Context: an optimization exercise on an open-source flow, tuned for small area, a short achievable clock period and few clock cycles per item. The choices shown serve that exercise and are no tape-out recipe.
Where RTL was checked, it was by simulation tests only, not by an equivalence proof against the original.
The series may have gaps, and a smaller design here may also do less where the tests do not look.
For run 3, only the layout was checked, not whether the RTL still works.
Power is estimated from default activity; no workload was simulated.

`flow/flow/run.sh`:
```
#!/bin/bash
# Layout flow: the standard ORFS flow (standard synthesis unchanged), with the
# setup repair aiming for more slack than the 10 ns clock needs, so that the
# resizer works on the design's real critical paths.
set -euo pipefail
MARGIN=$(cat flow/margin.txt)
bash standard.sh SETUP_SLACK_MARGIN=$MARGIN finish > standard.log 2>&1
```
`flow/flow/margin.txt`:
```
6.7
```
`flow/standard.sh`:
```
#!/bin/bash
# synth_recipe.tcl (not shown) runs the flow's synth.tcl, then flattens the netlist and writes it again
# the make line also repeats each setting of config.mk as NAME=value (left out here)
make -C /OpenROAD-flow-scripts/flow DESIGN_CONFIG=/design/flow/config.mk WORK_HOME=/design/flow/orfs CLKGATE_MAP_FILE= SYNTH_SCRIPT=/design/flow/synth_recipe.tcl "${@:-finish}"
```
`flow/config.mk`:
```
export PLATFORM = sky130hd
export DESIGN_NAME = ntt_core
export DESIGN_NICKNAME = ntt_core
export VERILOG_FILES = /design/flow/design.v
export SDC_FILE = /design/flow/constraint.sdc
export NUM_CORES = 8
export LEC_CHECK = 0
export CAP_MARGIN = 20
export CORE_MARGIN = 2
export CORE_UTILIZATION = 60
export SLEW_MARGIN = 20
```
`flow/constraint.sdc`:
```
create_clock -name core_clock -period 10.0 [get_ports {clk}]
set_input_delay 2.0000 -clock core_clock [delete_from_list [all_inputs] [get_ports {clk}]]
set_output_delay 2.0000 -clock core_clock [all_outputs]
set_load 0.01 [all_outputs]
```
`flow/design.v`:
```
`timescale 1ns / 1ps
module booth_enc (
    input  wire [22:0] b,
    output wire [11:0] bn,
    output wire [11:0] b1,
    output wire [11:0] b2
);
    wire [24:0] x = {1'b0, b, 1'b0};    
    genvar i;
    generate
        for (i = 0; i < 12; i = i + 1) begin : g
            wire h = x[2*i+2], m = x[2*i+1], l = x[2*i];
            assign bn[i] = h & ~(m & l);
            assign b1[i] = m ^ l;
            assign b2[i] = (h & ~m & ~l) | (~h & m & l);
        end
    endgenerate
endmodule
module modmul (
    input  wire        clk,
    input  wire [22:0] a,
    input  wire [11:0] bn,
    input  wire [11:0] b1,
    input  wire [11:0] b2,
    output reg  [23:0] r
);
    localparam [24:0] Q = 25'd8380417;
    reg c0;
    reg c1;
    reg c2;
    reg c3;
    reg c4;
    reg c5;
    reg c6;
    reg c7;
    reg c8;
    reg c9;
    reg c10;
    reg c11;
    reg c12;
    reg c13;
    reg c14;
    reg c15;
    reg c16;
    reg c17;
    reg c18;
    reg c19;
    reg c20;
    reg c21;
    reg c22;
    reg c23;
    reg c24;
    reg c25;
    reg c26;
    reg c27;
    reg c28;
    reg c29;
    reg c30;
    reg c31;
    reg c32;
    reg c33;
    reg c34;
    reg c35;
    reg c36;
    reg c37;
    reg c38;
    reg c39;
    reg c40;
    reg c41;
    reg c42;
    reg c43;
    reg c44;
    reg c45;
    reg c46;
    reg c47;
    reg c48;
    reg c49;
    reg c50;
    reg c51;
    reg c52;
    reg c53;
    reg c54;
    reg c55;
    reg c56;
    reg c57;
    reg c58;
    reg c59;
    reg c60;
    reg c61;
    reg c62;
    reg c63;
    reg c64;
    reg c65;
    reg c66;
    reg c67;
    reg c68;
    reg c69;
    reg c70;
    reg c71;
    reg c72;
    reg c73;
    reg c74;
    reg c75;
    reg c76;
    reg c77;
    reg c78;
    reg c79;
    reg c80;
    reg c81;
    reg c82;
    reg c83;
    reg c84;
    reg c85;
    reg c86;
    reg c87;
    reg c88;
    reg c89;
    reg c90;
    reg c91;
    reg c92;
    reg c93;
    reg c94;
    reg c95;
    reg c96;
    reg c97;
    reg c98;
    reg c99;
    reg c100;
    reg c101;
    reg c102;
    reg c103;
    reg c104;
    reg c105;
    reg c106;
    reg c107;
    reg c108;
    reg c109;
    reg c110;
    reg c111;
    reg c112;
    reg c113;
    reg c114;
    reg c115;
    reg c116;
    reg c117;
    reg c118;
    reg c119;
    reg c120;
    reg c121;
    reg c122;
    reg c123;
    reg c124;
    reg c125;
    reg c126;
    reg c127;
    reg c128;
    reg c129;
    wire w0 = (b1[0] & a[0]) ^ bn[0];
    wire w1 = ((b1[0] & a[1]) | (b2[0] & a[0])) ^ bn[0];
    wire w2 = ((b1[0] & a[2]) | (b2[0] & a[1])) ^ bn[0];
    wire w3 = ((b1[0] & a[3]) | (b2[0] & a[2])) ^ bn[0];
    wire w4 = ((b1[0] & a[4]) | (b2[0] & a[3])) ^ bn[0];
    wire w5 = ((b1[0] & a[5]) | (b2[0] & a[4])) ^ bn[0];
    wire w6 = ((b1[0] & a[6]) | (b2[0] & a[5])) ^ bn[0];
    wire w7 = ((b1[0] & a[7]) | (b2[0] & a[6])) ^ bn[0];
    wire w8 = ((b1[0] & a[8]) | (b2[0] & a[7])) ^ bn[0];
    wire w9 = ((b1[0] & a[9]) | (b2[0] & a[8])) ^ bn[0];
    wire w10 = ((b1[0] & a[10]) | (b2[0] & a[9])) ^ bn[0];
    wire w11 = ((b1[0] & a[11]) | (b2[0] & a[10])) ^ bn[0];
    wire w12 = ((b1[0] & a[12]) | (b2[0] & a[11])) ^ bn[0];
    wire w13 = ((b1[0] & a[13]) | (b2[0] & a[12])) ^ bn[0];
    wire w14 = ((b1[0] & a[14]) | (b2[0] & a[13])) ^ bn[0];
    wire w15 = ((b1[0] & a[15]) | (b2[0] & a[14])) ^ bn[0];
    wire w16 = ((b1[0] & a[16]) | (b2[0] & a[15])) ^ bn[0];
    wire w17 = ((b1[0] & a[17]) | (b2[0] & a[16])) ^ bn[0];
    wire w18 = ((b1[0] & a[18]) | (b2[0] & a[17])) ^ bn[0];
    wire w19 = ((b1[0] & a[19]) | (b2[0] & a[18])) ^ bn[0];
    wire w20 = ((b1[0] & a[20]) | (b2[0] & a[19])) ^ bn[0];
    wire w21 = ((b1[0] & a[21]) | (b2[0] & a[20])) ^ bn[0];
    wire w22 = ((b1[0] & a[22]) | (b2[0] & a[21])) ^ bn[0];
    wire w23 = (b2[0] & a[22]) ^ bn[0];
    wire w24 = ~bn[0];
    wire w25 = (b1[1] & a[0]) ^ bn[1];
    wire w26 = ((b1[1] & a[1]) | (b2[1] & a[0])) ^ bn[1];
    wire w27 = ((b1[1] & a[2]) | (b2[1] & a[1])) ^ bn[1];
    wire w28 = ((b1[1] & a[3]) | (b2[1] & a[2])) ^ bn[1];
    wire w29 = ((b1[1] & a[4]) | (b2[1] & a[3])) ^ bn[1];
    wire w30 = ((b1[1] & a[5]) | (b2[1] & a[4])) ^ bn[1];
    wire w31 = ((b1[1] & a[6]) | (b2[1] & a[5])) ^ bn[1];
    wire w32 = ((b1[1] & a[7]) | (b2[1] & a[6])) ^ bn[1];
    wire w33 = ((b1[1] & a[8]) | (b2[1] & a[7])) ^ bn[1];
    wire w34 = ((b1[1] & a[9]) | (b2[1] & a[8])) ^ bn[1];
    wire w35 = ((b1[1] & a[10]) | (b2[1] & a[9])) ^ bn[1];
    wire w36 = ((b1[1] & a[11]) | (b2[1] & a[10])) ^ bn[1];
    wire w37 = ((b1[1] & a[12]) | (b2[1] & a[11])) ^ bn[1];
    wire w38 = ((b1[1] & a[13]) | (b2[1] & a[12])) ^ bn[1];
    wire w39 = ((b1[1] & a[14]) | (b2[1] & a[13])) ^ bn[1];
    wire w40 = ((b1[1] & a[15]) | (b2[1] & a[14])) ^ bn[1];
    wire w41 = ((b1[1] & a[16]) | (b2[1] & a[15])) ^ bn[1];
    wire w42 = ((b1[1] & a[17]) | (b2[1] & a[16])) ^ bn[1];
    wire w43 = ((b1[1] & a[18]) | (b2[1] & a[17])) ^ bn[1];
    wire w44 = ((b1[1] & a[19]) | (b2[1] & a[18])) ^ bn[1];
    wire w45 = ((b1[1] & a[20]) | (b2[1] & a[19])) ^ bn[1];
    wire w46 = ((b1[1] & a[21]) | (b2[1] & a[20])) ^ bn[1];
    wire w47 = ((b1[1] & a[22]) | (b2[1] & a[21])) ^ bn[1];
    wire w48 = (b2[1] & a[22]) ^ bn[1];
    wire w49 = ~bn[1];
    wire w50 = (b1[2] & a[0]) ^ bn[2];
    wire w51 = ((b1[2] & a[1]) | (b2[2] & a[0])) ^ bn[2];
    wire w52 = ((b1[2] & a[2]) | (b2[2] & a[1])) ^ bn[2];
    wire w53 = ((b1[2] & a[3]) | (b2[2] & a[2])) ^ bn[2];
    wire w54 = ((b1[2] & a[4]) | (b2[2] & a[3])) ^ bn[2];
    wire w55 = ((b1[2] & a[5]) | (b2[2] & a[4])) ^ bn[2];
    wire w56 = ((b1[2] & a[6]) | (b2[2] & a[5])) ^ bn[2];
    wire w57 = ((b1[2] & a[7]) | (b2[2] & a[6])) ^ bn[2];
    wire w58 = ((b1[2] & a[8]) | (b2[2] & a[7])) ^ bn[2];
    wire w59 = ((b1[2] & a[9]) | (b2[2] & a[8])) ^ bn[2];
    wire w60 = ((b1[2] & a[10]) | (b2[2] & a[9])) ^ bn[2];
    wire w61 = ((b1[2] & a[11]) | (b2[2] & a[10])) ^ bn[2];
    wire w62 = ((b1[2] & a[12]) | (b2[2] & a[11])) ^ bn[2];
    wire w63 = ((b1[2] & a[13]) | (b2[2] & a[12])) ^ bn[2];
    wire w64 = ((b1[2] & a[14]) | (b2[2] & a[13])) ^ bn[2];
    wire w65 = ((b1[2] & a[15]) | (b2[2] & a[14])) ^ bn[2];
    wire w66 = ((b1[2] & a[16]) | (b2[2] & a[15])) ^ bn[2];
    wire w67 = ((b1[2] & a[17]) | (b2[2] & a[16])) ^ bn[2];
    wire w68 = ((b1[2] & a[18]) | (b2[2] & a[17])) ^ bn[2];
    wire w69 = ((b1[2] & a[19]) | (b2[2] & a[18])) ^ bn[2];
    wire w70 = ((b1[2] & a[20]) | (b2[2] & a[19])) ^ bn[2];
    wire w71 = ((b1[2] & a[21]) | (b2[2] & a[20])) ^ bn[2];
    wire w72 = ((b1[2] & a[22]) | (b2[2] & a[21])) ^ bn[2];
    wire w73 = (b2[2] & a[22]) ^ bn[2];
    wire w74 = ~bn[2];
    wire w75 = (b1[3] & a[0]) ^ bn[3];
    wire w76 = ((b1[3] & a[1]) | (b2[3] & a[0])) ^ bn[3];
    wire w77 = ((b1[3] & a[2]) | (b2[3] & a[1])) ^ bn[3];
    wire w78 = ((b1[3] & a[3]) | (b2[3] & a[2])) ^ bn[3];
    wire w79 = ((b1[3] & a[4]) | (b2[3] & a[3])) ^ bn[3];
    wire w80 = ((b1[3] & a[5]) | (b2[3] & a[4])) ^ bn[3];
    wire w81 = ((b1[3] & a[6]) | (b2[3] & a[5])) ^ bn[3];
    wire w82 = ((b1[3] & a[7]) | (b2[3] & a[6])) ^ bn[3];
    wire w83 = ((b1[3] & a[8]) | (b2[3] & a[7])) ^ bn[3];
    wire w84 = ((b1[3] & a[9]) | (b2[3] & a[8])) ^ bn[3];
    wire w85 = ((b1[3] & a[10]) | (b2[3] & a[9])) ^ bn[3];
    wire w86 = ((b1[3] & a[11]) | (b2[3] & a[10])) ^ bn[3];
    wire w87 = ((b1[3] & a[12]) | (b2[3] & a[11])) ^ bn[3];
    wire w88 = ((b1[3] & a[13]) | (b2[3] & a[12])) ^ bn[3];
    wire w89 = ((b1[3] & a[14]) | (b2[3] & a[13])) ^ bn[3];
    wire w90 = ((b1[3] & a[15]) | (b2[3] & a[14])) ^ bn[3];
    wire w91 = ((b1[3] & a[16]) | (b2[3] & a[15])) ^ bn[3];
    wire w92 = ((b1[3] & a[17]) | (b2[3] & a[16])) ^ bn[3];
    wire w93 = ((b1[3] & a[18]) | (b2[3] & a[17])) ^ bn[3];
    wire w94 = ((b1[3] & a[19]) | (b2[3] & a[18])) ^ bn[3];
    wire w95 = ((b1[3] & a[20]) | (b2[3] & a[19])) ^ bn[3];
    wire w96 = ((b1[3] & a[21]) | (b2[3] & a[20])) ^ bn[3];
    wire w97 = ((b1[3] & a[22]) | (b2[3] & a[21])) ^ bn[3];
    wire w98 = (b2[3] & a[22]) ^ bn[3];
    wire w99 = ~bn[3];
    wire w100 = (b1[4] & a[0]) ^ bn[4];
    wire w101 = ((b1[4] & a[1]) | (b2[4] & a[0])) ^ bn[4];
    wire w102 = ((b1[4] & a[2]) | (b2[4] & a[1])) ^ bn[4];
    wire w103 = ((b1[4] & a[3]) | (b2[4] & a[2])) ^ bn[4];
    wire w104 = ((b1[4] & a[4]) | (b2[4] & a[3])) ^ bn[4];
    wire w105 = ((b1[4] & a[5]) | (b2[4] & a[4])) ^ bn[4];
    wire w106 = ((b1[4] & a[6]) | (b2[4] & a[5])) ^ bn[4];
    wire w107 = ((b1[4] & a[7]) | (b2[4] & a[6])) ^ bn[4];
    wire w108 = ((b1[4] & a[8]) | (b2[4] & a[7])) ^ bn[4];
    wire w109 = ((b1[4] & a[9]) | (b2[4] & a[8])) ^ bn[4];
    wire w110 = ((b1[4] & a[10]) | (b2[4] & a[9])) ^ bn[4];
    wire w111 = ((b1[4] & a[11]) | (b2[4] & a[10])) ^ bn[4];
    wire w112 = ((b1[4] & a[12]) | (b2[4] & a[11])) ^ bn[4];
    wire w113 = ((b1[4] & a[13]) | (b2[4] & a[12])) ^ bn[4];
    wire w114 = ((b1[4] & a[14]) | (b2[4] & a[13])) ^ bn[4];
    wire w115 = ((b1[4] & a[15]) | (b2[4] & a[14])) ^ bn[4];
    wire w116 = ((b1[4] & a[16]) | (b2[4] & a[15])) ^ bn[4];
    wire w117 = ((b1[4] & a[17]) | (b2[4] & a[16])) ^ bn[4];
    wire w118 = ((b1[4] & a[18]) | (b2[4] & a[17])) ^ bn[4];
    wire w119 = ((b1[4] & a[19]) | (b2[4] & a[18])) ^ bn[4];
    wire w120 = ((b1[4] & a[20]) | (b2[4] & a[19])) ^ bn[4];
    wire w121 = ((b1[4] & a[21]) | (b2[4] & a[20])) ^ bn[4];
    wire w122 = ((b1[4] & a[22]) | (b2[4] & a[21])) ^ bn[4];
    wire w123 = (b2[4] & a[22]) ^ bn[4];
    wire w124 = ~bn[4];
    wire w125 = (b1[5] & a[0]) ^ bn[5];
    wire w126 = ((b1[5] & a[1]) | (b2[5] & a[0])) ^ bn[5];
    wire w127 = ((b1[5] & a[2]) | (b2[5] & a[1])) ^ bn[5];
    wire w128 = ((b1[5] & a[3]) | (b2[5] & a[2])) ^ bn[5];
    wire w129 = ((b1[5] & a[4]) | (b2[5] & a[3])) ^ bn[5];
    wire w130 = ((b1[5] & a[5]) | (b2[5] & a[4])) ^ bn[5];
    wire w131 = ((b1[5] & a[6]) | (b2[5] & a[5])) ^ bn[5];
    wire w132 = ((b1[5] & a[7]) | (b2[5] & a[6])) ^ bn[5];
    wire w133 = ((b1[5] & a[8]) | (b2[5] & a[7])) ^ bn[5];
    wire w134 = ((b1[5] & a[9]) | (b2[5] & a[8])) ^ bn[5];
    wire w135 = ((b1[5] & a[10]) | (b2[5] & a[9])) ^ bn[5];
    wire w136 = ((b1[5] & a[11]) | (b2[5] & a[10])) ^ bn[5];
    wire w137 = ((b1[5] & a[12]) | (b2[5] & a[11])) ^ bn[5];
    wire w138 = ((b1[5] & a[13]) | (b2[5] & a[12])) ^ bn[5];
    wire w139 = ((b1[5] & a[14]) | (b2[5] & a[13])) ^ bn[5];
    wire w140 = ((b1[5] & a[15]) | (b2[5] & a[14])) ^ bn[5];
    wire w141 = ((b1[5] & a[16]) | (b2[5] & a[15])) ^ bn[5];
    wire w142 = ((b1[5] & a[17]) | (b2[5] & a[16])) ^ bn[5];
    wire w143 = ((b1[5] & a[18]) | (b2[5] & a[17])) ^ bn[5];
    wire w144 = ((b1[5] & a[19]) | (b2[5] & a[18])) ^ bn[5];
    wire w145 = ((b1[5] & a[20]) | (b2[5] & a[19])) ^ bn[5];
    wire w146 = ((b1[5] & a[21]) | (b2[5] & a[20])) ^ bn[5];
    wire w147 = ((b1[5] & a[22]) | (b2[5] & a[21])) ^ bn[5];
    wire w148 = (b2[5] & a[22]) ^ bn[5];
    wire w149 = ~bn[5];
    wire w150 = (b1[6] & a[0]) ^ bn[6];
    wire w151 = ((b1[6] & a[1]) | (b2[6] & a[0])) ^ bn[6];
    wire w152 = ((b1[6] & a[2]) | (b2[6] & a[1])) ^ bn[6];
    wire w153 = ((b1[6] & a[3]) | (b2[6] & a[2])) ^ bn[6];
    wire w154 = ((b1[6] & a[4]) | (b2[6] & a[3])) ^ bn[6];
    wire w155 = ((b1[6] & a[5]) | (b2[6] & a[4])) ^ bn[6];
    wire w156 = ((b1[6] & a[6]) | (b2[6] & a[5])) ^ bn[6];
    wire w157 = ((b1[6] & a[7]) | (b2[6] & a[6])) ^ bn[6];
    wire w158 = ((b1[6] & a[8]) | (b2[6] & a[7])) ^ bn[6];
    wire w159 = ((b1[6] & a[9]) | (b2[6] & a[8])) ^ bn[6];
    wire w160 = ((b1[6] & a[10]) | (b2[6] & a[9])) ^ bn[6];
    wire w161 = ((b1[6] & a[11]) | (b2[6] & a[10])) ^ bn[6];
    wire w162 = ((b1[6] & a[12]) | (b2[6] & a[11])) ^ bn[6];
    wire w163 = ((b1[6] & a[13]) | (b2[6] & a[12])) ^ bn[6];
    wire w164 = ((b1[6] & a[14]) | (b2[6] & a[13])) ^ bn[6];
    wire w165 = ((b1[6] & a[15]) | (b2[6] & a[14])) ^ bn[6];
    wire w166 = ((b1[6] & a[16]) | (b2[6] & a[15])) ^ bn[6];
    wire w167 = ((b1[6] & a[17]) | (b2[6] & a[16])) ^ bn[6];
    wire w168 = ((b1[6] & a[18]) | (b2[6] & a[17])) ^ bn[6];
    wire w169 = ((b1[6] & a[19]) | (b2[6] & a[18])) ^ bn[6];
    wire w170 = ((b1[6] & a[20]) | (b2[6] & a[19])) ^ bn[6];
    wire w171 = ((b1[6] & a[21]) | (b2[6] & a[20])) ^ bn[6];
    wire w172 = ((b1[6] & a[22]) | (b2[6] & a[21])) ^ bn[6];
    wire w173 = (b2[6] & a[22]) ^ bn[6];
    wire w174 = ~bn[6];
    wire w175 = (b1[7] & a[0]) ^ bn[7];
    wire w176 = ((b1[7] & a[1]) | (b2[7] & a[0])) ^ bn[7];
    wire w177 = ((b1[7] & a[2]) | (b2[7] & a[1])) ^ bn[7];
    wire w178 = ((b1[7] & a[3]) | (b2[7] & a[2])) ^ bn[7];
    wire w179 = ((b1[7] & a[4]) | (b2[7] & a[3])) ^ bn[7];
    wire w180 = ((b1[7] & a[5]) | (b2[7] & a[4])) ^ bn[7];
    wire w181 = ((b1[7] & a[6]) | (b2[7] & a[5])) ^ bn[7];
    wire w182 = ((b1[7] & a[7]) | (b2[7] & a[6])) ^ bn[7];
    wire w183 = ((b1[7] & a[8]) | (b2[7] & a[7])) ^ bn[7];
    wire w184 = ((b1[7] & a[9]) | (b2[7] & a[8])) ^ bn[7];
    wire w185 = ((b1[7] & a[10]) | (b2[7] & a[9])) ^ bn[7];
    wire w186 = ((b1[7] & a[11]) | (b2[7] & a[10])) ^ bn[7];
    wire w187 = ((b1[7] & a[12]) | (b2[7] & a[11])) ^ bn[7];
    wire w188 = ((b1[7] & a[13]) | (b2[7] & a[12])) ^ bn[7];
    wire w189 = ((b1[7] & a[14]) | (b2[7] & a[13])) ^ bn[7];
    wire w190 = ((b1[7] & a[15]) | (b2[7] & a[14])) ^ bn[7];
    wire w191 = ((b1[7] & a[16]) | (b2[7] & a[15])) ^ bn[7];
    wire w192 = ((b1[7] & a[17]) | (b2[7] & a[16])) ^ bn[7];
    wire w193 = ((b1[7] & a[18]) | (b2[7] & a[17])) ^ bn[7];
    wire w194 = ((b1[7] & a[19]) | (b2[7] & a[18])) ^ bn[7];
    wire w195 = ((b1[7] & a[20]) | (b2[7] & a[19])) ^ bn[7];
    wire w196 = ((b1[7] & a[21]) | (b2[7] & a[20])) ^ bn[7];
    wire w197 = ((b1[7] & a[22]) | (b2[7] & a[21])) ^ bn[7];
    wire w198 = (b2[7] & a[22]) ^ bn[7];
    wire w199 = ~bn[7];
    wire w200 = (b1[8] & a[0]) ^ bn[8];
    wire w201 = ((b1[8] & a[1]) | (b2[8] & a[0])) ^ bn[8];
    wire w202 = ((b1[8] & a[2]) | (b2[8] & a[1])) ^ bn[8];
    wire w203 = ((b1[8] & a[3]) | (b2[8] & a[2])) ^ bn[8];
    wire w204 = ((b1[8] & a[4]) | (b2[8] & a[3])) ^ bn[8];
    wire w205 = ((b1[8] & a[5]) | (b2[8] & a[4])) ^ bn[8];
    wire w206 = ((b1[8] & a[6]) | (b2[8] & a[5])) ^ bn[8];
    wire w207 = ((b1[8] & a[7]) | (b2[8] & a[6])) ^ bn[8];
    wire w208 = ((b1[8] & a[8]) | (b2[8] & a[7])) ^ bn[8];
    wire w209 = ((b1[8] & a[9]) | (b2[8] & a[8])) ^ bn[8];
    wire w210 = ((b1[8] & a[10]) | (b2[8] & a[9])) ^ bn[8];
    wire w211 = ((b1[8] & a[11]) | (b2[8] & a[10])) ^ bn[8];
    wire w212 = ((b1[8] & a[12]) | (b2[8] & a[11])) ^ bn[8];
    wire w213 = ((b1[8] & a[13]) | (b2[8] & a[12])) ^ bn[8];
    wire w214 = ((b1[8] & a[14]) | (b2[8] & a[13])) ^ bn[8];
    wire w215 = ((b1[8] & a[15]) | (b2[8] & a[14])) ^ bn[8];
    wire w216 = ((b1[8] & a[16]) | (b2[8] & a[15])) ^ bn[8];
    wire w217 = ((b1[8] & a[17]) | (b2[8] & a[16])) ^ bn[8];
    wire w218 = ((b1[8] & a[18]) | (b2[8] & a[17])) ^ bn[8];
    wire w219 = ((b1[8] & a[19]) | (b2[8] & a[18])) ^ bn[8];
    wire w220 = ((b1[8] & a[20]) | (b2[8] & a[19])) ^ bn[8];
    wire w221 = ((b1[8] & a[21]) | (b2[8] & a[20])) ^ bn[8];
    wire w222 = ((b1[8] & a[22]) | (b2[8] & a[21])) ^ bn[8];
    wire w223 = (b2[8] & a[22]) ^ bn[8];
    wire w224 = ~bn[8];
    wire w225 = (b1[9] & a[0]) ^ bn[9];
    wire w226 = ((b1[9] & a[1]) | (b2[9] & a[0])) ^ bn[9];
    wire w227 = ((b1[9] & a[2]) | (b2[9] & a[1])) ^ bn[9];
    wire w228 = ((b1[9] & a[3]) | (b2[9] & a[2])) ^ bn[9];
    wire w229 = ((b1[9] & a[4]) | (b2[9] & a[3])) ^ bn[9];
    wire w230 = ((b1[9] & a[5]) | (b2[9] & a[4])) ^ bn[9];
    wire w231 = ((b1[9] & a[6]) | (b2[9] & a[5])) ^ bn[9];
    wire w232 = ((b1[9] & a[7]) | (b2[9] & a[6])) ^ bn[9];
    wire w233 = ((b1[9] & a[8]) | (b2[9] & a[7])) ^ bn[9];
    wire w234 = ((b1[9] & a[9]) | (b2[9] & a[8])) ^ bn[9];
    wire w235 = ((b1[9] & a[10]) | (b2[9] & a[9])) ^ bn[9];
    wire w236 = ((b1[9] & a[11]) | (b2[9] & a[10])) ^ bn[9];
    wire w237 = ((b1[9] & a[12]) | (b2[9] & a[11])) ^ bn[9];
    wire w238 = ((b1[9] & a[13]) | (b2[9] & a[12])) ^ bn[9];
    wire w239 = ((b1[9] & a[14]) | (b2[9] & a[13])) ^ bn[9];
    wire w240 = ((b1[9] & a[15]) | (b2[9] & a[14])) ^ bn[9];
    wire w241 = ((b1[9] & a[16]) | (b2[9] & a[15])) ^ bn[9];
    wire w242 = ((b1[9] & a[17]) | (b2[9] & a[16])) ^ bn[9];
    wire w243 = ((b1[9] & a[18]) | (b2[9] & a[17])) ^ bn[9];
    wire w244 = ((b1[9] & a[19]) | (b2[9] & a[18])) ^ bn[9];
    wire w245 = ((b1[9] & a[20]) | (b2[9] & a[19])) ^ bn[9];
    wire w246 = ((b1[9] & a[21]) | (b2[9] & a[20])) ^ bn[9];
    wire w247 = ((b1[9] & a[22]) | (b2[9] & a[21])) ^ bn[9];
    wire w248 = (b2[9] & a[22]) ^ bn[9];
    wire w249 = ~bn[9];
    wire w250 = (b1[10] & a[0]) ^ bn[10];
    wire w251 = ((b1[10] & a[1]) | (b2[10] & a[0])) ^ bn[10];
    wire w252 = ((b1[10] & a[2]) | (b2[10] & a[1])) ^ bn[10];
    wire w253 = ((b1[10] & a[3]) | (b2[10] & a[2])) ^ bn[10];
    wire w254 = ((b1[10] & a[4]) | (b2[10] & a[3])) ^ bn[10];
    wire w255 = ((b1[10] & a[5]) | (b2[10] & a[4])) ^ bn[10];
    wire w256 = ((b1[10] & a[6]) | (b2[10] & a[5])) ^ bn[10];
    wire w257 = ((b1[10] & a[7]) | (b2[10] & a[6])) ^ bn[10];
    wire w258 = ((b1[10] & a[8]) | (b2[10] & a[7])) ^ bn[10];
    wire w259 = ((b1[10] & a[9]) | (b2[10] & a[8])) ^ bn[10];
    wire w260 = ((b1[10] & a[10]) | (b2[10] & a[9])) ^ bn[10];
    wire w261 = ((b1[10] & a[11]) | (b2[10] & a[10])) ^ bn[10];
    wire w262 = ((b1[10] & a[12]) | (b2[10] & a[11])) ^ bn[10];
    wire w263 = ((b1[10] & a[13]) | (b2[10] & a[12])) ^ bn[10];
    wire w264 = ((b1[10] & a[14]) | (b2[10] & a[13])) ^ bn[10];
    wire w265 = ((b1[10] & a[15]) | (b2[10] & a[14])) ^ bn[10];
    wire w266 = ((b1[10] & a[16]) | (b2[10] & a[15])) ^ bn[10];
    wire w267 = ((b1[10] & a[17]) | (b2[10] & a[16])) ^ bn[10];
    wire w268 = ((b1[10] & a[18]) | (b2[10] & a[17])) ^ bn[10];
    wire w269 = ((b1[10] & a[19]) | (b2[10] & a[18])) ^ bn[10];
    wire w270 = ((b1[10] & a[20]) | (b2[10] & a[19])) ^ bn[10];
    wire w271 = ((b1[10] & a[21]) | (b2[10] & a[20])) ^ bn[10];
    wire w272 = ((b1[10] & a[22]) | (b2[10] & a[21])) ^ bn[10];
    wire w273 = (b2[10] & a[22]) ^ bn[10];
    wire w274 = ~bn[10];
    wire w275 = (b1[11] & a[0]) ^ bn[11];
    wire w276 = ((b1[11] & a[1]) | (b2[11] & a[0])) ^ bn[11];
    wire w277 = ((b1[11] & a[2]) | (b2[11] & a[1])) ^ bn[11];
    wire w278 = ((b1[11] & a[3]) | (b2[11] & a[2])) ^ bn[11];
    wire w279 = ((b1[11] & a[4]) | (b2[11] & a[3])) ^ bn[11];
    wire w280 = ((b1[11] & a[5]) | (b2[11] & a[4])) ^ bn[11];
    wire w281 = ((b1[11] & a[6]) | (b2[11] & a[5])) ^ bn[11];
    wire w282 = ((b1[11] & a[7]) | (b2[11] & a[6])) ^ bn[11];
    wire w283 = ((b1[11] & a[8]) | (b2[11] & a[7])) ^ bn[11];
    wire w284 = ((b1[11] & a[9]) | (b2[11] & a[8])) ^ bn[11];
    wire w285 = ((b1[11] & a[10]) | (b2[11] & a[9])) ^ bn[11];
    wire w286 = ((b1[11] & a[11]) | (b2[11] & a[10])) ^ bn[11];
    wire w287 = ((b1[11] & a[12]) | (b2[11] & a[11])) ^ bn[11];
    wire w288 = ((b1[11] & a[13]) | (b2[11] & a[12])) ^ bn[11];
    wire w289 = ((b1[11] & a[14]) | (b2[11] & a[13])) ^ bn[11];
    wire w290 = ((b1[11] & a[15]) | (b2[11] & a[14])) ^ bn[11];
    wire w291 = ((b1[11] & a[16]) | (b2[11] & a[15])) ^ bn[11];
    wire w292 = ((b1[11] & a[17]) | (b2[11] & a[16])) ^ bn[11];
    wire w293 = ((b1[11] & a[18]) | (b2[11] & a[17])) ^ bn[11];
    wire w294 = ((b1[11] & a[19]) | (b2[11] & a[18])) ^ bn[11];
    wire w295 = ((b1[11] & a[20]) | (b2[11] & a[19])) ^ bn[11];
    wire w296 = ((b1[11] & a[21]) | (b2[11] & a[20])) ^ bn[11];
    wire w297 = ((b1[11] & a[22]) | (b2[11] & a[21])) ^ bn[11];
    wire w298 = (b2[11] & a[22]) ^ bn[11];
    wire w299 = w16 ^ w39;
    wire w300 = w16 & w39;
    wire w301 = w17 ^ w40;
    wire w302 = w17 & w40;
    wire w303 = w18 ^ w41 ^ w64;
    wire w304 = (w18 & w41) | (w18 & w64) | (w41 & w64);
    wire w305 = w87 ^ w110;
    wire w306 = w87 & w110;
    wire w307 = w19 ^ w42 ^ w65;
    wire w308 = (w19 & w42) | (w19 & w65) | (w42 & w65);
    wire w309 = w88 ^ w111;
    wire w310 = w88 & w111;
    wire w311 = w20 ^ w43 ^ w66;
    wire w312 = (w20 & w43) | (w20 & w66) | (w43 & w66);
    wire w313 = w89 ^ w112 ^ w135;
    wire w314 = (w89 & w112) | (w89 & w135) | (w112 & w135);
    wire w315 = w158 ^ w181;
    wire w316 = w158 & w181;
    wire w317 = w21 ^ w44 ^ w67;
    wire w318 = (w21 & w44) | (w21 & w67) | (w44 & w67);
    wire w319 = w90 ^ w113 ^ w136;
    wire w320 = (w90 & w113) | (w90 & w136) | (w113 & w136);
    wire w321 = w159 ^ w182;
    wire w322 = w159 & w182;
    wire w323 = w22 ^ w45 ^ w68;
    wire w324 = (w22 & w45) | (w22 & w68) | (w45 & w68);
    wire w325 = w91 ^ w114 ^ w137;
    wire w326 = (w91 & w114) | (w91 & w137) | (w114 & w137);
    wire w327 = w160 ^ w183 ^ w206;
    wire w328 = (w160 & w183) | (w160 & w206) | (w183 & w206);
    wire w329 = w229 ^ w252;
    wire w330 = w229 & w252;
    wire w331 = w23 ^ w46 ^ w69;
    wire w332 = (w23 & w46) | (w23 & w69) | (w46 & w69);
    wire w333 = w92 ^ w115 ^ w138;
    wire w334 = (w92 & w115) | (w92 & w138) | (w115 & w138);
    wire w335 = w161 ^ w184 ^ w207;
    wire w336 = (w161 & w184) | (w161 & w207) | (w184 & w207);
    wire w337 = w230 ^ w253;
    wire w338 = w230 & w253;
    wire w339 = w24 ^ w47 ^ w70;
    wire w340 = (w24 & w47) | (w24 & w70) | (w47 & w70);
    wire w341 = w93 ^ w116 ^ w139;
    wire w342 = (w93 & w116) | (w93 & w139) | (w116 & w139);
    wire w343 = w162 ^ w185 ^ w208;
    wire w344 = (w162 & w185) | (w162 & w208) | (w185 & w208);
    wire w345 = w231 ^ w254 ^ w277;
    wire w346 = (w231 & w254) | (w231 & w277) | (w254 & w277);
    wire w347 = w48 ^ w71 ^ w94;
    wire w348 = (w48 & w71) | (w48 & w94) | (w71 & w94);
    wire w349 = w117 ^ w140 ^ w163;
    wire w350 = (w117 & w140) | (w117 & w163) | (w140 & w163);
    wire w351 = w186 ^ w209 ^ w232;
    wire w352 = (w186 & w209) | (w186 & w232) | (w209 & w232);
    wire w353 = w255 ^ w278;
    wire w354 = w255 & w278;
    wire w355 = w49 ^ w72 ^ w95;
    wire w356 = (w49 & w72) | (w49 & w95) | (w72 & w95);
    wire w357 = w118 ^ w141 ^ w164;
    wire w358 = (w118 & w141) | (w118 & w164) | (w141 & w164);
    wire w359 = w187 ^ w210 ^ w233;
    wire w360 = (w187 & w210) | (w187 & w233) | (w210 & w233);
    wire w361 = w73 ^ w96 ^ w119;
    wire w362 = (w73 & w96) | (w73 & w119) | (w96 & w119);
    wire w363 = w142 ^ w165 ^ w188;
    wire w364 = (w142 & w165) | (w142 & w188) | (w165 & w188);
    wire w365 = w211 ^ w234;
    wire w366 = w211 & w234;
    wire w367 = w74 ^ w97 ^ w120;
    wire w368 = (w74 & w97) | (w74 & w120) | (w97 & w120);
    wire w369 = w143 ^ w166 ^ w189;
    wire w370 = (w143 & w166) | (w143 & w189) | (w166 & w189);
    wire w371 = w98 ^ w121 ^ w144;
    wire w372 = (w98 & w121) | (w98 & w144) | (w121 & w144);
    wire w373 = w167 ^ w190;
    wire w374 = w167 & w190;
    wire w375 = w99 ^ w122 ^ w145;
    wire w376 = (w99 & w122) | (w99 & w145) | (w122 & w145);
    wire w377 = w123 ^ w146;
    wire w378 = w123 & w146;
    wire w379 = w10 ^ w33;
    wire w380 = w10 & w33;
    wire w381 = w11 ^ w34;
    wire w382 = w11 & w34;
    wire w383 = w12 ^ w35 ^ w58;
    wire w384 = (w12 & w35) | (w12 & w58) | (w35 & w58);
    wire w385 = w81 ^ w104;
    wire w386 = w81 & w104;
    wire w387 = w13 ^ w36 ^ w59;
    wire w388 = (w13 & w36) | (w13 & w59) | (w36 & w59);
    wire w389 = w82 ^ w105;
    wire w390 = w82 & w105;
    wire w391 = w14 ^ w37 ^ w60;
    wire w392 = (w14 & w37) | (w14 & w60) | (w37 & w60);
    wire w393 = w83 ^ w106 ^ w129;
    wire w394 = (w83 & w106) | (w83 & w129) | (w106 & w129);
    wire w395 = w152 ^ w175;
    wire w396 = w152 & w175;
    wire w397 = w15 ^ w38 ^ w61;
    wire w398 = (w15 & w38) | (w15 & w61) | (w38 & w61);
    wire w399 = w84 ^ w107 ^ w130;
    wire w400 = (w84 & w107) | (w84 & w130) | (w107 & w130);
    wire w401 = w153 ^ w176;
    wire w402 = w153 & w176;
    wire w403 = w299 ^ w62 ^ w85;
    wire w404 = (w299 & w62) | (w299 & w85) | (w62 & w85);
    wire w405 = w108 ^ w131 ^ w154;
    wire w406 = (w108 & w131) | (w108 & w154) | (w131 & w154);
    wire w407 = w177 ^ w200 ^ bn[8];
    wire w408 = (w177 & w200) | (w177 & bn[8]) | (w200 & bn[8]);
    wire w409 = w300 ^ w301 ^ w63;
    wire w410 = (w300 & w301) | (w300 & w63) | (w301 & w63);
    wire w411 = w86 ^ w109 ^ w132;
    wire w412 = (w86 & w109) | (w86 & w132) | (w109 & w132);
    wire w413 = w155 ^ w178 ^ w201;
    wire w414 = (w155 & w178) | (w155 & w201) | (w178 & w201);
    wire w415 = w302 ^ w303 ^ w305;
    wire w416 = (w302 & w303) | (w302 & w305) | (w303 & w305);
    wire w417 = w133 ^ w156 ^ w179;
    wire w418 = (w133 & w156) | (w133 & w179) | (w156 & w179);
    wire w419 = w202 ^ w225 ^ bn[9];
    wire w420 = (w202 & w225) | (w202 & bn[9]) | (w225 & bn[9]);
    wire w421 = w304 ^ w306 ^ w307;
    wire w422 = (w304 & w306) | (w304 & w307) | (w306 & w307);
    wire w423 = w309 ^ w134 ^ w157;
    wire w424 = (w309 & w134) | (w309 & w157) | (w134 & w157);
    wire w425 = w180 ^ w203 ^ w226;
    wire w426 = (w180 & w203) | (w180 & w226) | (w203 & w226);
    wire w427 = w308 ^ w310 ^ w311;
    wire w428 = (w308 & w310) | (w308 & w311) | (w310 & w311);
    wire w429 = w313 ^ w315 ^ w204;
    wire w430 = (w313 & w315) | (w313 & w204) | (w315 & w204);
    wire w431 = w227 ^ w250 ^ bn[10];
    wire w432 = (w227 & w250) | (w227 & bn[10]) | (w250 & bn[10]);
    wire w433 = w312 ^ w314 ^ w316;
    wire w434 = (w312 & w314) | (w312 & w316) | (w314 & w316);
    wire w435 = w317 ^ w319 ^ w321;
    wire w436 = (w317 & w319) | (w317 & w321) | (w319 & w321);
    wire w437 = w205 ^ w228 ^ w251;
    wire w438 = (w205 & w228) | (w205 & w251) | (w228 & w251);
    wire w439 = w318 ^ w320 ^ w322;
    wire w440 = (w318 & w320) | (w318 & w322) | (w320 & w322);
    wire w441 = w323 ^ w325 ^ w327;
    wire w442 = (w323 & w325) | (w323 & w327) | (w325 & w327);
    wire w443 = w329 ^ w275 ^ bn[11];
    wire w444 = (w329 & w275) | (w329 & bn[11]) | (w275 & bn[11]);
    wire w445 = w324 ^ w326 ^ w328;
    wire w446 = (w324 & w326) | (w324 & w328) | (w326 & w328);
    wire w447 = w330 ^ w331 ^ w333;
    wire w448 = (w330 & w331) | (w330 & w333) | (w331 & w333);
    wire w449 = w335 ^ w337 ^ w276;
    wire w450 = (w335 & w337) | (w335 & w276) | (w337 & w276);
    wire w451 = w332 ^ w334 ^ w336;
    wire w452 = (w332 & w334) | (w332 & w336) | (w334 & w336);
    wire w453 = w338 ^ w339 ^ w341;
    wire w454 = (w338 & w339) | (w338 & w341) | (w339 & w341);
    wire w455 = w343 ^ w345 ^ 1'b1;
    wire w456 = (w343 & w345) | (w343 & 1'b1) | (w345 & 1'b1);
    wire w457 = w340 ^ w342 ^ w344;
    wire w458 = (w340 & w342) | (w340 & w344) | (w342 & w344);
    wire w459 = w346 ^ w347 ^ w349;
    wire w460 = (w346 & w347) | (w346 & w349) | (w347 & w349);
    wire w461 = w351 ^ w353 ^ 1'b1;
    wire w462 = (w351 & w353) | (w351 & 1'b1) | (w353 & 1'b1);
    wire w463 = w348 ^ w350 ^ w352;
    wire w464 = (w348 & w350) | (w348 & w352) | (w350 & w352);
    wire w465 = w354 ^ w355 ^ w357;
    wire w466 = (w354 & w355) | (w354 & w357) | (w355 & w357);
    wire w467 = w359 ^ w256 ^ w279;
    wire w468 = (w359 & w256) | (w359 & w279) | (w256 & w279);
    wire w469 = w356 ^ w358 ^ w360;
    wire w470 = (w356 & w358) | (w356 & w360) | (w358 & w360);
    wire w471 = w361 ^ w363 ^ w365;
    wire w472 = (w361 & w363) | (w361 & w365) | (w363 & w365);
    wire w473 = w257 ^ w280 ^ 1'b1;
    wire w474 = (w257 & w280) | (w257 & 1'b1) | (w280 & 1'b1);
    wire w475 = w362 ^ w364 ^ w366;
    wire w476 = (w362 & w364) | (w362 & w366) | (w364 & w366);
    wire w477 = w367 ^ w369 ^ w212;
    wire w478 = (w367 & w369) | (w367 & w212) | (w369 & w212);
    wire w479 = w235 ^ w258 ^ w281;
    wire w480 = (w235 & w258) | (w235 & w281) | (w258 & w281);
    wire w481 = w368 ^ w370 ^ w371;
    wire w482 = (w368 & w370) | (w368 & w371) | (w370 & w371);
    wire w483 = w373 ^ w213 ^ w236;
    wire w484 = (w373 & w213) | (w373 & w236) | (w213 & w236);
    wire w485 = w259 ^ w282 ^ 1'b1;
    wire w486 = (w259 & w282) | (w259 & 1'b1) | (w282 & 1'b1);
    wire w487 = w372 ^ w374 ^ w375;
    wire w488 = (w372 & w374) | (w372 & w375) | (w374 & w375);
    wire w489 = w168 ^ w191 ^ w214;
    wire w490 = (w168 & w191) | (w168 & w214) | (w191 & w214);
    wire w491 = w237 ^ w260 ^ w283;
    wire w492 = (w237 & w260) | (w237 & w283) | (w260 & w283);
    wire w493 = w376 ^ w377 ^ w169;
    wire w494 = (w376 & w377) | (w376 & w169) | (w377 & w169);
    wire w495 = w192 ^ w215 ^ w238;
    wire w496 = (w192 & w215) | (w192 & w238) | (w215 & w238);
    wire w497 = w261 ^ w284 ^ 1'b1;
    wire w498 = (w261 & w284) | (w261 & 1'b1) | (w284 & 1'b1);
    wire w499 = w378 ^ w124 ^ w147;
    wire w500 = (w378 & w124) | (w378 & w147) | (w124 & w147);
    wire w501 = w170 ^ w193 ^ w216;
    wire w502 = (w170 & w193) | (w170 & w216) | (w193 & w216);
    wire w503 = w239 ^ w262 ^ w285;
    wire w504 = (w239 & w262) | (w239 & w285) | (w262 & w285);
    wire w505 = w148 ^ w171 ^ w194;
    wire w506 = (w148 & w171) | (w148 & w194) | (w171 & w194);
    wire w507 = w217 ^ w240 ^ w263;
    wire w508 = (w217 & w240) | (w217 & w263) | (w240 & w263);
    wire w509 = w286 ^ 1'b1;
    wire w510 = w286 & 1'b1;
    wire w511 = w149 ^ w172 ^ w195;
    wire w512 = (w149 & w172) | (w149 & w195) | (w172 & w195);
    wire w513 = w218 ^ w241 ^ w264;
    wire w514 = (w218 & w241) | (w218 & w264) | (w241 & w264);
    wire w515 = w173 ^ w196 ^ w219;
    wire w516 = (w173 & w196) | (w173 & w219) | (w196 & w219);
    wire w517 = w242 ^ w265;
    wire w518 = w242 & w265;
    wire w519 = w174 ^ w197 ^ w220;
    wire w520 = (w174 & w197) | (w174 & w220) | (w197 & w220);
    wire w521 = w198 ^ w221;
    wire w522 = w198 & w221;
    wire w523 = w6 ^ w29;
    wire w524 = w6 & w29;
    wire w525 = w7 ^ w30;
    wire w526 = w7 & w30;
    wire w527 = w8 ^ w31 ^ w54;
    wire w528 = (w8 & w31) | (w8 & w54) | (w31 & w54);
    wire w529 = w77 ^ w100;
    wire w530 = w77 & w100;
    wire w531 = w9 ^ w32 ^ w55;
    wire w532 = (w9 & w32) | (w9 & w55) | (w32 & w55);
    wire w533 = w78 ^ w101;
    wire w534 = w78 & w101;
    wire w535 = w379 ^ w56 ^ w79;
    wire w536 = (w379 & w56) | (w379 & w79) | (w56 & w79);
    wire w537 = w102 ^ w125 ^ bn[5];
    wire w538 = (w102 & w125) | (w102 & bn[5]) | (w125 & bn[5]);
    wire w539 = w380 ^ w381 ^ w57;
    wire w540 = (w380 & w381) | (w380 & w57) | (w381 & w57);
    wire w541 = w80 ^ w103 ^ w126;
    wire w542 = (w80 & w103) | (w80 & w126) | (w103 & w126);
    wire w543 = w382 ^ w383 ^ w385;
    wire w544 = (w382 & w383) | (w382 & w385) | (w383 & w385);
    wire w545 = w127 ^ w150 ^ bn[6];
    wire w546 = (w127 & w150) | (w127 & bn[6]) | (w150 & bn[6]);
    wire w547 = w384 ^ w386 ^ w387;
    wire w548 = (w384 & w386) | (w384 & w387) | (w386 & w387);
    wire w549 = w389 ^ w128 ^ w151;
    wire w550 = (w389 & w128) | (w389 & w151) | (w128 & w151);
    wire w551 = w388 ^ w390 ^ w391;
    wire w552 = (w388 & w390) | (w388 & w391) | (w390 & w391);
    wire w553 = w393 ^ w395 ^ bn[7];
    wire w554 = (w393 & w395) | (w393 & bn[7]) | (w395 & bn[7]);
    wire w555 = w392 ^ w394 ^ w396;
    wire w556 = (w392 & w394) | (w392 & w396) | (w394 & w396);
    wire w557 = w397 ^ w399 ^ w401;
    wire w558 = (w397 & w399) | (w397 & w401) | (w399 & w401);
    wire w559 = w398 ^ w400 ^ w402;
    wire w560 = (w398 & w400) | (w398 & w402) | (w400 & w402);
    wire w561 = w403 ^ w405 ^ w407;
    wire w562 = (w403 & w405) | (w403 & w407) | (w405 & w407);
    wire w563 = w404 ^ w406 ^ w408;
    wire w564 = (w404 & w406) | (w404 & w408) | (w406 & w408);
    wire w565 = w409 ^ w411 ^ w413;
    wire w566 = (w409 & w411) | (w409 & w413) | (w411 & w413);
    wire w567 = w410 ^ w412 ^ w414;
    wire w568 = (w410 & w412) | (w410 & w414) | (w412 & w414);
    wire w569 = w415 ^ w417 ^ w419;
    wire w570 = (w415 & w417) | (w415 & w419) | (w417 & w419);
    wire w571 = w416 ^ w418 ^ w420;
    wire w572 = (w416 & w418) | (w416 & w420) | (w418 & w420);
    wire w573 = w421 ^ w423 ^ w425;
    wire w574 = (w421 & w423) | (w421 & w425) | (w423 & w425);
    wire w575 = w422 ^ w424 ^ w426;
    wire w576 = (w422 & w424) | (w422 & w426) | (w424 & w426);
    wire w577 = w427 ^ w429 ^ w431;
    wire w578 = (w427 & w429) | (w427 & w431) | (w429 & w431);
    wire w579 = w428 ^ w430 ^ w432;
    wire w580 = (w428 & w430) | (w428 & w432) | (w430 & w432);
    wire w581 = w433 ^ w435 ^ w437;
    wire w582 = (w433 & w435) | (w433 & w437) | (w435 & w437);
    wire w583 = w434 ^ w436 ^ w438;
    wire w584 = (w434 & w436) | (w434 & w438) | (w436 & w438);
    wire w585 = w439 ^ w441 ^ w443;
    wire w586 = (w439 & w441) | (w439 & w443) | (w441 & w443);
    wire w587 = w440 ^ w442 ^ w444;
    wire w588 = (w440 & w442) | (w440 & w444) | (w442 & w444);
    wire w589 = w445 ^ w447 ^ w449;
    wire w590 = (w445 & w447) | (w445 & w449) | (w447 & w449);
    wire w591 = w446 ^ w448 ^ w450;
    wire w592 = (w446 & w448) | (w446 & w450) | (w448 & w450);
    wire w593 = w451 ^ w453 ^ w455;
    wire w594 = (w451 & w453) | (w451 & w455) | (w453 & w455);
    wire w595 = w452 ^ w454 ^ w456;
    wire w596 = (w452 & w454) | (w452 & w456) | (w454 & w456);
    wire w597 = w457 ^ w459 ^ w461;
    wire w598 = (w457 & w459) | (w457 & w461) | (w459 & w461);
    wire w599 = w458 ^ w460 ^ w462;
    wire w600 = (w458 & w460) | (w458 & w462) | (w460 & w462);
    wire w601 = w463 ^ w465 ^ w467;
    wire w602 = (w463 & w465) | (w463 & w467) | (w465 & w467);
    wire w603 = w464 ^ w466 ^ w468;
    wire w604 = (w464 & w466) | (w464 & w468) | (w466 & w468);
    wire w605 = w469 ^ w471 ^ w473;
    wire w606 = (w469 & w471) | (w469 & w473) | (w471 & w473);
    wire w607 = w470 ^ w472 ^ w474;
    wire w608 = (w470 & w472) | (w470 & w474) | (w472 & w474);
    wire w609 = w475 ^ w477 ^ w479;
    wire w610 = (w475 & w477) | (w475 & w479) | (w477 & w479);
    wire w611 = w476 ^ w478 ^ w480;
    wire w612 = (w476 & w478) | (w476 & w480) | (w478 & w480);
    wire w613 = w481 ^ w483 ^ w485;
    wire w614 = (w481 & w483) | (w481 & w485) | (w483 & w485);
    wire w615 = w482 ^ w484 ^ w486;
    wire w616 = (w482 & w484) | (w482 & w486) | (w484 & w486);
    wire w617 = w487 ^ w489 ^ w491;
    wire w618 = (w487 & w489) | (w487 & w491) | (w489 & w491);
    wire w619 = w488 ^ w490 ^ w492;
    wire w620 = (w488 & w490) | (w488 & w492) | (w490 & w492);
    wire w621 = w493 ^ w495 ^ w497;
    wire w622 = (w493 & w495) | (w493 & w497) | (w495 & w497);
    wire w623 = w494 ^ w496 ^ w498;
    wire w624 = (w494 & w496) | (w494 & w498) | (w496 & w498);
    wire w625 = w499 ^ w501 ^ w503;
    wire w626 = (w499 & w501) | (w499 & w503) | (w501 & w503);
    wire w627 = w500 ^ w502 ^ w504;
    wire w628 = (w500 & w502) | (w500 & w504) | (w502 & w504);
    wire w629 = w505 ^ w507 ^ w509;
    wire w630 = (w505 & w507) | (w505 & w509) | (w507 & w509);
    wire w631 = w506 ^ w508 ^ w510;
    wire w632 = (w506 & w508) | (w506 & w510) | (w508 & w510);
    wire w633 = w511 ^ w513 ^ w287;
    wire w634 = (w511 & w513) | (w511 & w287) | (w513 & w287);
    wire w635 = w512 ^ w514 ^ w515;
    wire w636 = (w512 & w514) | (w512 & w515) | (w514 & w515);
    wire w637 = w517 ^ w288 ^ 1'b1;
    wire w638 = (w517 & w288) | (w517 & 1'b1) | (w288 & 1'b1);
    wire w639 = w516 ^ w518 ^ w519;
    wire w640 = (w516 & w518) | (w516 & w519) | (w518 & w519);
    wire w641 = w243 ^ w266 ^ w289;
    wire w642 = (w243 & w266) | (w243 & w289) | (w266 & w289);
    wire w643 = w520 ^ w521 ^ w244;
    wire w644 = (w520 & w521) | (w520 & w244) | (w521 & w244);
    wire w645 = w267 ^ w290 ^ 1'b1;
    wire w646 = (w267 & w290) | (w267 & 1'b1) | (w290 & 1'b1);
    wire w647 = w522 ^ w199 ^ w222;
    wire w648 = (w522 & w199) | (w522 & w222) | (w199 & w222);
    wire w649 = w245 ^ w268 ^ w291;
    wire w650 = (w245 & w268) | (w245 & w291) | (w268 & w291);
    wire w651 = w223 ^ w246 ^ w269;
    wire w652 = (w223 & w246) | (w223 & w269) | (w246 & w269);
    wire w653 = w292 ^ 1'b1;
    wire w654 = w292 & 1'b1;
    wire w655 = w224 ^ w247 ^ w270;
    wire w656 = (w224 & w247) | (w224 & w270) | (w247 & w270);
    wire w657 = w248 ^ w271;
    wire w658 = w248 & w271;
    wire w659 = w4 ^ w27;
    wire w660 = w4 & w27;
    wire w661 = w5 ^ w28;
    wire w662 = w5 & w28;
    wire w663 = w523 ^ w52 ^ w75;
    wire w664 = (w523 & w52) | (w523 & w75) | (w52 & w75);
    wire w665 = w524 ^ w525 ^ w53;
    wire w666 = (w524 & w525) | (w524 & w53) | (w525 & w53);
    wire w667 = w526 ^ w527 ^ w529;
    wire w668 = (w526 & w527) | (w526 & w529) | (w527 & w529);
    wire w669 = w528 ^ w530 ^ w531;
    wire w670 = (w528 & w530) | (w528 & w531) | (w530 & w531);
    wire w671 = w532 ^ w534 ^ w535;
    wire w672 = (w532 & w534) | (w532 & w535) | (w534 & w535);
    wire w673 = w536 ^ w538 ^ w539;
    wire w674 = (w536 & w538) | (w536 & w539) | (w538 & w539);
    wire w675 = w540 ^ w542 ^ w543;
    wire w676 = (w540 & w542) | (w540 & w543) | (w542 & w543);
    wire w677 = w544 ^ w546 ^ w547;
    wire w678 = (w544 & w546) | (w544 & w547) | (w546 & w547);
    wire w679 = w548 ^ w550 ^ w551;
    wire w680 = (w548 & w550) | (w548 & w551) | (w550 & w551);
    wire w681 = w552 ^ w554 ^ w555;
    wire w682 = (w552 & w554) | (w552 & w555) | (w554 & w555);
    wire w683 = w556 ^ w558 ^ w559;
    wire w684 = (w556 & w558) | (w556 & w559) | (w558 & w559);
    wire w685 = w560 ^ w562 ^ w563;
    wire w686 = (w560 & w562) | (w560 & w563) | (w562 & w563);
    wire w687 = w564 ^ w566 ^ w567;
    wire w688 = (w564 & w566) | (w564 & w567) | (w566 & w567);
    wire w689 = w568 ^ w570 ^ w571;
    wire w690 = (w568 & w570) | (w568 & w571) | (w570 & w571);
    wire w691 = w572 ^ w574 ^ w575;
    wire w692 = (w572 & w574) | (w572 & w575) | (w574 & w575);
    wire w693 = w576 ^ w578 ^ w579;
    wire w694 = (w576 & w578) | (w576 & w579) | (w578 & w579);
    wire w695 = w580 ^ w582 ^ w583;
    wire w696 = (w580 & w582) | (w580 & w583) | (w582 & w583);
    wire w697 = w584 ^ w586 ^ w587;
    wire w698 = (w584 & w586) | (w584 & w587) | (w586 & w587);
    wire w699 = w588 ^ w590 ^ w591;
    wire w700 = (w588 & w590) | (w588 & w591) | (w590 & w591);
    wire w701 = w592 ^ w594 ^ w595;
    wire w702 = (w592 & w594) | (w592 & w595) | (w594 & w595);
    wire w703 = w596 ^ w598 ^ w599;
    wire w704 = (w596 & w598) | (w596 & w599) | (w598 & w599);
    wire w705 = w600 ^ w602 ^ w603;
    wire w706 = (w600 & w602) | (w600 & w603) | (w602 & w603);
    wire w707 = w604 ^ w606 ^ w607;
    wire w708 = (w604 & w606) | (w604 & w607) | (w606 & w607);
    wire w709 = w608 ^ w610 ^ w611;
    wire w710 = (w608 & w610) | (w608 & w611) | (w610 & w611);
    wire w711 = w612 ^ w614 ^ w615;
    wire w712 = (w612 & w614) | (w612 & w615) | (w614 & w615);
    wire w713 = w616 ^ w618 ^ w619;
    wire w714 = (w616 & w618) | (w616 & w619) | (w618 & w619);
    wire w715 = w620 ^ w622 ^ w623;
    wire w716 = (w620 & w622) | (w620 & w623) | (w622 & w623);
    wire w717 = w624 ^ w626 ^ w627;
    wire w718 = (w624 & w626) | (w624 & w627) | (w626 & w627);
    wire w719 = w628 ^ w630 ^ w631;
    wire w720 = (w628 & w630) | (w628 & w631) | (w630 & w631);
    wire w721 = w632 ^ w634 ^ w635;
    wire w722 = (w632 & w634) | (w632 & w635) | (w634 & w635);
    wire w723 = w636 ^ w638 ^ w639;
    wire w724 = (w636 & w638) | (w636 & w639) | (w638 & w639);
    wire w725 = w640 ^ w642 ^ w643;
    wire w726 = (w640 & w642) | (w640 & w643) | (w642 & w643);
    wire w727 = w644 ^ w646 ^ w647;
    wire w728 = (w644 & w646) | (w644 & w647) | (w646 & w647);
    wire w729 = w648 ^ w650 ^ w651;
    wire w730 = (w648 & w650) | (w648 & w651) | (w650 & w651);
    wire w731 = w652 ^ w654 ^ w655;
    wire w732 = (w652 & w654) | (w652 & w655) | (w654 & w655);
    wire w733 = w656 ^ w657 ^ w294;
    wire w734 = (w656 & w657) | (w656 & w294) | (w657 & w294);
    wire w735 = w658 ^ w249 ^ w272;
    wire w736 = (w658 & w249) | (w658 & w272) | (w249 & w272);
    wire w737 = w273 ^ w296;
    wire w738 = w273 & w296;
    wire w739 = c3 ^ c4;
    wire w740 = c3 & c4;
    wire w741 = c6 ^ c7;
    wire w742 = c6 & c7;
    wire w743 = c8 ^ c9 ^ c10;
    wire w744 = (c8 & c9) | (c8 & c10) | (c9 & c10);
    wire w745 = c11 ^ c12 ^ c13;
    wire w746 = (c11 & c12) | (c11 & c13) | (c12 & c13);
    wire w747 = c14 ^ c15 ^ c16;
    wire w748 = (c14 & c15) | (c14 & c16) | (c15 & c16);
    wire w749 = c17 ^ c18 ^ c19;
    wire w750 = (c17 & c18) | (c17 & c19) | (c18 & c19);
    wire w751 = c20 ^ c21 ^ c22;
    wire w752 = (c20 & c21) | (c20 & c22) | (c21 & c22);
    wire w753 = c23 ^ c24 ^ c25;
    wire w754 = (c23 & c24) | (c23 & c25) | (c24 & c25);
    wire w755 = c26 ^ c27 ^ c28;
    wire w756 = (c26 & c27) | (c26 & c28) | (c27 & c28);
    wire w757 = c29 ^ c30 ^ c31;
    wire w758 = (c29 & c30) | (c29 & c31) | (c30 & c31);
    wire w759 = c32 ^ c33 ^ c34;
    wire w760 = (c32 & c33) | (c32 & c34) | (c33 & c34);
    wire w761 = c35 ^ c36 ^ c37;
    wire w762 = (c35 & c36) | (c35 & c37) | (c36 & c37);
    wire w763 = c38 ^ c39 ^ c40;
    wire w764 = (c38 & c39) | (c38 & c40) | (c39 & c40);
    wire w765 = c41 ^ c42 ^ c43;
    wire w766 = (c41 & c42) | (c41 & c43) | (c42 & c43);
    wire w767 = c44 ^ c45 ^ c46;
    wire w768 = (c44 & c45) | (c44 & c46) | (c45 & c46);
    wire w769 = c47 ^ c48 ^ c49;
    wire w770 = (c47 & c48) | (c47 & c49) | (c48 & c49);
    wire w771 = c50 ^ c51 ^ c52;
    wire w772 = (c50 & c51) | (c50 & c52) | (c51 & c52);
    wire w773 = c53 ^ c54 ^ c55;
    wire w774 = (c53 & c54) | (c53 & c55) | (c54 & c55);
    wire w775 = c56 ^ c57 ^ c58;
    wire w776 = (c56 & c57) | (c56 & c58) | (c57 & c58);
    wire w777 = c59 ^ c60 ^ c61;
    wire w778 = (c59 & c60) | (c59 & c61) | (c60 & c61);
    wire w779 = c62 ^ c63 ^ c64;
    wire w780 = (c62 & c63) | (c62 & c64) | (c63 & c64);
    wire w781 = c65 ^ c66 ^ c67;
    wire w782 = (c65 & c66) | (c65 & c67) | (c66 & c67);
    wire w783 = c68 ^ c69 ^ c70;
    wire w784 = (c68 & c69) | (c68 & c70) | (c69 & c70);
    wire w785 = c71 ^ c72 ^ c73;
    wire w786 = (c71 & c72) | (c71 & c73) | (c72 & c73);
    wire w787 = c74 ^ c75 ^ c76;
    wire w788 = (c74 & c75) | (c74 & c76) | (c75 & c76);
    wire w789 = c77 ^ c78 ^ c79;
    wire w790 = (c77 & c78) | (c77 & c79) | (c78 & c79);
    wire w791 = c80 ^ c81 ^ c82;
    wire w792 = (c80 & c81) | (c80 & c82) | (c81 & c82);
    wire w793 = c83 ^ c84 ^ c85;
    wire w794 = (c83 & c84) | (c83 & c85) | (c84 & c85);
    wire w795 = c86 ^ c87 ^ c88;
    wire w796 = (c86 & c87) | (c86 & c88) | (c87 & c88);
    wire w797 = c89 ^ c90 ^ c91;
    wire w798 = (c89 & c90) | (c89 & c91) | (c90 & c91);
    wire w799 = c92 ^ c93 ^ c94;
    wire w800 = (c92 & c93) | (c92 & c94) | (c93 & c94);
    wire w801 = c95 ^ c96 ^ c97;
    wire w802 = (c95 & c96) | (c95 & c97) | (c96 & c97);
    wire w803 = c98 ^ c99 ^ c100;
    wire w804 = (c98 & c99) | (c98 & c100) | (c99 & c100);
    wire w805 = c101 ^ c102 ^ c103;
    wire w806 = (c101 & c102) | (c101 & c103) | (c102 & c103);
    wire w807 = c104 ^ c105 ^ c106;
    wire w808 = (c104 & c105) | (c104 & c106) | (c105 & c106);
    wire w809 = c107 ^ c108 ^ c109;
    wire w810 = (c107 & c108) | (c107 & c109) | (c108 & c109);
    wire w811 = c110 ^ c111 ^ c112;
    wire w812 = (c110 & c111) | (c110 & c112) | (c111 & c112);
    wire w813 = c113 ^ c114 ^ c115;
    wire w814 = (c113 & c114) | (c113 & c115) | (c114 & c115);
    wire w815 = c116 ^ c117 ^ c118;
    wire w816 = (c116 & c117) | (c116 & c118) | (c117 & c118);
    wire w817 = c119 ^ c120 ^ 1'b1;
    wire w818 = (c119 & c120) | (c119 & 1'b1) | (c120 & 1'b1);
    wire w819 = c121 ^ c122 ^ c123;
    wire w820 = (c121 & c122) | (c121 & c123) | (c122 & c123);
    wire w821 = c124 ^ c125 ^ 1'b1;
    wire w822 = (c124 & c125) | (c124 & 1'b1) | (c125 & 1'b1);
    wire w823 = c126 ^ c127 ^ c128;
    wire w824 = (c126 & c127) | (c126 & c128) | (c127 & c128);
    wire w825 = c129 ^ 1'b1;
    wire w826 = c129 & 1'b1;
    always @(posedge clk) begin
        c0 <= w0;
        c1 <= bn[0];
        c2 <= w1;
        c3 <= w2;
        c4 <= w25;
        c5 <= bn[1];
        c6 <= w3;
        c7 <= w26;
        c8 <= w659;
        c9 <= w50;
        c10 <= bn[2];
        c11 <= w660;
        c12 <= w661;
        c13 <= w51;
        c14 <= w662;
        c15 <= w663;
        c16 <= bn[3];
        c17 <= w664;
        c18 <= w665;
        c19 <= w76;
        c20 <= w666;
        c21 <= w667;
        c22 <= bn[4];
        c23 <= w668;
        c24 <= w669;
        c25 <= w533;
        c26 <= w670;
        c27 <= w671;
        c28 <= w537;
        c29 <= w672;
        c30 <= w673;
        c31 <= w541;
        c32 <= w674;
        c33 <= w675;
        c34 <= w545;
        c35 <= w676;
        c36 <= w677;
        c37 <= w549;
        c38 <= w678;
        c39 <= w679;
        c40 <= w553;
        c41 <= w680;
        c42 <= w681;
        c43 <= w557;
        c44 <= w682;
        c45 <= w683;
        c46 <= w561;
        c47 <= w684;
        c48 <= w685;
        c49 <= w565;
        c50 <= w686;
        c51 <= w687;
        c52 <= w569;
        c53 <= w688;
        c54 <= w689;
        c55 <= w573;
        c56 <= w690;
        c57 <= w691;
        c58 <= w577;
        c59 <= w692;
        c60 <= w693;
        c61 <= w581;
        c62 <= w694;
        c63 <= w695;
        c64 <= w585;
        c65 <= w696;
        c66 <= w697;
        c67 <= w589;
        c68 <= w698;
        c69 <= w699;
        c70 <= w593;
        c71 <= w700;
        c72 <= w701;
        c73 <= w597;
        c74 <= w702;
        c75 <= w703;
        c76 <= w601;
        c77 <= w704;
        c78 <= w705;
        c79 <= w605;
        c80 <= w706;
        c81 <= w707;
        c82 <= w609;
        c83 <= w708;
        c84 <= w709;
        c85 <= w613;
        c86 <= w710;
        c87 <= w711;
        c88 <= w617;
        c89 <= w712;
        c90 <= w713;
        c91 <= w621;
        c92 <= w714;
        c93 <= w715;
        c94 <= w625;
        c95 <= w716;
        c96 <= w717;
        c97 <= w629;
        c98 <= w718;
        c99 <= w719;
        c100 <= w633;
        c101 <= w720;
        c102 <= w721;
        c103 <= w637;
        c104 <= w722;
        c105 <= w723;
        c106 <= w641;
        c107 <= w724;
        c108 <= w725;
        c109 <= w645;
        c110 <= w726;
        c111 <= w727;
        c112 <= w649;
        c113 <= w728;
        c114 <= w729;
        c115 <= w653;
        c116 <= w730;
        c117 <= w731;
        c118 <= w293;
        c119 <= w732;
        c120 <= w733;
        c121 <= w734;
        c122 <= w735;
        c123 <= w295;
        c124 <= w736;
        c125 <= w737;
        c126 <= w738;
        c127 <= w274;
        c128 <= w297;
        c129 <= w298;
    end
    wire [45:0] ps = {w824, w822, w820, w818, w816, w814, w812, w810, w808, w806, w804, w802, w800, w798, w796, w794, w792, w790, w788, w786, w784, w782, w780, w778, w776, w774, w772, w770, w768, w766, w764, w762, w760, w758, w756, w754, w752, w750, w748, w746, w744, w742, w740, w739, c2, c0};
    wire [45:0] pc = {w825, w823, w821, w819, w817, w815, w813, w811, w809, w807, w805, w803, w801, w799, w797, w795, w793, w791, w789, w787, w785, w783, w781, w779, w777, w775, w773, w771, w769, w767, w765, w763, w761, w759, w757, w755, w753, w751, w749, w747, w745, w743, w741, c5, 1'b0, c1};
    reg  [45:0] p;
    reg  [33:0] t1;
    wire [33:0] r1a = {1'b0, p[45:13]};
    wire [33:0] r1b = {21'd0, p[12:0]};
    wire [33:0] r1c = {11'd0, ~p[12:0], 10'd0};
    wire [33:0] sm1 = r1a ^ r1b ^ r1c;
    wire [33:0] cy1 = (r1a & r1b) | (r1a & r1c) | (r1b & r1c);
    wire [23:0] r2a = {3'd0, t1[33:13]};
    wire [23:0] r2b = {11'd0, t1[12:0]};
    wire [23:0] r2c = {1'b0, ~t1[12:0], 10'd0};
    wire [23:0] sm2 = r2a ^ r2b ^ r2c;
    wire [23:0] cy2 = (r2a & r2b) | (r2a & r2c) | (r2b & r2c);
    always @(posedge clk) begin
        p  <= ps + pc;
        t1 <= sm1 + {cy1[32:0], 1'b0};
        r  <= sm2 + {cy2[22:0], 1'b0};
    end
endmodule
`timescale 1ns / 1ps
module bfly_add1 (
    input  wire [22:0] u,
    input  wire [23:0] x,      
    output wire [24:0] s,      
    output wire [24:0] d       
);
    localparam [24:0] KS = -25'd1055743;        
    localparam [24:0] KD = 25'd1055744;         
    wire [24:0] uu = {2'd0, u};
    wire [24:0] xs = {1'b0, x};
    wire [24:0] xd = ~{1'b0, x};
    wire [24:0] ss = uu ^ xs ^ KS;
    wire [24:0] sc = (uu & xs) | (uu & KS) | (xs & KS);
    wire [24:0] ds = uu ^ xd ^ KD;
    wire [24:0] dc = (uu & xd) | (uu & KD) | (xd & KD);
    assign s = ss + {sc[23:0], 1'b0};
    assign d = ds + {dc[23:0], 1'b0};
endmodule
module bfly_red (
    input  wire [24:0] a,      
    output wire [22:0] r       
);
    wire        neg = a[24];
    wire        ge  = ~neg & (a[23] | ((&a[22:13]) & (|a[12:0])));    
    wire [22:0] ap  = a[22:0] - 23'd8191;                                
    wire [22:0] am  = a[22:0] + 23'd8191;                                
    assign r = neg ? ap : (ge ? am : a[22:0]);
endmodule
`timescale 1ns / 1ps
module g1_rom (
    input  wire [6:0]  k,       
    input  wire [6:0]  kn,      
    output wire [22:0] z0,      
    output wire [22:0] z1       
);
    localparam [1535:0] TL0 = 1536'h6e0e0211f8bb921066f440f9adf2cd52c673a001dcb211923a1ee32a07d69a88e6e7a1b0e9e936bdb2b4117a9182c8709b2296c58730ba8c19e8580bd51d6a412c5f53bf1967b944cc024464bd4bdf4fc2f5edbecbf858b285da2e170833329cbbd876bf181566253ed6f58f7cfc528d959133e4f96ac6c9d96d5b42a81017a52b43a6d767bf20ac1c159fc2545d98aa398549fd15c13f36147ec9b8cce3e6bab677edf01768225a71526a46d8eafd20935254f9e79e85c8507a1d51c5d14ff8;
    localparam [1407:0] TH0 = 1408'h9db442383b3f71dedfc364b87d8dff595271f2b78280df2f860f288fe3c101feb099be041d800e15481002d2772e9ac1c5d23427eccfbbda89774839385241fad1ccd7cfc519ff12766bce315a133c99264599a7843ec3504a9618fa98eb5a50e60302d191e28b02d9a11329c0598b921f2e80dfa75303a74f45d5d138f97ed79a9ffb29ebffb5df1669e44698853612ec25fd5fce16ded01d09653bab6996b02e979542a6700bee7df7ff39ed08f80f;
    localparam [1535:0] TL1 = 1536'hfa875b97a558c5c40e53d62ac177716e14b38f54d0f07e9e380d1861963b89a8f31348763d1c58e702940776853954850b12061df3f30766a97f1cb39cf8d39a3377d7314f9f711a8f90445b1fc5ac66009298e5764c782f0e11297096183b66f36b4b39c678035479905da32db9ae195dc3f6f963b5361546a042e275855b6ee90c7ffce65d7418154c841bb6785165588a17af45666bfe03c6c881e1cf5d28bfbfefea84e795fac181ee88c9234eec94817acc791a2f678cfe508764cfe92b;
    localparam [1407:0] TH1 = 1408'hc8a4f1826cd8338f9475fc5a2b17ad59fdab1750b3739212f4cdcf860c8e302f5cc80c94bd9280035b4768740b2c4662b623d7c123f83363428285d06c3a4a753cf7821406d8494a2e3e73997dc56c1d917634b43da7359946feab91b7d4340ce5183a677a9413ed2be17a0224f0e897a3c148e3c82d674b696ffc9049b2c95df533fce0f616ee9e052e95e1499bdc0fbdf75c79f982d0a62c428654e838bf18d87eb93960763054541b221d61e65da6;
    wire [6:0] kh = ~kn;
    assign z0[11:0]  = TL0[k*12 +: 12];
    assign z0[22:12] = TH0[kh*11 +: 11];
    assign z1[11:0]  = TL1[k*12 +: 12];
    assign z1[22:12] = TH1[kh*11 +: 11];
endmodule
`timescale 1ns / 1ps
module ntt_core #(
    parameter WIDTH = 24
)(
    input  wire          clk,
    input  wire          rst_n,
    input  wire          start,
    output reg           done,
    output reg  [7:0]    ram_addr_a,
    output reg           ram_we_a,
    output reg  [WIDTH-1:0] ram_wdata_a,
    input  wire [WIDTH-1:0] ram_rdata_a,
    output reg  [7:0]    ram_addr_b,
    output reg           ram_we_b,
    output reg  [WIDTH-1:0] ram_wdata_b,
    input  wire [WIDTH-1:0] ram_rdata_b
);
    localparam [10:0] CC_LAST = 11'd1037;    
    reg        run;       
    reg [10:0] cn;        
    function [1:0] r2;
        input [1:0] x;
        r2 = {x[0], x[1]};
    endfunction
    function [7:0] posr;
        input [7:0] g;
        input [1:0] e;
        begin
            case (g[7:6])
                2'd0: posr = {e, g[5:0]};
                2'd1: posr = {g[5:4], e, g[3:0]};
                2'd2: posr = {g[5:4], g[1:0], e, g[3:2]};
                default: posr = {g[1:0], r2(g[3:2]), r2(g[5:4]), e};
            endcase
        end
    endfunction
    function [7:0] posw;
        input [7:0] g;
        input [1:0] e;
        begin
            case (g[7:6])
                2'd0: posw = {e, g[5:0]};
                2'd1: posw = {g[5:4], e, g[3:0]};
                2'd2: posw = {g[5:4], r2(e), r2(g[1:0]), g[3:2]};
                default: posw = {r2(e), r2(g[3:2]), r2(g[5:4]), r2(g[1:0])};
            endcase
        end
    endfunction
    function [5:0] nat;
        input [7:0] g;
        begin
            case (g[7:6])
                2'd0, 2'd1: nat = g[5:0];
                2'd2: nat = {g[5:4], g[1:0], g[3:2]};
                default: nat = {g[1:0], g[5:4], g[3:2]};
            endcase
        end
    endfunction
    wire [8:0]  kn   = cn[10:2];
    wire [8:0]  kw1  = kn - 9'd3;               
    wire [8:0]  kw2  = kn - 9'd4;               
    wire        rd_n = run && (kn[8] == 1'b0) && (cn[0] == 1'b0);
    wire        w1_n = run && (cn[1:0] == 2'd3) && (kn >= 9'd3) && (kw1[8] == 1'b0);
    wire        w2_n = run && (cn[1:0] == 2'd1) && (kn >= 9'd4) && (kw2[8] == 1'b0);
    reg  [22:0] V;                  
    reg  [22:0] H;                  
    reg  [24:0] SA, DA;             
    reg  [22:0] U1, U2, U3, U4, U5; 
    reg  [7:0]  tidx;               
    reg  [6:0]  tidxn;              
    reg  [22:0] Z0, Z1;             
    reg         Zs;                 
    wire [22:0] Z = Zs ? Z1 : Z0;   
    reg  [11:0] Wn, W1, W2;         
    wire [23:0] T;                  
    wire [24:0] SA_n, DA_n;
    wire [22:0] S_n, D_n;
    wire [22:0] z_rom0, z_rom1;
    wire [11:0] zn, z1, z2;
    wire [1:0]  ph = cn[1:0] - 2'd1;     
    wire [22:0] S  = ram_wdata_a[22:0];    
    wire [22:0] D  = ram_wdata_b[22:0];
    wire [10:0] ci  = cn + 11'd2;
    wire [7:0]  gk  = ci[9:2];
    wire [7:0]  gq1 = (ci[1:0] == 2'd2) ? gk : gk - 8'd1;    
    wire [7:0]  gq2 = gk - 8'd2;                             
    wire [7:0]  gz1 = {gq1[7:6], nat(gq1)};
    wire [7:0]  gz2 = {gq2[7:6], nat(gq2)};
    reg  [7:0]  tidx_n;
    always @(*) begin
        if (!run) begin
            tidx_n = 8'd1;
        end else if (ci[0] == 1'b0) begin
            case (gz1[7:6])
                2'd0: tidx_n = 8'd1;
                2'd1: tidx_n = {6'b000001, gz1[5:4]};
                2'd2: tidx_n = {4'b0001, gz1[5:2]};
                default: tidx_n = {2'b01, gz1[5:0]};
            endcase
        end else begin
            case (gz2[7:6])
                2'd0: tidx_n = {7'b0000001, ci[1]};
                2'd1: tidx_n = {5'b00001, gz2[5:4], ci[1]};
                2'd2: tidx_n = {3'b001, gz2[5:2], ci[1]};
                default: tidx_n = {1'b1, gz2[5:0], ci[1]};
            endcase
        end
    end
    g1_rom u_rom (.k(tidx[6:0]), .kn(tidxn), .z0(z_rom0), .z1(z_rom1));
    booth_enc u_enc (.b(Z), .bn(zn), .b1(z1), .b2(z2));
    modmul u_mul (.clk(clk), .a(V), .bn(Wn), .b1(W1), .b2(W2), .r(T));
    bfly_add1 u_as1 (.u(U1), .x(T), .s(SA_n), .d(DA_n));
    bfly_red  u_rs  (.a(SA), .r(S_n));
    bfly_red  u_rd  (.a(DA), .r(D_n));
    always @(posedge clk) begin
        tidx <= tidx_n;
        tidxn <= ~tidx_n[6:0];
        Z0   <= z_rom0;
        Z1   <= z_rom1;
        Zs   <= tidx[7];
        Wn   <= zn;
        W1   <= z1;
        W2   <= z2;
        SA   <= SA_n;
        DA   <= DA_n;
        if (ph == 2'd0) H <= D;
        case (ph)
            2'd1, 2'd3: V <= ram_rdata_b[22:0];
            2'd0:       V <= S;
            default:    V <= H;
        endcase
        ram_wdata_a <= {1'b0, S_n};
        ram_wdata_b <= {1'b0, D_n};
        U1 <= U2;
        U2 <= U3;
        U3 <= (ph == 2'd2) ? S : U4;
        U4 <= U5;
        U5 <= (ph == 2'd2) ? D : ram_rdata_a[22:0];
    end
    always @(posedge clk or negedge rst_n) begin
        if (!rst_n) begin
            run <= 1'b0; done <= 1'b0;
            cn <= 11'd1;
            ram_we_a <= 1'b0; ram_we_b <= 1'b0;
            ram_addr_a <= 8'd64; ram_addr_b <= 8'd192;
        end else begin
            done <= 1'b0;
            if (!run) begin
                ram_we_a <= 1'b0; ram_we_b <= 1'b0;
                cn <= 11'd1;
                if (start) begin
                    run <= 1'b1;
                    cn <= 11'd2;
                end
            end else if (run) begin
                cn <= cn + 11'd1;
                if (cn == CC_LAST + 11'd1) begin
                    run <= 1'b0;
                    done <= 1'b1;
                    cn <= 11'd1;
                    ram_we_a <= 1'b0; ram_we_b <= 1'b0;
                    ram_addr_a <= 8'd64; ram_addr_b <= 8'd192;
                end else if (rd_n) begin
                    ram_we_a <= 1'b0; ram_we_b <= 1'b0;
                    ram_addr_a <= posr(kn[7:0], cn[1] ? 2'd0 : 2'd1);
                    ram_addr_b <= posr(kn[7:0], cn[1] ? 2'd2 : 2'd3);
                end else if (w1_n) begin
                    ram_we_a <= 1'b1; ram_we_b <= 1'b1;
                    ram_addr_a <= posw(kw1[7:0], 2'd0);
                    ram_addr_b <= posw(kw1[7:0], 2'd1);
                end else if (w2_n) begin
                    ram_we_a <= 1'b1; ram_we_b <= 1'b1;
                    ram_addr_a <= posw(kw2[7:0], 2'd2);
                    ram_addr_b <= posw(kw2[7:0], 2'd3);
                end else begin
                    ram_we_a <= 1'b0; ram_we_b <= 1'b0;
                end
            end
        end
    end
endmodule
```
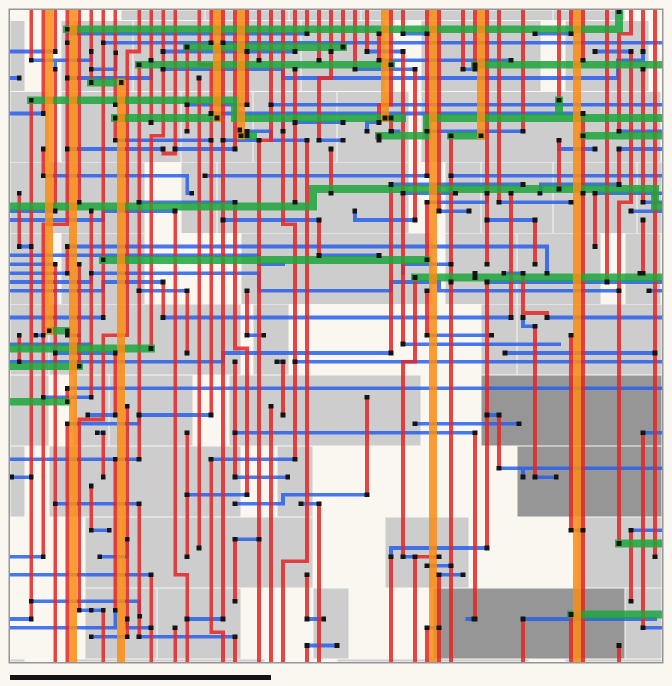
run_1/closeup.png
The bar under the picture is 10 um long. Window x 125 to 150, y 125 to 150 um. Cells in gray, sequential cells in the stronger gray; small squares are vias.
M1 -> blue
M3 -> green
M2 -> red
M4 -> orange
most frequent = inv_1 (9), xnor2_1 (9), fa_1 (8)
sequential cells in the window = 3
cells with their middle in the window = 41

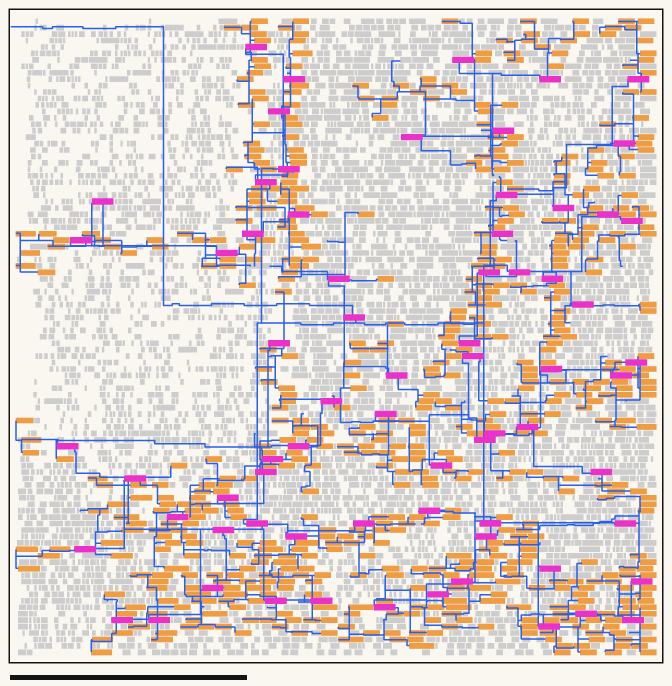
run_1/clock_wires.png
The bar under the picture is 100 um long.
flip-flops -> orange  # count 615
clock wires -> blue  # length 7540 um
clock-net drivers -> magenta  # count 70
routed clock nets = 71

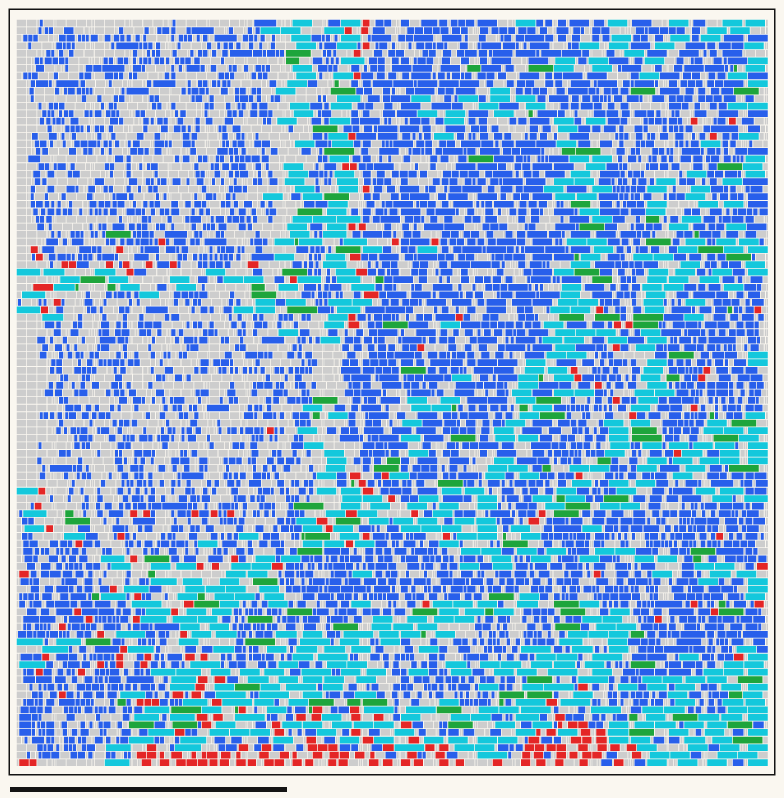
run_1/class_map.png
The bar under the picture is 100 um long. Fill, decap, tap and diode cells in gray.
remaining logic cells -> blue  # cells 4065, share of their area 64%
clock drivers and dummy loads -> green  # cells 128, share of their area 5.2%
remaining buffers and delay cells -> red  # cells 230, share of their area 4.2%
sequential cells -> cyan  # cells 615, share of their area 27%
utilization after layout: 67.44%
sequential cell area share: 26.08%
Row Count: 99
post-layout instance area: 0.04920 mm^2
area inside the core boundary: 0.07296 mm^2

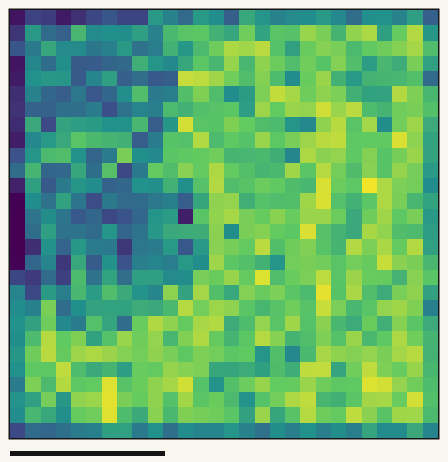
run_1/util_map.png
The bar under the picture is 100 um long. 28 x 28 tiles, from dark purple (low) to yellow (high), 0 to 100% covered.
mean over tiles = 63%
tiles over 75% full = 36%
nearly empty tiles = 0.60%
starting density of the core: 60.56%

==> implementation parameters, run 1 <==
Parameter                              Value

Synth
  Count of flip-flops with a built-in enable after synthesis ... 23
  Area contributors post-synth ... sky130_fd_sc_hd__dfxtp_1 (26%), sky130_fd_sc_hd__fa_1 (10%), sky130_fd_sc_hd__ha_1 (9.0%)
  Total standard cell area after synthesis ... 0.04419 mm^2
  Leading register cell type out of synthesis ... sky130_fd_sc_hd__dfxtp_1
  Cells after synthesis ... 5044
  Cell taking the most area after synthesis ... sky130_fd_sc_hd__dfxtp_1
  Synth async-reset ratio ... 4.553%
  Area share of the largest cell type after synthesis ... 25.55%
  Post-Syn Area per Cell ... 8.760 um^2

Detailed routing
  Via count ... 38830
  Router iterations before antenna repair ... 7
  Total Wirelength ... 144000 um

Final layout
  FILL cells ... 6013

Placement
  Number of I/O port buffers ... 113
  Total placed cells including tap cells ... 5825

STA
  Hold violation total from the final report ... 0
  Unrepaired setup endpoints after global routing ... yes
  Tmin final ... 3354 ps
  Max-slew headroom ... 21.24%
  Final setup slack of the worst path ... 6646 ps

Clock network
  Clock latency on the worst-skew pair ... 640 ps
  Number of CTS-inserted buffers ... 70
  Total clock sinks ... 615
  Clock edge transition at the registers on the reported setup and hold paths ... 60 ps
  Clock Path Buffers ... 3

Hold path
  Hold Path Class ... reg -> reg
  Worst hold path startpoint ... U2[22]

Pwr
  Power Total ... 11.89 mW
  LEAKAGE ... 20.73 nW
  Max rail drop VDD ... 0.0003881 V
  Power Dens Cells ... 241.6 mW/mm^2
  Proportion of power drawn by combinational gates ... 46.1%
  Int Power ... 7.206 mW

Setup path
  Worst setup path endpoint ... Z0[12]
  Crit path depth ... 8
  Type of element launching the critical path ... flip-flop
  Depth of the worst register-to-register path ... 8
  Capturing element type of the critical path ... flip-flop
  FF-to-FF End ... Z0[12]
  Critical path launch point ... tidxn[2]
  Crit path kind ... reg -> reg
  Cell with the most instances on the worst path ... sky130_fd_sc_hd__o21ai_0

Status
  Outcome ... no timing/DRC/antenna violations

Die
  X dimension of the die ... 275.4 um

Global routing
  Wire length of the first global-routing pass ... 216300 um
  Total GRT Usage ... 36.88%
  Gr ovfl total ... 0

Flow run
  Max-cap violations ... 0
Testbench counts for the RTL of run 1, summed over its fixed seeds: cycles 24,920, transforms 24.
[run 1: power groups by stage]
stage               Sequential, mW  Combinational (mW)  Clock, mW
finish                        3.70                5.48       2.71
detailed placement            3.72                5.03          0
CTS                           3.69                5.22       2.74
global route                  3.76                6.00       2.85
global placement              3.71                4.98          0
floorplan                     3.54                3.71          0
[run 1: cell type report]
cell class / count / area, um^2 / area share (%)
sequential: 615 / 12830 / 26.08
clock buffer: 92 / 2008 / 4.081
timing repair buffer: 230 / 2036 / 4.137
multi-input combinational: 3687 / 29190 / 59.32
tap: 959 / 1200 / 2.439
clock inverter: 36 / 485.5 / 0.9866
inverter: 378 / 1456 / 2.960
[run 1: cells by family (layout without fill, tap and decap cells)]
group,Yosys count,after routing,synth area share (%)
AO/OA/AOI/OAI,1482,1482,22.04
XOR/XNOR,481,481,9.551
adder cells (fa/ha/maj),543,543,19.15
buffers and inverters,743,736,6.399
flip-flops,615,615,28.71
multiplexers,111,111,3.191
other,1,2,0.008487
AND/OR/NAND/NOR,1068,1068,10.96
[run 1: per-layer routing]
metal  up-vias  routed length [um]  part of all wire [%]  GRT usage [%]
met5         -                  24                 0.017              0
met4         4                7283                   5.1          17.30
met3       504               14990                    10          7.482
met2      2267               63350                    44          56.82
met1     18450               58320                    41          49.81
li1      17600                   -                     -              -
[run 1: cell usage in the layout (no fill, tap or decap), drive strengths merged, types with 25 or more instances in the layout]
cell           instances
a211oi                70
a21o                  69
a21oi                354
a22oi                287
a311oi                29
a31oi                 59
and3                  25
buf                  122
clkbuf                99
clkdlybuf4s15         43
clkdlybuf4s50         48
dfxtp                564
fa                   223
ha                   317
inv                  377
mux2                  59
mux2i                 34
nand2                370
nand2b                36
nand3                 95
nor2                 293
nor2b                 27
nor3                 107
o211ai                45
o21ai                302
o21bai                26
o31ai                 26
xnor2                374
xor2                 107
[run 1: state kept, by name, indices dropped and copies added, names as in the netlist, 11 cells and up]
name and count:
ram_wdata_a 23, cn 11, U4 23, V 23
u_mul.t1 34, U3 23, U5 23, W1 12
ram_wdata_b 23, U2 23, SA 24, u_mul.r 24
Z0 23, u_mul.p 46, U1 23, DA 25
Z1 23, W2 12, H 23, Wn 11
[run 1: timing repair]
item                                    in CTS  in global routing
setup buffers                               14                 30
pin swaps                                   20                 25
resized for setup                          244                117
endpoints found under the setup margin     210                131
## Run 2: what changed since run 1
--- a/flow/config.mk
+++ b/flow/config.mk
@@ -7,5 +7,5 @@
 export LEC_CHECK = 0
 export CAP_MARGIN = 20
 export CORE_MARGIN = 2
-export CORE_UTILIZATION = 60
+export CORE_UTILIZATION = 50
 export SLEW_MARGIN = 20
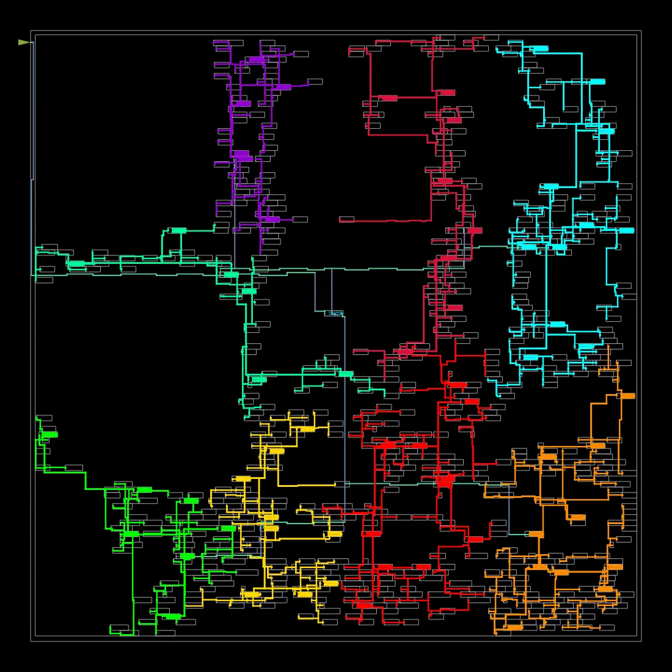
run_2/cts.png
number of CTS-inserted buffers: 69
CTS HTree Levels: 3
total clock sinks: 615
clock root buffer: sky130_fd_sc_hd__clkbuf_16

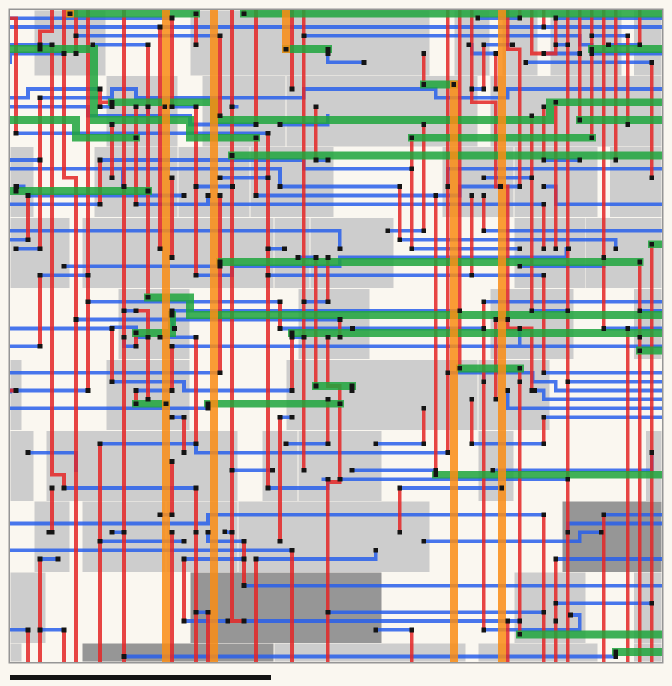
run_2/closeup.png
The bar under the picture is 10 um long. Window x 138 to 163, y 138 to 163 um. Cells in gray, sequential cells in the stronger gray; small squares are vias.
M4 -> orange
M3 -> green
M1 -> blue
M2 -> red
cells with their middle in the window = 37
most frequent = a22oi_1 (11), xnor2_1 (7)
sequential cells in the window = 2
netlist names of flops here include = u_mul.c102 (1), u_mul.c104 (1)

==> implementation parameters, run 2 <==
Parameter                              Value

Clock network
  Clock edge transition at the registers on the reported setup and hold paths ... 60 ps (about the same)
  Clock Path Buffers ... 3 (unchanged)

Global routing
  Gr ovfl total ... 0 (unchanged)
  Total GRT Usage ... 31.86% (was 36.88%)

Synth
  Count of flip-flops with a built-in enable after synthesis ... 23 (unchanged)
  Cells after synthesis ... 5044 (unchanged)
  Synth async-reset ratio ... 4.553% (unchanged)
  Area contributors post-synth ... sky130_fd_sc_hd__dfxtp_1 (26%), sky130_fd_sc_hd__fa_1 (10%), sky130_fd_sc_hd__ha_1 (9.0%) (unchanged)
  Total standard cell area after synthesis ... 0.04419 mm^2 (unchanged)
  Area share of the largest cell type after synthesis ... 25.55% (unchanged)
  Leading register cell type out of synthesis ... sky130_fd_sc_hd__dfxtp_1 (unchanged)

Detailed routing
  Router iterations before antenna repair ... 6 (was 7)
  Total Wirelength ... 148100 um (was 144000 um)

Final layout
  Leading cell type in the layout, fill and taps excluded ... sky130_fd_sc_hd__dfxtp_1 (unchanged)
  Max FFs per register ... 46 (unchanged)
  Commonest cells after routing, fill and taps aside ... sky130_fd_sc_hd__dfxtp_1 (505), sky130_fd_sc_hd__nand2_1 (369), sky130_fd_sc_hd__xnor2_1 (365) (was sky130_fd_sc_hd__dfxtp_1 (505), sky130_fd_sc_hd__nand2_1 (369), sky130_fd_sc_hd__xnor2_1 (368))
  FILL cells ... 8090 (was 6013)

Die
  X dimension of the die ... 301.3 um (was 275.4 um)
  Area inside the core boundary ... 0.08797 mm^2 (was 0.07296 mm^2)
  Starting density of the core ... 50.23% (was 60.56%)

STA
  Unrepaired setup endpoints after global routing ... yes (unchanged)
  Hold violation total from the final report ... 0 (unchanged)
  Max-slew headroom ... 31.03% (was 21.24%)
  Final setup slack of the worst path ... 6599 ps (was 6646 ps)
  Tmin final ... 3401 ps (was 3354 ps)

Flow run
  Max-cap violations ... 0 (unchanged)

Status
  Outcome ... no timing/DRC/antenna violations (unchanged)

Pwr
  Power Dens Cells ... 236.1 mW/mm^2 (was 241.6 mW/mm^2)
  LEAKAGE ... 20.75 nW (was 20.73 nW)

Setup path
  Cell with the most instances on the worst path ... sky130_fd_sc_hd__a211oi_1 (was sky130_fd_sc_hd__o21ai_0)
  Capturing element type of the critical path ... flip-flop (unchanged)
  Type of element launching the critical path ... flip-flop (unchanged)

Placement
  Number of I/O port buffers ... 113 (unchanged)
run 2: changes by cell type in the layout (fill, tap and decap cells not counted), sizes merged:
| cell | change |
|---|---|
| bufinv | -3 |
| dlygate4sd2 | -7 |
| clkinv | +4 |
| clkbuf | +3 |
| inv | +3 |
| buf | +26 |
| clkinvlp | +2 |
| clkdlybuf4s15 | -9 |
run 2: area by class of cell:
class | instances | area [um^2] | share of cell area, %
clock buffers | 85 | 1888 | 3.813
inverters | 378 | 1461 | 2.951
multi-input cells | 3687 | 29330 | 59.24
well taps | 1165 | 1458 | 2.944
clock inverters | 42 | 419.2 | 0.8465
repair buffers | 250 | 2138 | 4.318
flip-flops and latches | 615 | 12820 | 25.89
run 2: final timing paths:
check,startpoint,end,cells after the start
setup reg to reg,tidxn[1],Z0[18],7
setup / recovery,tidxn[1],Z0[18],7
hold / removal,U3[15],U2[15],0
min in group asynchronous,rst_n,ram_addr_a[4],2
max in group asynchronous,rst_n,cn[0],2
hold reg to reg,U3[15],U2[15],0
run 2: logic make-up after synthesis:
| logic type | synth area share, % |
|---|---|
| compound gates | 22.04 |
| simple gates | 10.96 |
| buf+inv | 6.399 |
| flops | 28.71 |
| fa+ha+maj | 19.15 |
| xor+xnor | 9.551 |
| mux | 3.191 |
| other cells | 0.008487 |
run 2: report_power, final:
group / leakage [nW] / total (mW) / switching [mW] / internal [mW]
sequential: 5.29 / 3.70 / 0.499 / 3.20
clock: 1.13 / 2.55 / 1.09 / 1.45
combinational: 14.3 / 5.45 / 3.01 / 2.44
run 2: per-layer routing:
metal	part of all wire [%]	vias up	global-route usage (%)
li1	-	17640	-
met1	43	18480	44.24
met2	44	1954	48.61
met3	9.1	403	6.275
met4	4.3	0	12.72
met5	0	-	0
run 2: repair_timing:
action,in CTS,in global routing
buffers inserted,20,33
gates cloned,0,0
resized for setup,273,147
endpoints found under the hold margin,0,0
hold buffers,0,0
pin swaps,20,30
endpoints found under the setup margin,208,157
run 2: stage by stage:
| stage | cell area [um^2] | util [%] | instances | power, mW |
|---|---|---|---|---|
| 3_3_place_gp | 46040 | 52.34 | 6042 | 8.783 |
| 6_report | 49520 | 56.29 | 6222 | 11.69 |
| 3_5_place_dp | 46040 | 52.34 | 6042 | 8.775 |
| 2_1_floorplan | 44200 | - | 5045 | 7.256 |
| 4_1_cts | 48800 | 55.47 | 6189 | 11.51 |
| 5_1_grt | 49520 | 56.29 | 6222 | 12.49 |
## Run 3: what changed since run 2
--- a/flow/design.v
+++ b/flow/design.v
@@ -1199,44 +1199,27 @@
 );
     localparam [10:0] CC_LAST = 11'd1037;    
     reg        run;       
+    reg        prm;       
     reg [10:0] cn;        
-    function [1:0] r2;
-        input [1:0] x;
-        r2 = {x[0], x[1]};
-    endfunction
-    function [7:0] posr;
+    reg [2:0]  pj;        
+    reg [3:0]  pd;        
+    reg [1:0]  pm;        
+    wire idle = !run && !prm;
+    function [7:0] pos;
         input [7:0] g;
         input [1:0] e;
         begin
             case (g[7:6])
-                2'd0: posr = {e, g[5:0]};
-                2'd1: posr = {g[5:4], e, g[3:0]};
-                2'd2: posr = {g[5:4], g[1:0], e, g[3:2]};
-                default: posr = {g[1:0], r2(g[3:2]), r2(g[5:4]), e};
+                2'd0: pos = {e, g[5:0]};
+                2'd1: pos = {g[5:4], e, g[3:0]};
+                2'd2: pos = {g[5:2], e, g[1:0]};
+                default: pos = {g[5:0], e};
             endcase
         end
     endfunction
-    function [7:0] posw;
-        input [7:0] g;
-        input [1:0] e;
-        begin
-            case (g[7:6])
-                2'd0: posw = {e, g[5:0]};
-                2'd1: posw = {g[5:4], e, g[3:0]};
-                2'd2: posw = {g[5:4], r2(e), r2(g[1:0]), g[3:2]};
-                default: posw = {r2(e), r2(g[3:2]), r2(g[5:4]), r2(g[1:0])};
-            endcase
-        end
-    endfunction
-    function [5:0] nat;
-        input [7:0] g;
-        begin
-            case (g[7:6])
-                2'd0, 2'd1: nat = g[5:0];
-                2'd2: nat = {g[5:4], g[1:0], g[3:2]};
-                default: nat = {g[1:0], g[5:4], g[3:2]};
-            endcase
-        end
+    function [3:0] brv4;
+        input [3:0] x;
+        brv4 = {x[0], x[1], x[2], x[3]};
     endfunction
     wire [8:0]  kn   = cn[10:2];
     wire [8:0]  kw1  = kn - 9'd3;               
@@ -1244,6 +1227,20 @@
     wire        rd_n = run && (kn[8] == 1'b0) && (cn[0] == 1'b0);
     wire        w1_n = run && (cn[1:0] == 2'd3) && (kn >= 9'd3) && (kw1[8] == 1'b0);
     wire        w2_n = run && (cn[1:0] == 2'd1) && (kn >= 9'd4) && (kw2[8] == 1'b0);
+    wire [2:0]  pj_n   = (pj == 3'd5) ? 3'd0 : pj + 3'd1;
+    wire        pf_end = (pj == 3'd5);
+    wire        plast  = pf_end && (pd == 4'd8) && (pm == 2'd1);
+    wire [3:0]  pd_n   = (pf_end && ((pd != 4'd8 && pm == 2'd3))) ? pd + 4'd1 : pd;
+    wire [1:0]  pm_n   = pf_end ? ((pm == 2'd3 || (pd == 4'd8 && pm == 2'd1)) ? 2'd0 : pm + 2'd1) : pm;
+    wire        sec_n  = pj_n[0];
+    wire [3:0]  xa_n   = {pm_n, sec_n, 1'b0};
+    wire [3:0]  xb_n   = {pm_n, sec_n, 1'b1};
+    wire [3:0]  ya_n   = xa_n + pd_n;
+    wire [3:0]  yb_n   = xb_n + pd_n;
+    wire        useb_n = (pj_n[2:1] == 2'd1);     
+    wire [7:0]  pa_n   = useb_n ? {ya_n, brv4(xa_n)} : {xa_n, brv4(ya_n)};
+    wire [7:0]  pb_n   = useb_n ? {yb_n, brv4(xb_n)} : {xb_n, brv4(yb_n)};
+    wire        pwe_n  = (pj_n >= 3'd2);
     reg  [22:0] V;                  
     reg  [22:0] H;                  
     reg  [24:0] SA, DA;             
@@ -1264,10 +1261,8 @@
     wire [22:0] D  = ram_wdata_b[22:0];
     wire [10:0] ci  = cn + 11'd2;
     wire [7:0]  gk  = ci[9:2];
-    wire [7:0]  gq1 = (ci[1:0] == 2'd2) ? gk : gk - 8'd1;    
-    wire [7:0]  gq2 = gk - 8'd2;                             
-    wire [7:0]  gz1 = {gq1[7:6], nat(gq1)};
-    wire [7:0]  gz2 = {gq2[7:6], nat(gq2)};
+    wire [7:0]  gz1 = (ci[1:0] == 2'd2) ? gk : gk - 8'd1;    
+    wire [7:0]  gz2 = gk - 8'd2;                             
     reg  [7:0]  tidx_n;
     always @(*) begin
         if (!run) begin
@@ -1311,8 +1306,13 @@
             2'd0:       V <= S;
             default:    V <= H;
         endcase
-        ram_wdata_a <= {1'b0, S_n};
-        ram_wdata_b <= {1'b0, D_n};
+        if (prm) begin
+            ram_wdata_a <= {1'b0, ram_rdata_a[22:0]};
+            ram_wdata_b <= {1'b0, ram_rdata_b[22:0]};
+        end else begin
+            ram_wdata_a <= {1'b0, S_n};
+            ram_wdata_b <= {1'b0, D_n};
+        end
         U1 <= U2;
         U2 <= U3;
         U3 <= (ph == 2'd2) ? S : U4;
@@ -1321,13 +1321,13 @@
     end
     always @(posedge clk or negedge rst_n) begin
         if (!rst_n) begin
-            run <= 1'b0; done <= 1'b0;
-            cn <= 11'd1;
+            run <= 1'b0; prm <= 1'b0; done <= 1'b0;
+            cn <= 11'd1; pj <= 3'd0; pd <= 4'd1; pm <= 2'd0;
             ram_we_a <= 1'b0; ram_we_b <= 1'b0;
             ram_addr_a <= 8'd64; ram_addr_b <= 8'd192;
         end else begin
             done <= 1'b0;
-            if (!run) begin
+            if (idle) begin
                 ram_we_a <= 1'b0; ram_we_b <= 1'b0;
                 cn <= 11'd1;
                 if (start) begin
@@ -1337,26 +1337,38 @@
             end else if (run) begin
                 cn <= cn + 11'd1;
                 if (cn == CC_LAST + 11'd1) begin
-                    run <= 1'b0;
-                    done <= 1'b1;
+                    run <= 1'b0; prm <= 1'b1;
                     cn <= 11'd1;
+                    pj <= 3'd0; pd <= 4'd1; pm <= 2'd0;
                     ram_we_a <= 1'b0; ram_we_b <= 1'b0;
-                    ram_addr_a <= 8'd64; ram_addr_b <= 8'd192;
+                    ram_addr_a <= {4'd0, brv4(4'd1)};
+                    ram_addr_b <= {4'd1, brv4(4'd2)};
                 end else if (rd_n) begin
                     ram_we_a <= 1'b0; ram_we_b <= 1'b0;
-                    ram_addr_a <= posr(kn[7:0], cn[1] ? 2'd0 : 2'd1);
-                    ram_addr_b <= posr(kn[7:0], cn[1] ? 2'd2 : 2'd3);
+                    ram_addr_a <= pos(kn[7:0], cn[1] ? 2'd0 : 2'd1);
+                    ram_addr_b <= pos(kn[7:0], cn[1] ? 2'd2 : 2'd3);
                 end else if (w1_n) begin
                     ram_we_a <= 1'b1; ram_we_b <= 1'b1;
-                    ram_addr_a <= posw(kw1[7:0], 2'd0);
-                    ram_addr_b <= posw(kw1[7:0], 2'd1);
+                    ram_addr_a <= pos(kw1[7:0], 2'd0);
+                    ram_addr_b <= pos(kw1[7:0], 2'd1);
                 end else if (w2_n) begin
                     ram_we_a <= 1'b1; ram_we_b <= 1'b1;
-                    ram_addr_a <= posw(kw2[7:0], 2'd2);
-                    ram_addr_b <= posw(kw2[7:0], 2'd3);
+                    ram_addr_a <= pos(kw2[7:0], 2'd2);
+                    ram_addr_b <= pos(kw2[7:0], 2'd3);
                 end else begin
                     ram_we_a <= 1'b0; ram_we_b <= 1'b0;
                 end
+            end else begin
+                pj <= pj_n; pd <= pd_n; pm <= pm_n;
+                if (plast) begin
+                    prm <= 1'b0;
+                    done <= 1'b1;
+                    ram_we_a <= 1'b0; ram_we_b <= 1'b0;
+                    ram_addr_a <= 8'd64; ram_addr_b <= 8'd192;
+                end else begin
+                    ram_we_a <= pwe_n; ram_we_b <= pwe_n;
+                    ram_addr_a <= pa_n; ram_addr_b <= pb_n;
+                end
             end
         end
     end
==> flow/flow/margin.txt (replaced) <==
6.6
--- a/flow/config.mk
+++ b/flow/config.mk
@@ -7,5 +7,5 @@
 export LEC_CHECK = 0
 export CAP_MARGIN = 20
 export CORE_MARGIN = 2
-export CORE_UTILIZATION = 50
+export CORE_UTILIZATION = 40
 export SLEW_MARGIN = 20
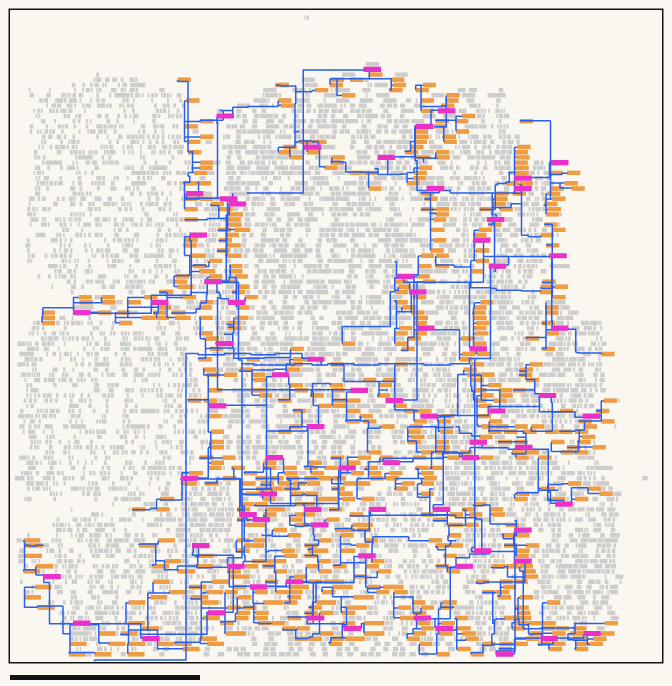
run_3/clock_wires.png
The bar under the picture is 100 um long.
clock wires -> blue  # length 8470 um
clock-net drivers -> magenta  # count 73
flip-flops -> orange  # count 627
routed clock nets = 74
clock network power consumption: 2.79 mW
worst clock skew: 26.05 ps

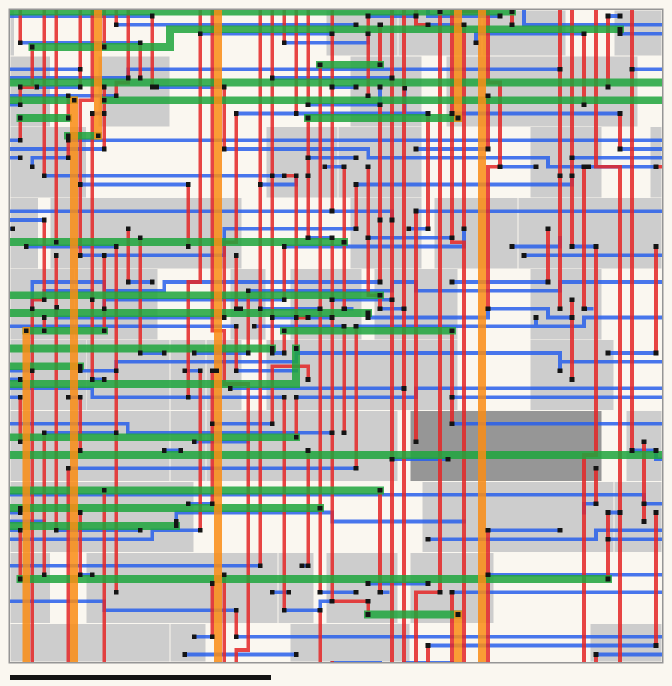
run_3/closeup.png
The bar under the picture is 10 um long. Window x 159 to 184, y 159 to 184 um. Cells in gray, sequential cells in the stronger gray; small squares are vias.
M3 -> green
M4 -> orange
M2 -> red
M1 -> blue
most frequent = a22oi_1 (12), fa_1 (9), xnor2_1 (8)
sequential cells in the window = 1
netlist names of flops here include = u_mul.c49 (1)
cells with their middle in the window = 42

==> implementation parameters, run 3 <==
Parameter                              Value

STA
  Tmin final ... 3423 ps (was 3401 ps)
  Final setup slack of the worst path ... 6577 ps (was 6599 ps)
  Hold violation total from the final report ... 0 (unchanged)
  Unrepaired setup endpoints after global routing ... yes (unchanged)

Pwr
  Power Total ... 12.03 mW (was 11.69 mW)
  Power Dens Cells ... 233.3 mW/mm^2 (was 236.1 mW/mm^2)
  Sw Share ... 39.77% (was 39.38%)
  Proportion of power drawn by combinational gates ... 45.6% (was 46.6%)
  P_sw ... 4.784 mW (was 4.605 mW)
  Clock power frac ... 23.2% (was 21.8%)

Final layout
  FFs & Latches ... 627 (was 615)
  FILL cells ... 11110 (was 8090)
  Fraction of area in clock buffers and inverters ... 4.933% (was 4.659%)
  # clk buffers ... 96 (was 85)
  Cell Count, Final, Fillers Out ... 6877 (was 6222)
  Commonest cells after routing, fill and taps aside ... sky130_fd_sc_hd__dfxtp_1 (536), sky130_fd_sc_hd__nand2_1 (418), sky130_fd_sc_hd__inv_1 (406) (was sky130_fd_sc_hd__dfxtp_1 (505), sky130_fd_sc_hd__nand2_1 (369), sky130_fd_sc_hd__xnor2_1 (365))
  Leading cell type in the layout, fill and taps excluded ... sky130_fd_sc_hd__dfxtp_1 (unchanged)
  Largest registers ... u_mul.p (46), u_mul.t1 (34), DA (25) (unchanged)
  Comb_multi_in ... 3947 (was 3687)
  Footprint of the multi-input gates ... 0.03052 mm^2 (was 0.02933 mm^2)

Setup path
  R2R Path Start ... u_mul.c8 (was tidxn[1])
  Depth of the worst register-to-register path ... 15 (was 7)
  FF-to-FF End ... u_mul.p[43] (was Z0[18])
  Capturing element type of the critical path ... flip-flop (unchanged)

Clock network
  Total clock sinks ... 627 (was 615)
  CTS HTree Levels ... 3 (unchanged)
  Clock Path Buffers ... 3 (unchanged)
  Clock latency on the worst-skew pair ... 630 ps (was 640 ps)

Die
  Area inside the core boundary ... 0.1140 mm^2 (was 0.08797 mm^2)
  Starting density of the core ... 40.23% (was 50.23%)
  X dimension of the die ... 342.7 um (was 301.3 um)

Detailed routing
  Total Wirelength ... 155900 um (was 148100 um)

Placement
  Number of I/O port buffers ... 113 (unchanged)
  Area post-placement ... 0.04813 mm^2 (was 0.04604 mm^2)

Synth
  Cells after synthesis ... 5380 (was 5044)
  Count of flip-flops with a built-in enable after synthesis ... 23 (unchanged)

Global routing
  Wire length of the first global-routing pass ... 235600 um (was 223200 um)

Hold path
  Hold Path Class ... reg -> reg (unchanged)
  Worst hold path startpoint ... U2[1] (was U3[15])

Status
  Outcome ... no timing/DRC/antenna violations (unchanged)
[run 3: power groups by stage]
stage	registers, mW	logic [mW]	clock network, mW
6_report	3.76	5.48	2.79
5_1_grt	3.83	6.06	2.95
4_1_cts	3.77	5.26	2.85
3_5_place_dp	3.81	5.19	0
3_3_place_gp	3.81	5.17	0
2_1_floorplan	3.60	3.78	0
[run 3: worst max path at each step]
stage / startpoint / end / slack (ps) / cells past startpoint
after floorplan: Wn[3] / u_mul.c81 / 6670 / 9
after global placement: Wn[4] / u_mul.c60 / 5840 / 9
after detailed placement: Wn[4] / u_mul.c60 / 5840 / 9
after CTS: u_mul.c8 / u_mul.p[43] / 6480 / 15
after global routing: u_mul.c8 / u_mul.p[43] / 6450 / 15
final: u_mul.c8 / u_mul.p[43] / 6580 / 15
[run 3: timing repair]
item                       in CTS  in global routing
pin swaps                      19                 28
hold buffers                    0                  0
buffers inserted               12                 17
setup endpoints to repair     192                105
gates cloned                    0                  1
resized for setup             151                105
[run 3: worst register-to-register path: stages, from the launching register on]
cell                        delay [ps]
sky130_fd_sc_hd__dfxtp_2           320
sky130_fd_sc_hd__inv_2              30
sky130_fd_sc_hd__fa_1              540
sky130_fd_sc_hd__inv_2              50
sky130_fd_sc_hd__ha_4              280
sky130_fd_sc_hd__nor2_4             40
sky130_fd_sc_hd__a211oi_4          210
sky130_fd_sc_hd__a221oi_2          110
sky130_fd_sc_hd__or4_4             530
sky130_fd_sc_hd__a2111oi_4         310
sky130_fd_sc_hd__buf_4             190
sky130_fd_sc_hd__buf_6             100
sky130_fd_sc_hd__nor2_4             40
sky130_fd_sc_hd__o31ai_4           240
sky130_fd_sc_hd__a41o_1            220
sky130_fd_sc_hd__xor2_1            140
[run 3: per-layer routing]
metal / GRT usage, % / up-vias / wire length (um)
li1: - / 18710 / -
met1: 34.79 / 19620 / 66460
met2: 40.15 / 1922 / 69270
met3: 3.890 / 451 / 12480
met4: 12.67 / 4 / 7696
met5: 0 / - / 27
[run 3: kinds of logic (layout without fill, tap and decap cells)]
group                      count (synthesis)  in the layout  share of synthesized area [%]
other                                      1              5                       0.008174
and+or+nand+nor                         1220           1220                          11.98
AOI/OAI and AO/OA                       1577           1577                          22.10
muxes                                    112            112                          2.981
xor gates and xnor gates                 483            484                          9.221
adders and majority gates                552            552                          18.73
DFF                                      627            627                          28.31
buffers and inverters                    808            788                          6.665

-- what the ideal ports hide --
The results above use ideal ports. As a check the final layouts listed here were re-extracted and re-timed, cells and wires unchanged. Step 1 sets driving cells, clkbuf_16 on the clock port and buf_2 on the other inputs (assumed; they add their load-dependent delay and slew). Step 2 times the ports against the registers' clock, not the clock port: input delays grow and output delays shrink by t, the midpoint of the rising clock arrivals with the driver on. Three values: no drivers, after step 1, after step 2; two values: the first two.
run | t, ns | slack for setup (ns) | worst data-port slew with drivers (ns)
run 1 | 0.678 | 6.646 / 6.635 / 6.459 | 0.07
run 2 | 0.685 | 6.599 / 6.565 / 6.407 | 0.07
run 3 | 0.694 | 6.577 / 6.577 / 6.577 | 0.09
After both steps setup and hold are still met in every run listed. The setup slack of run 2, which loses most, moves by -0.034 ns with the drivers and by -0.192 ns with both steps.
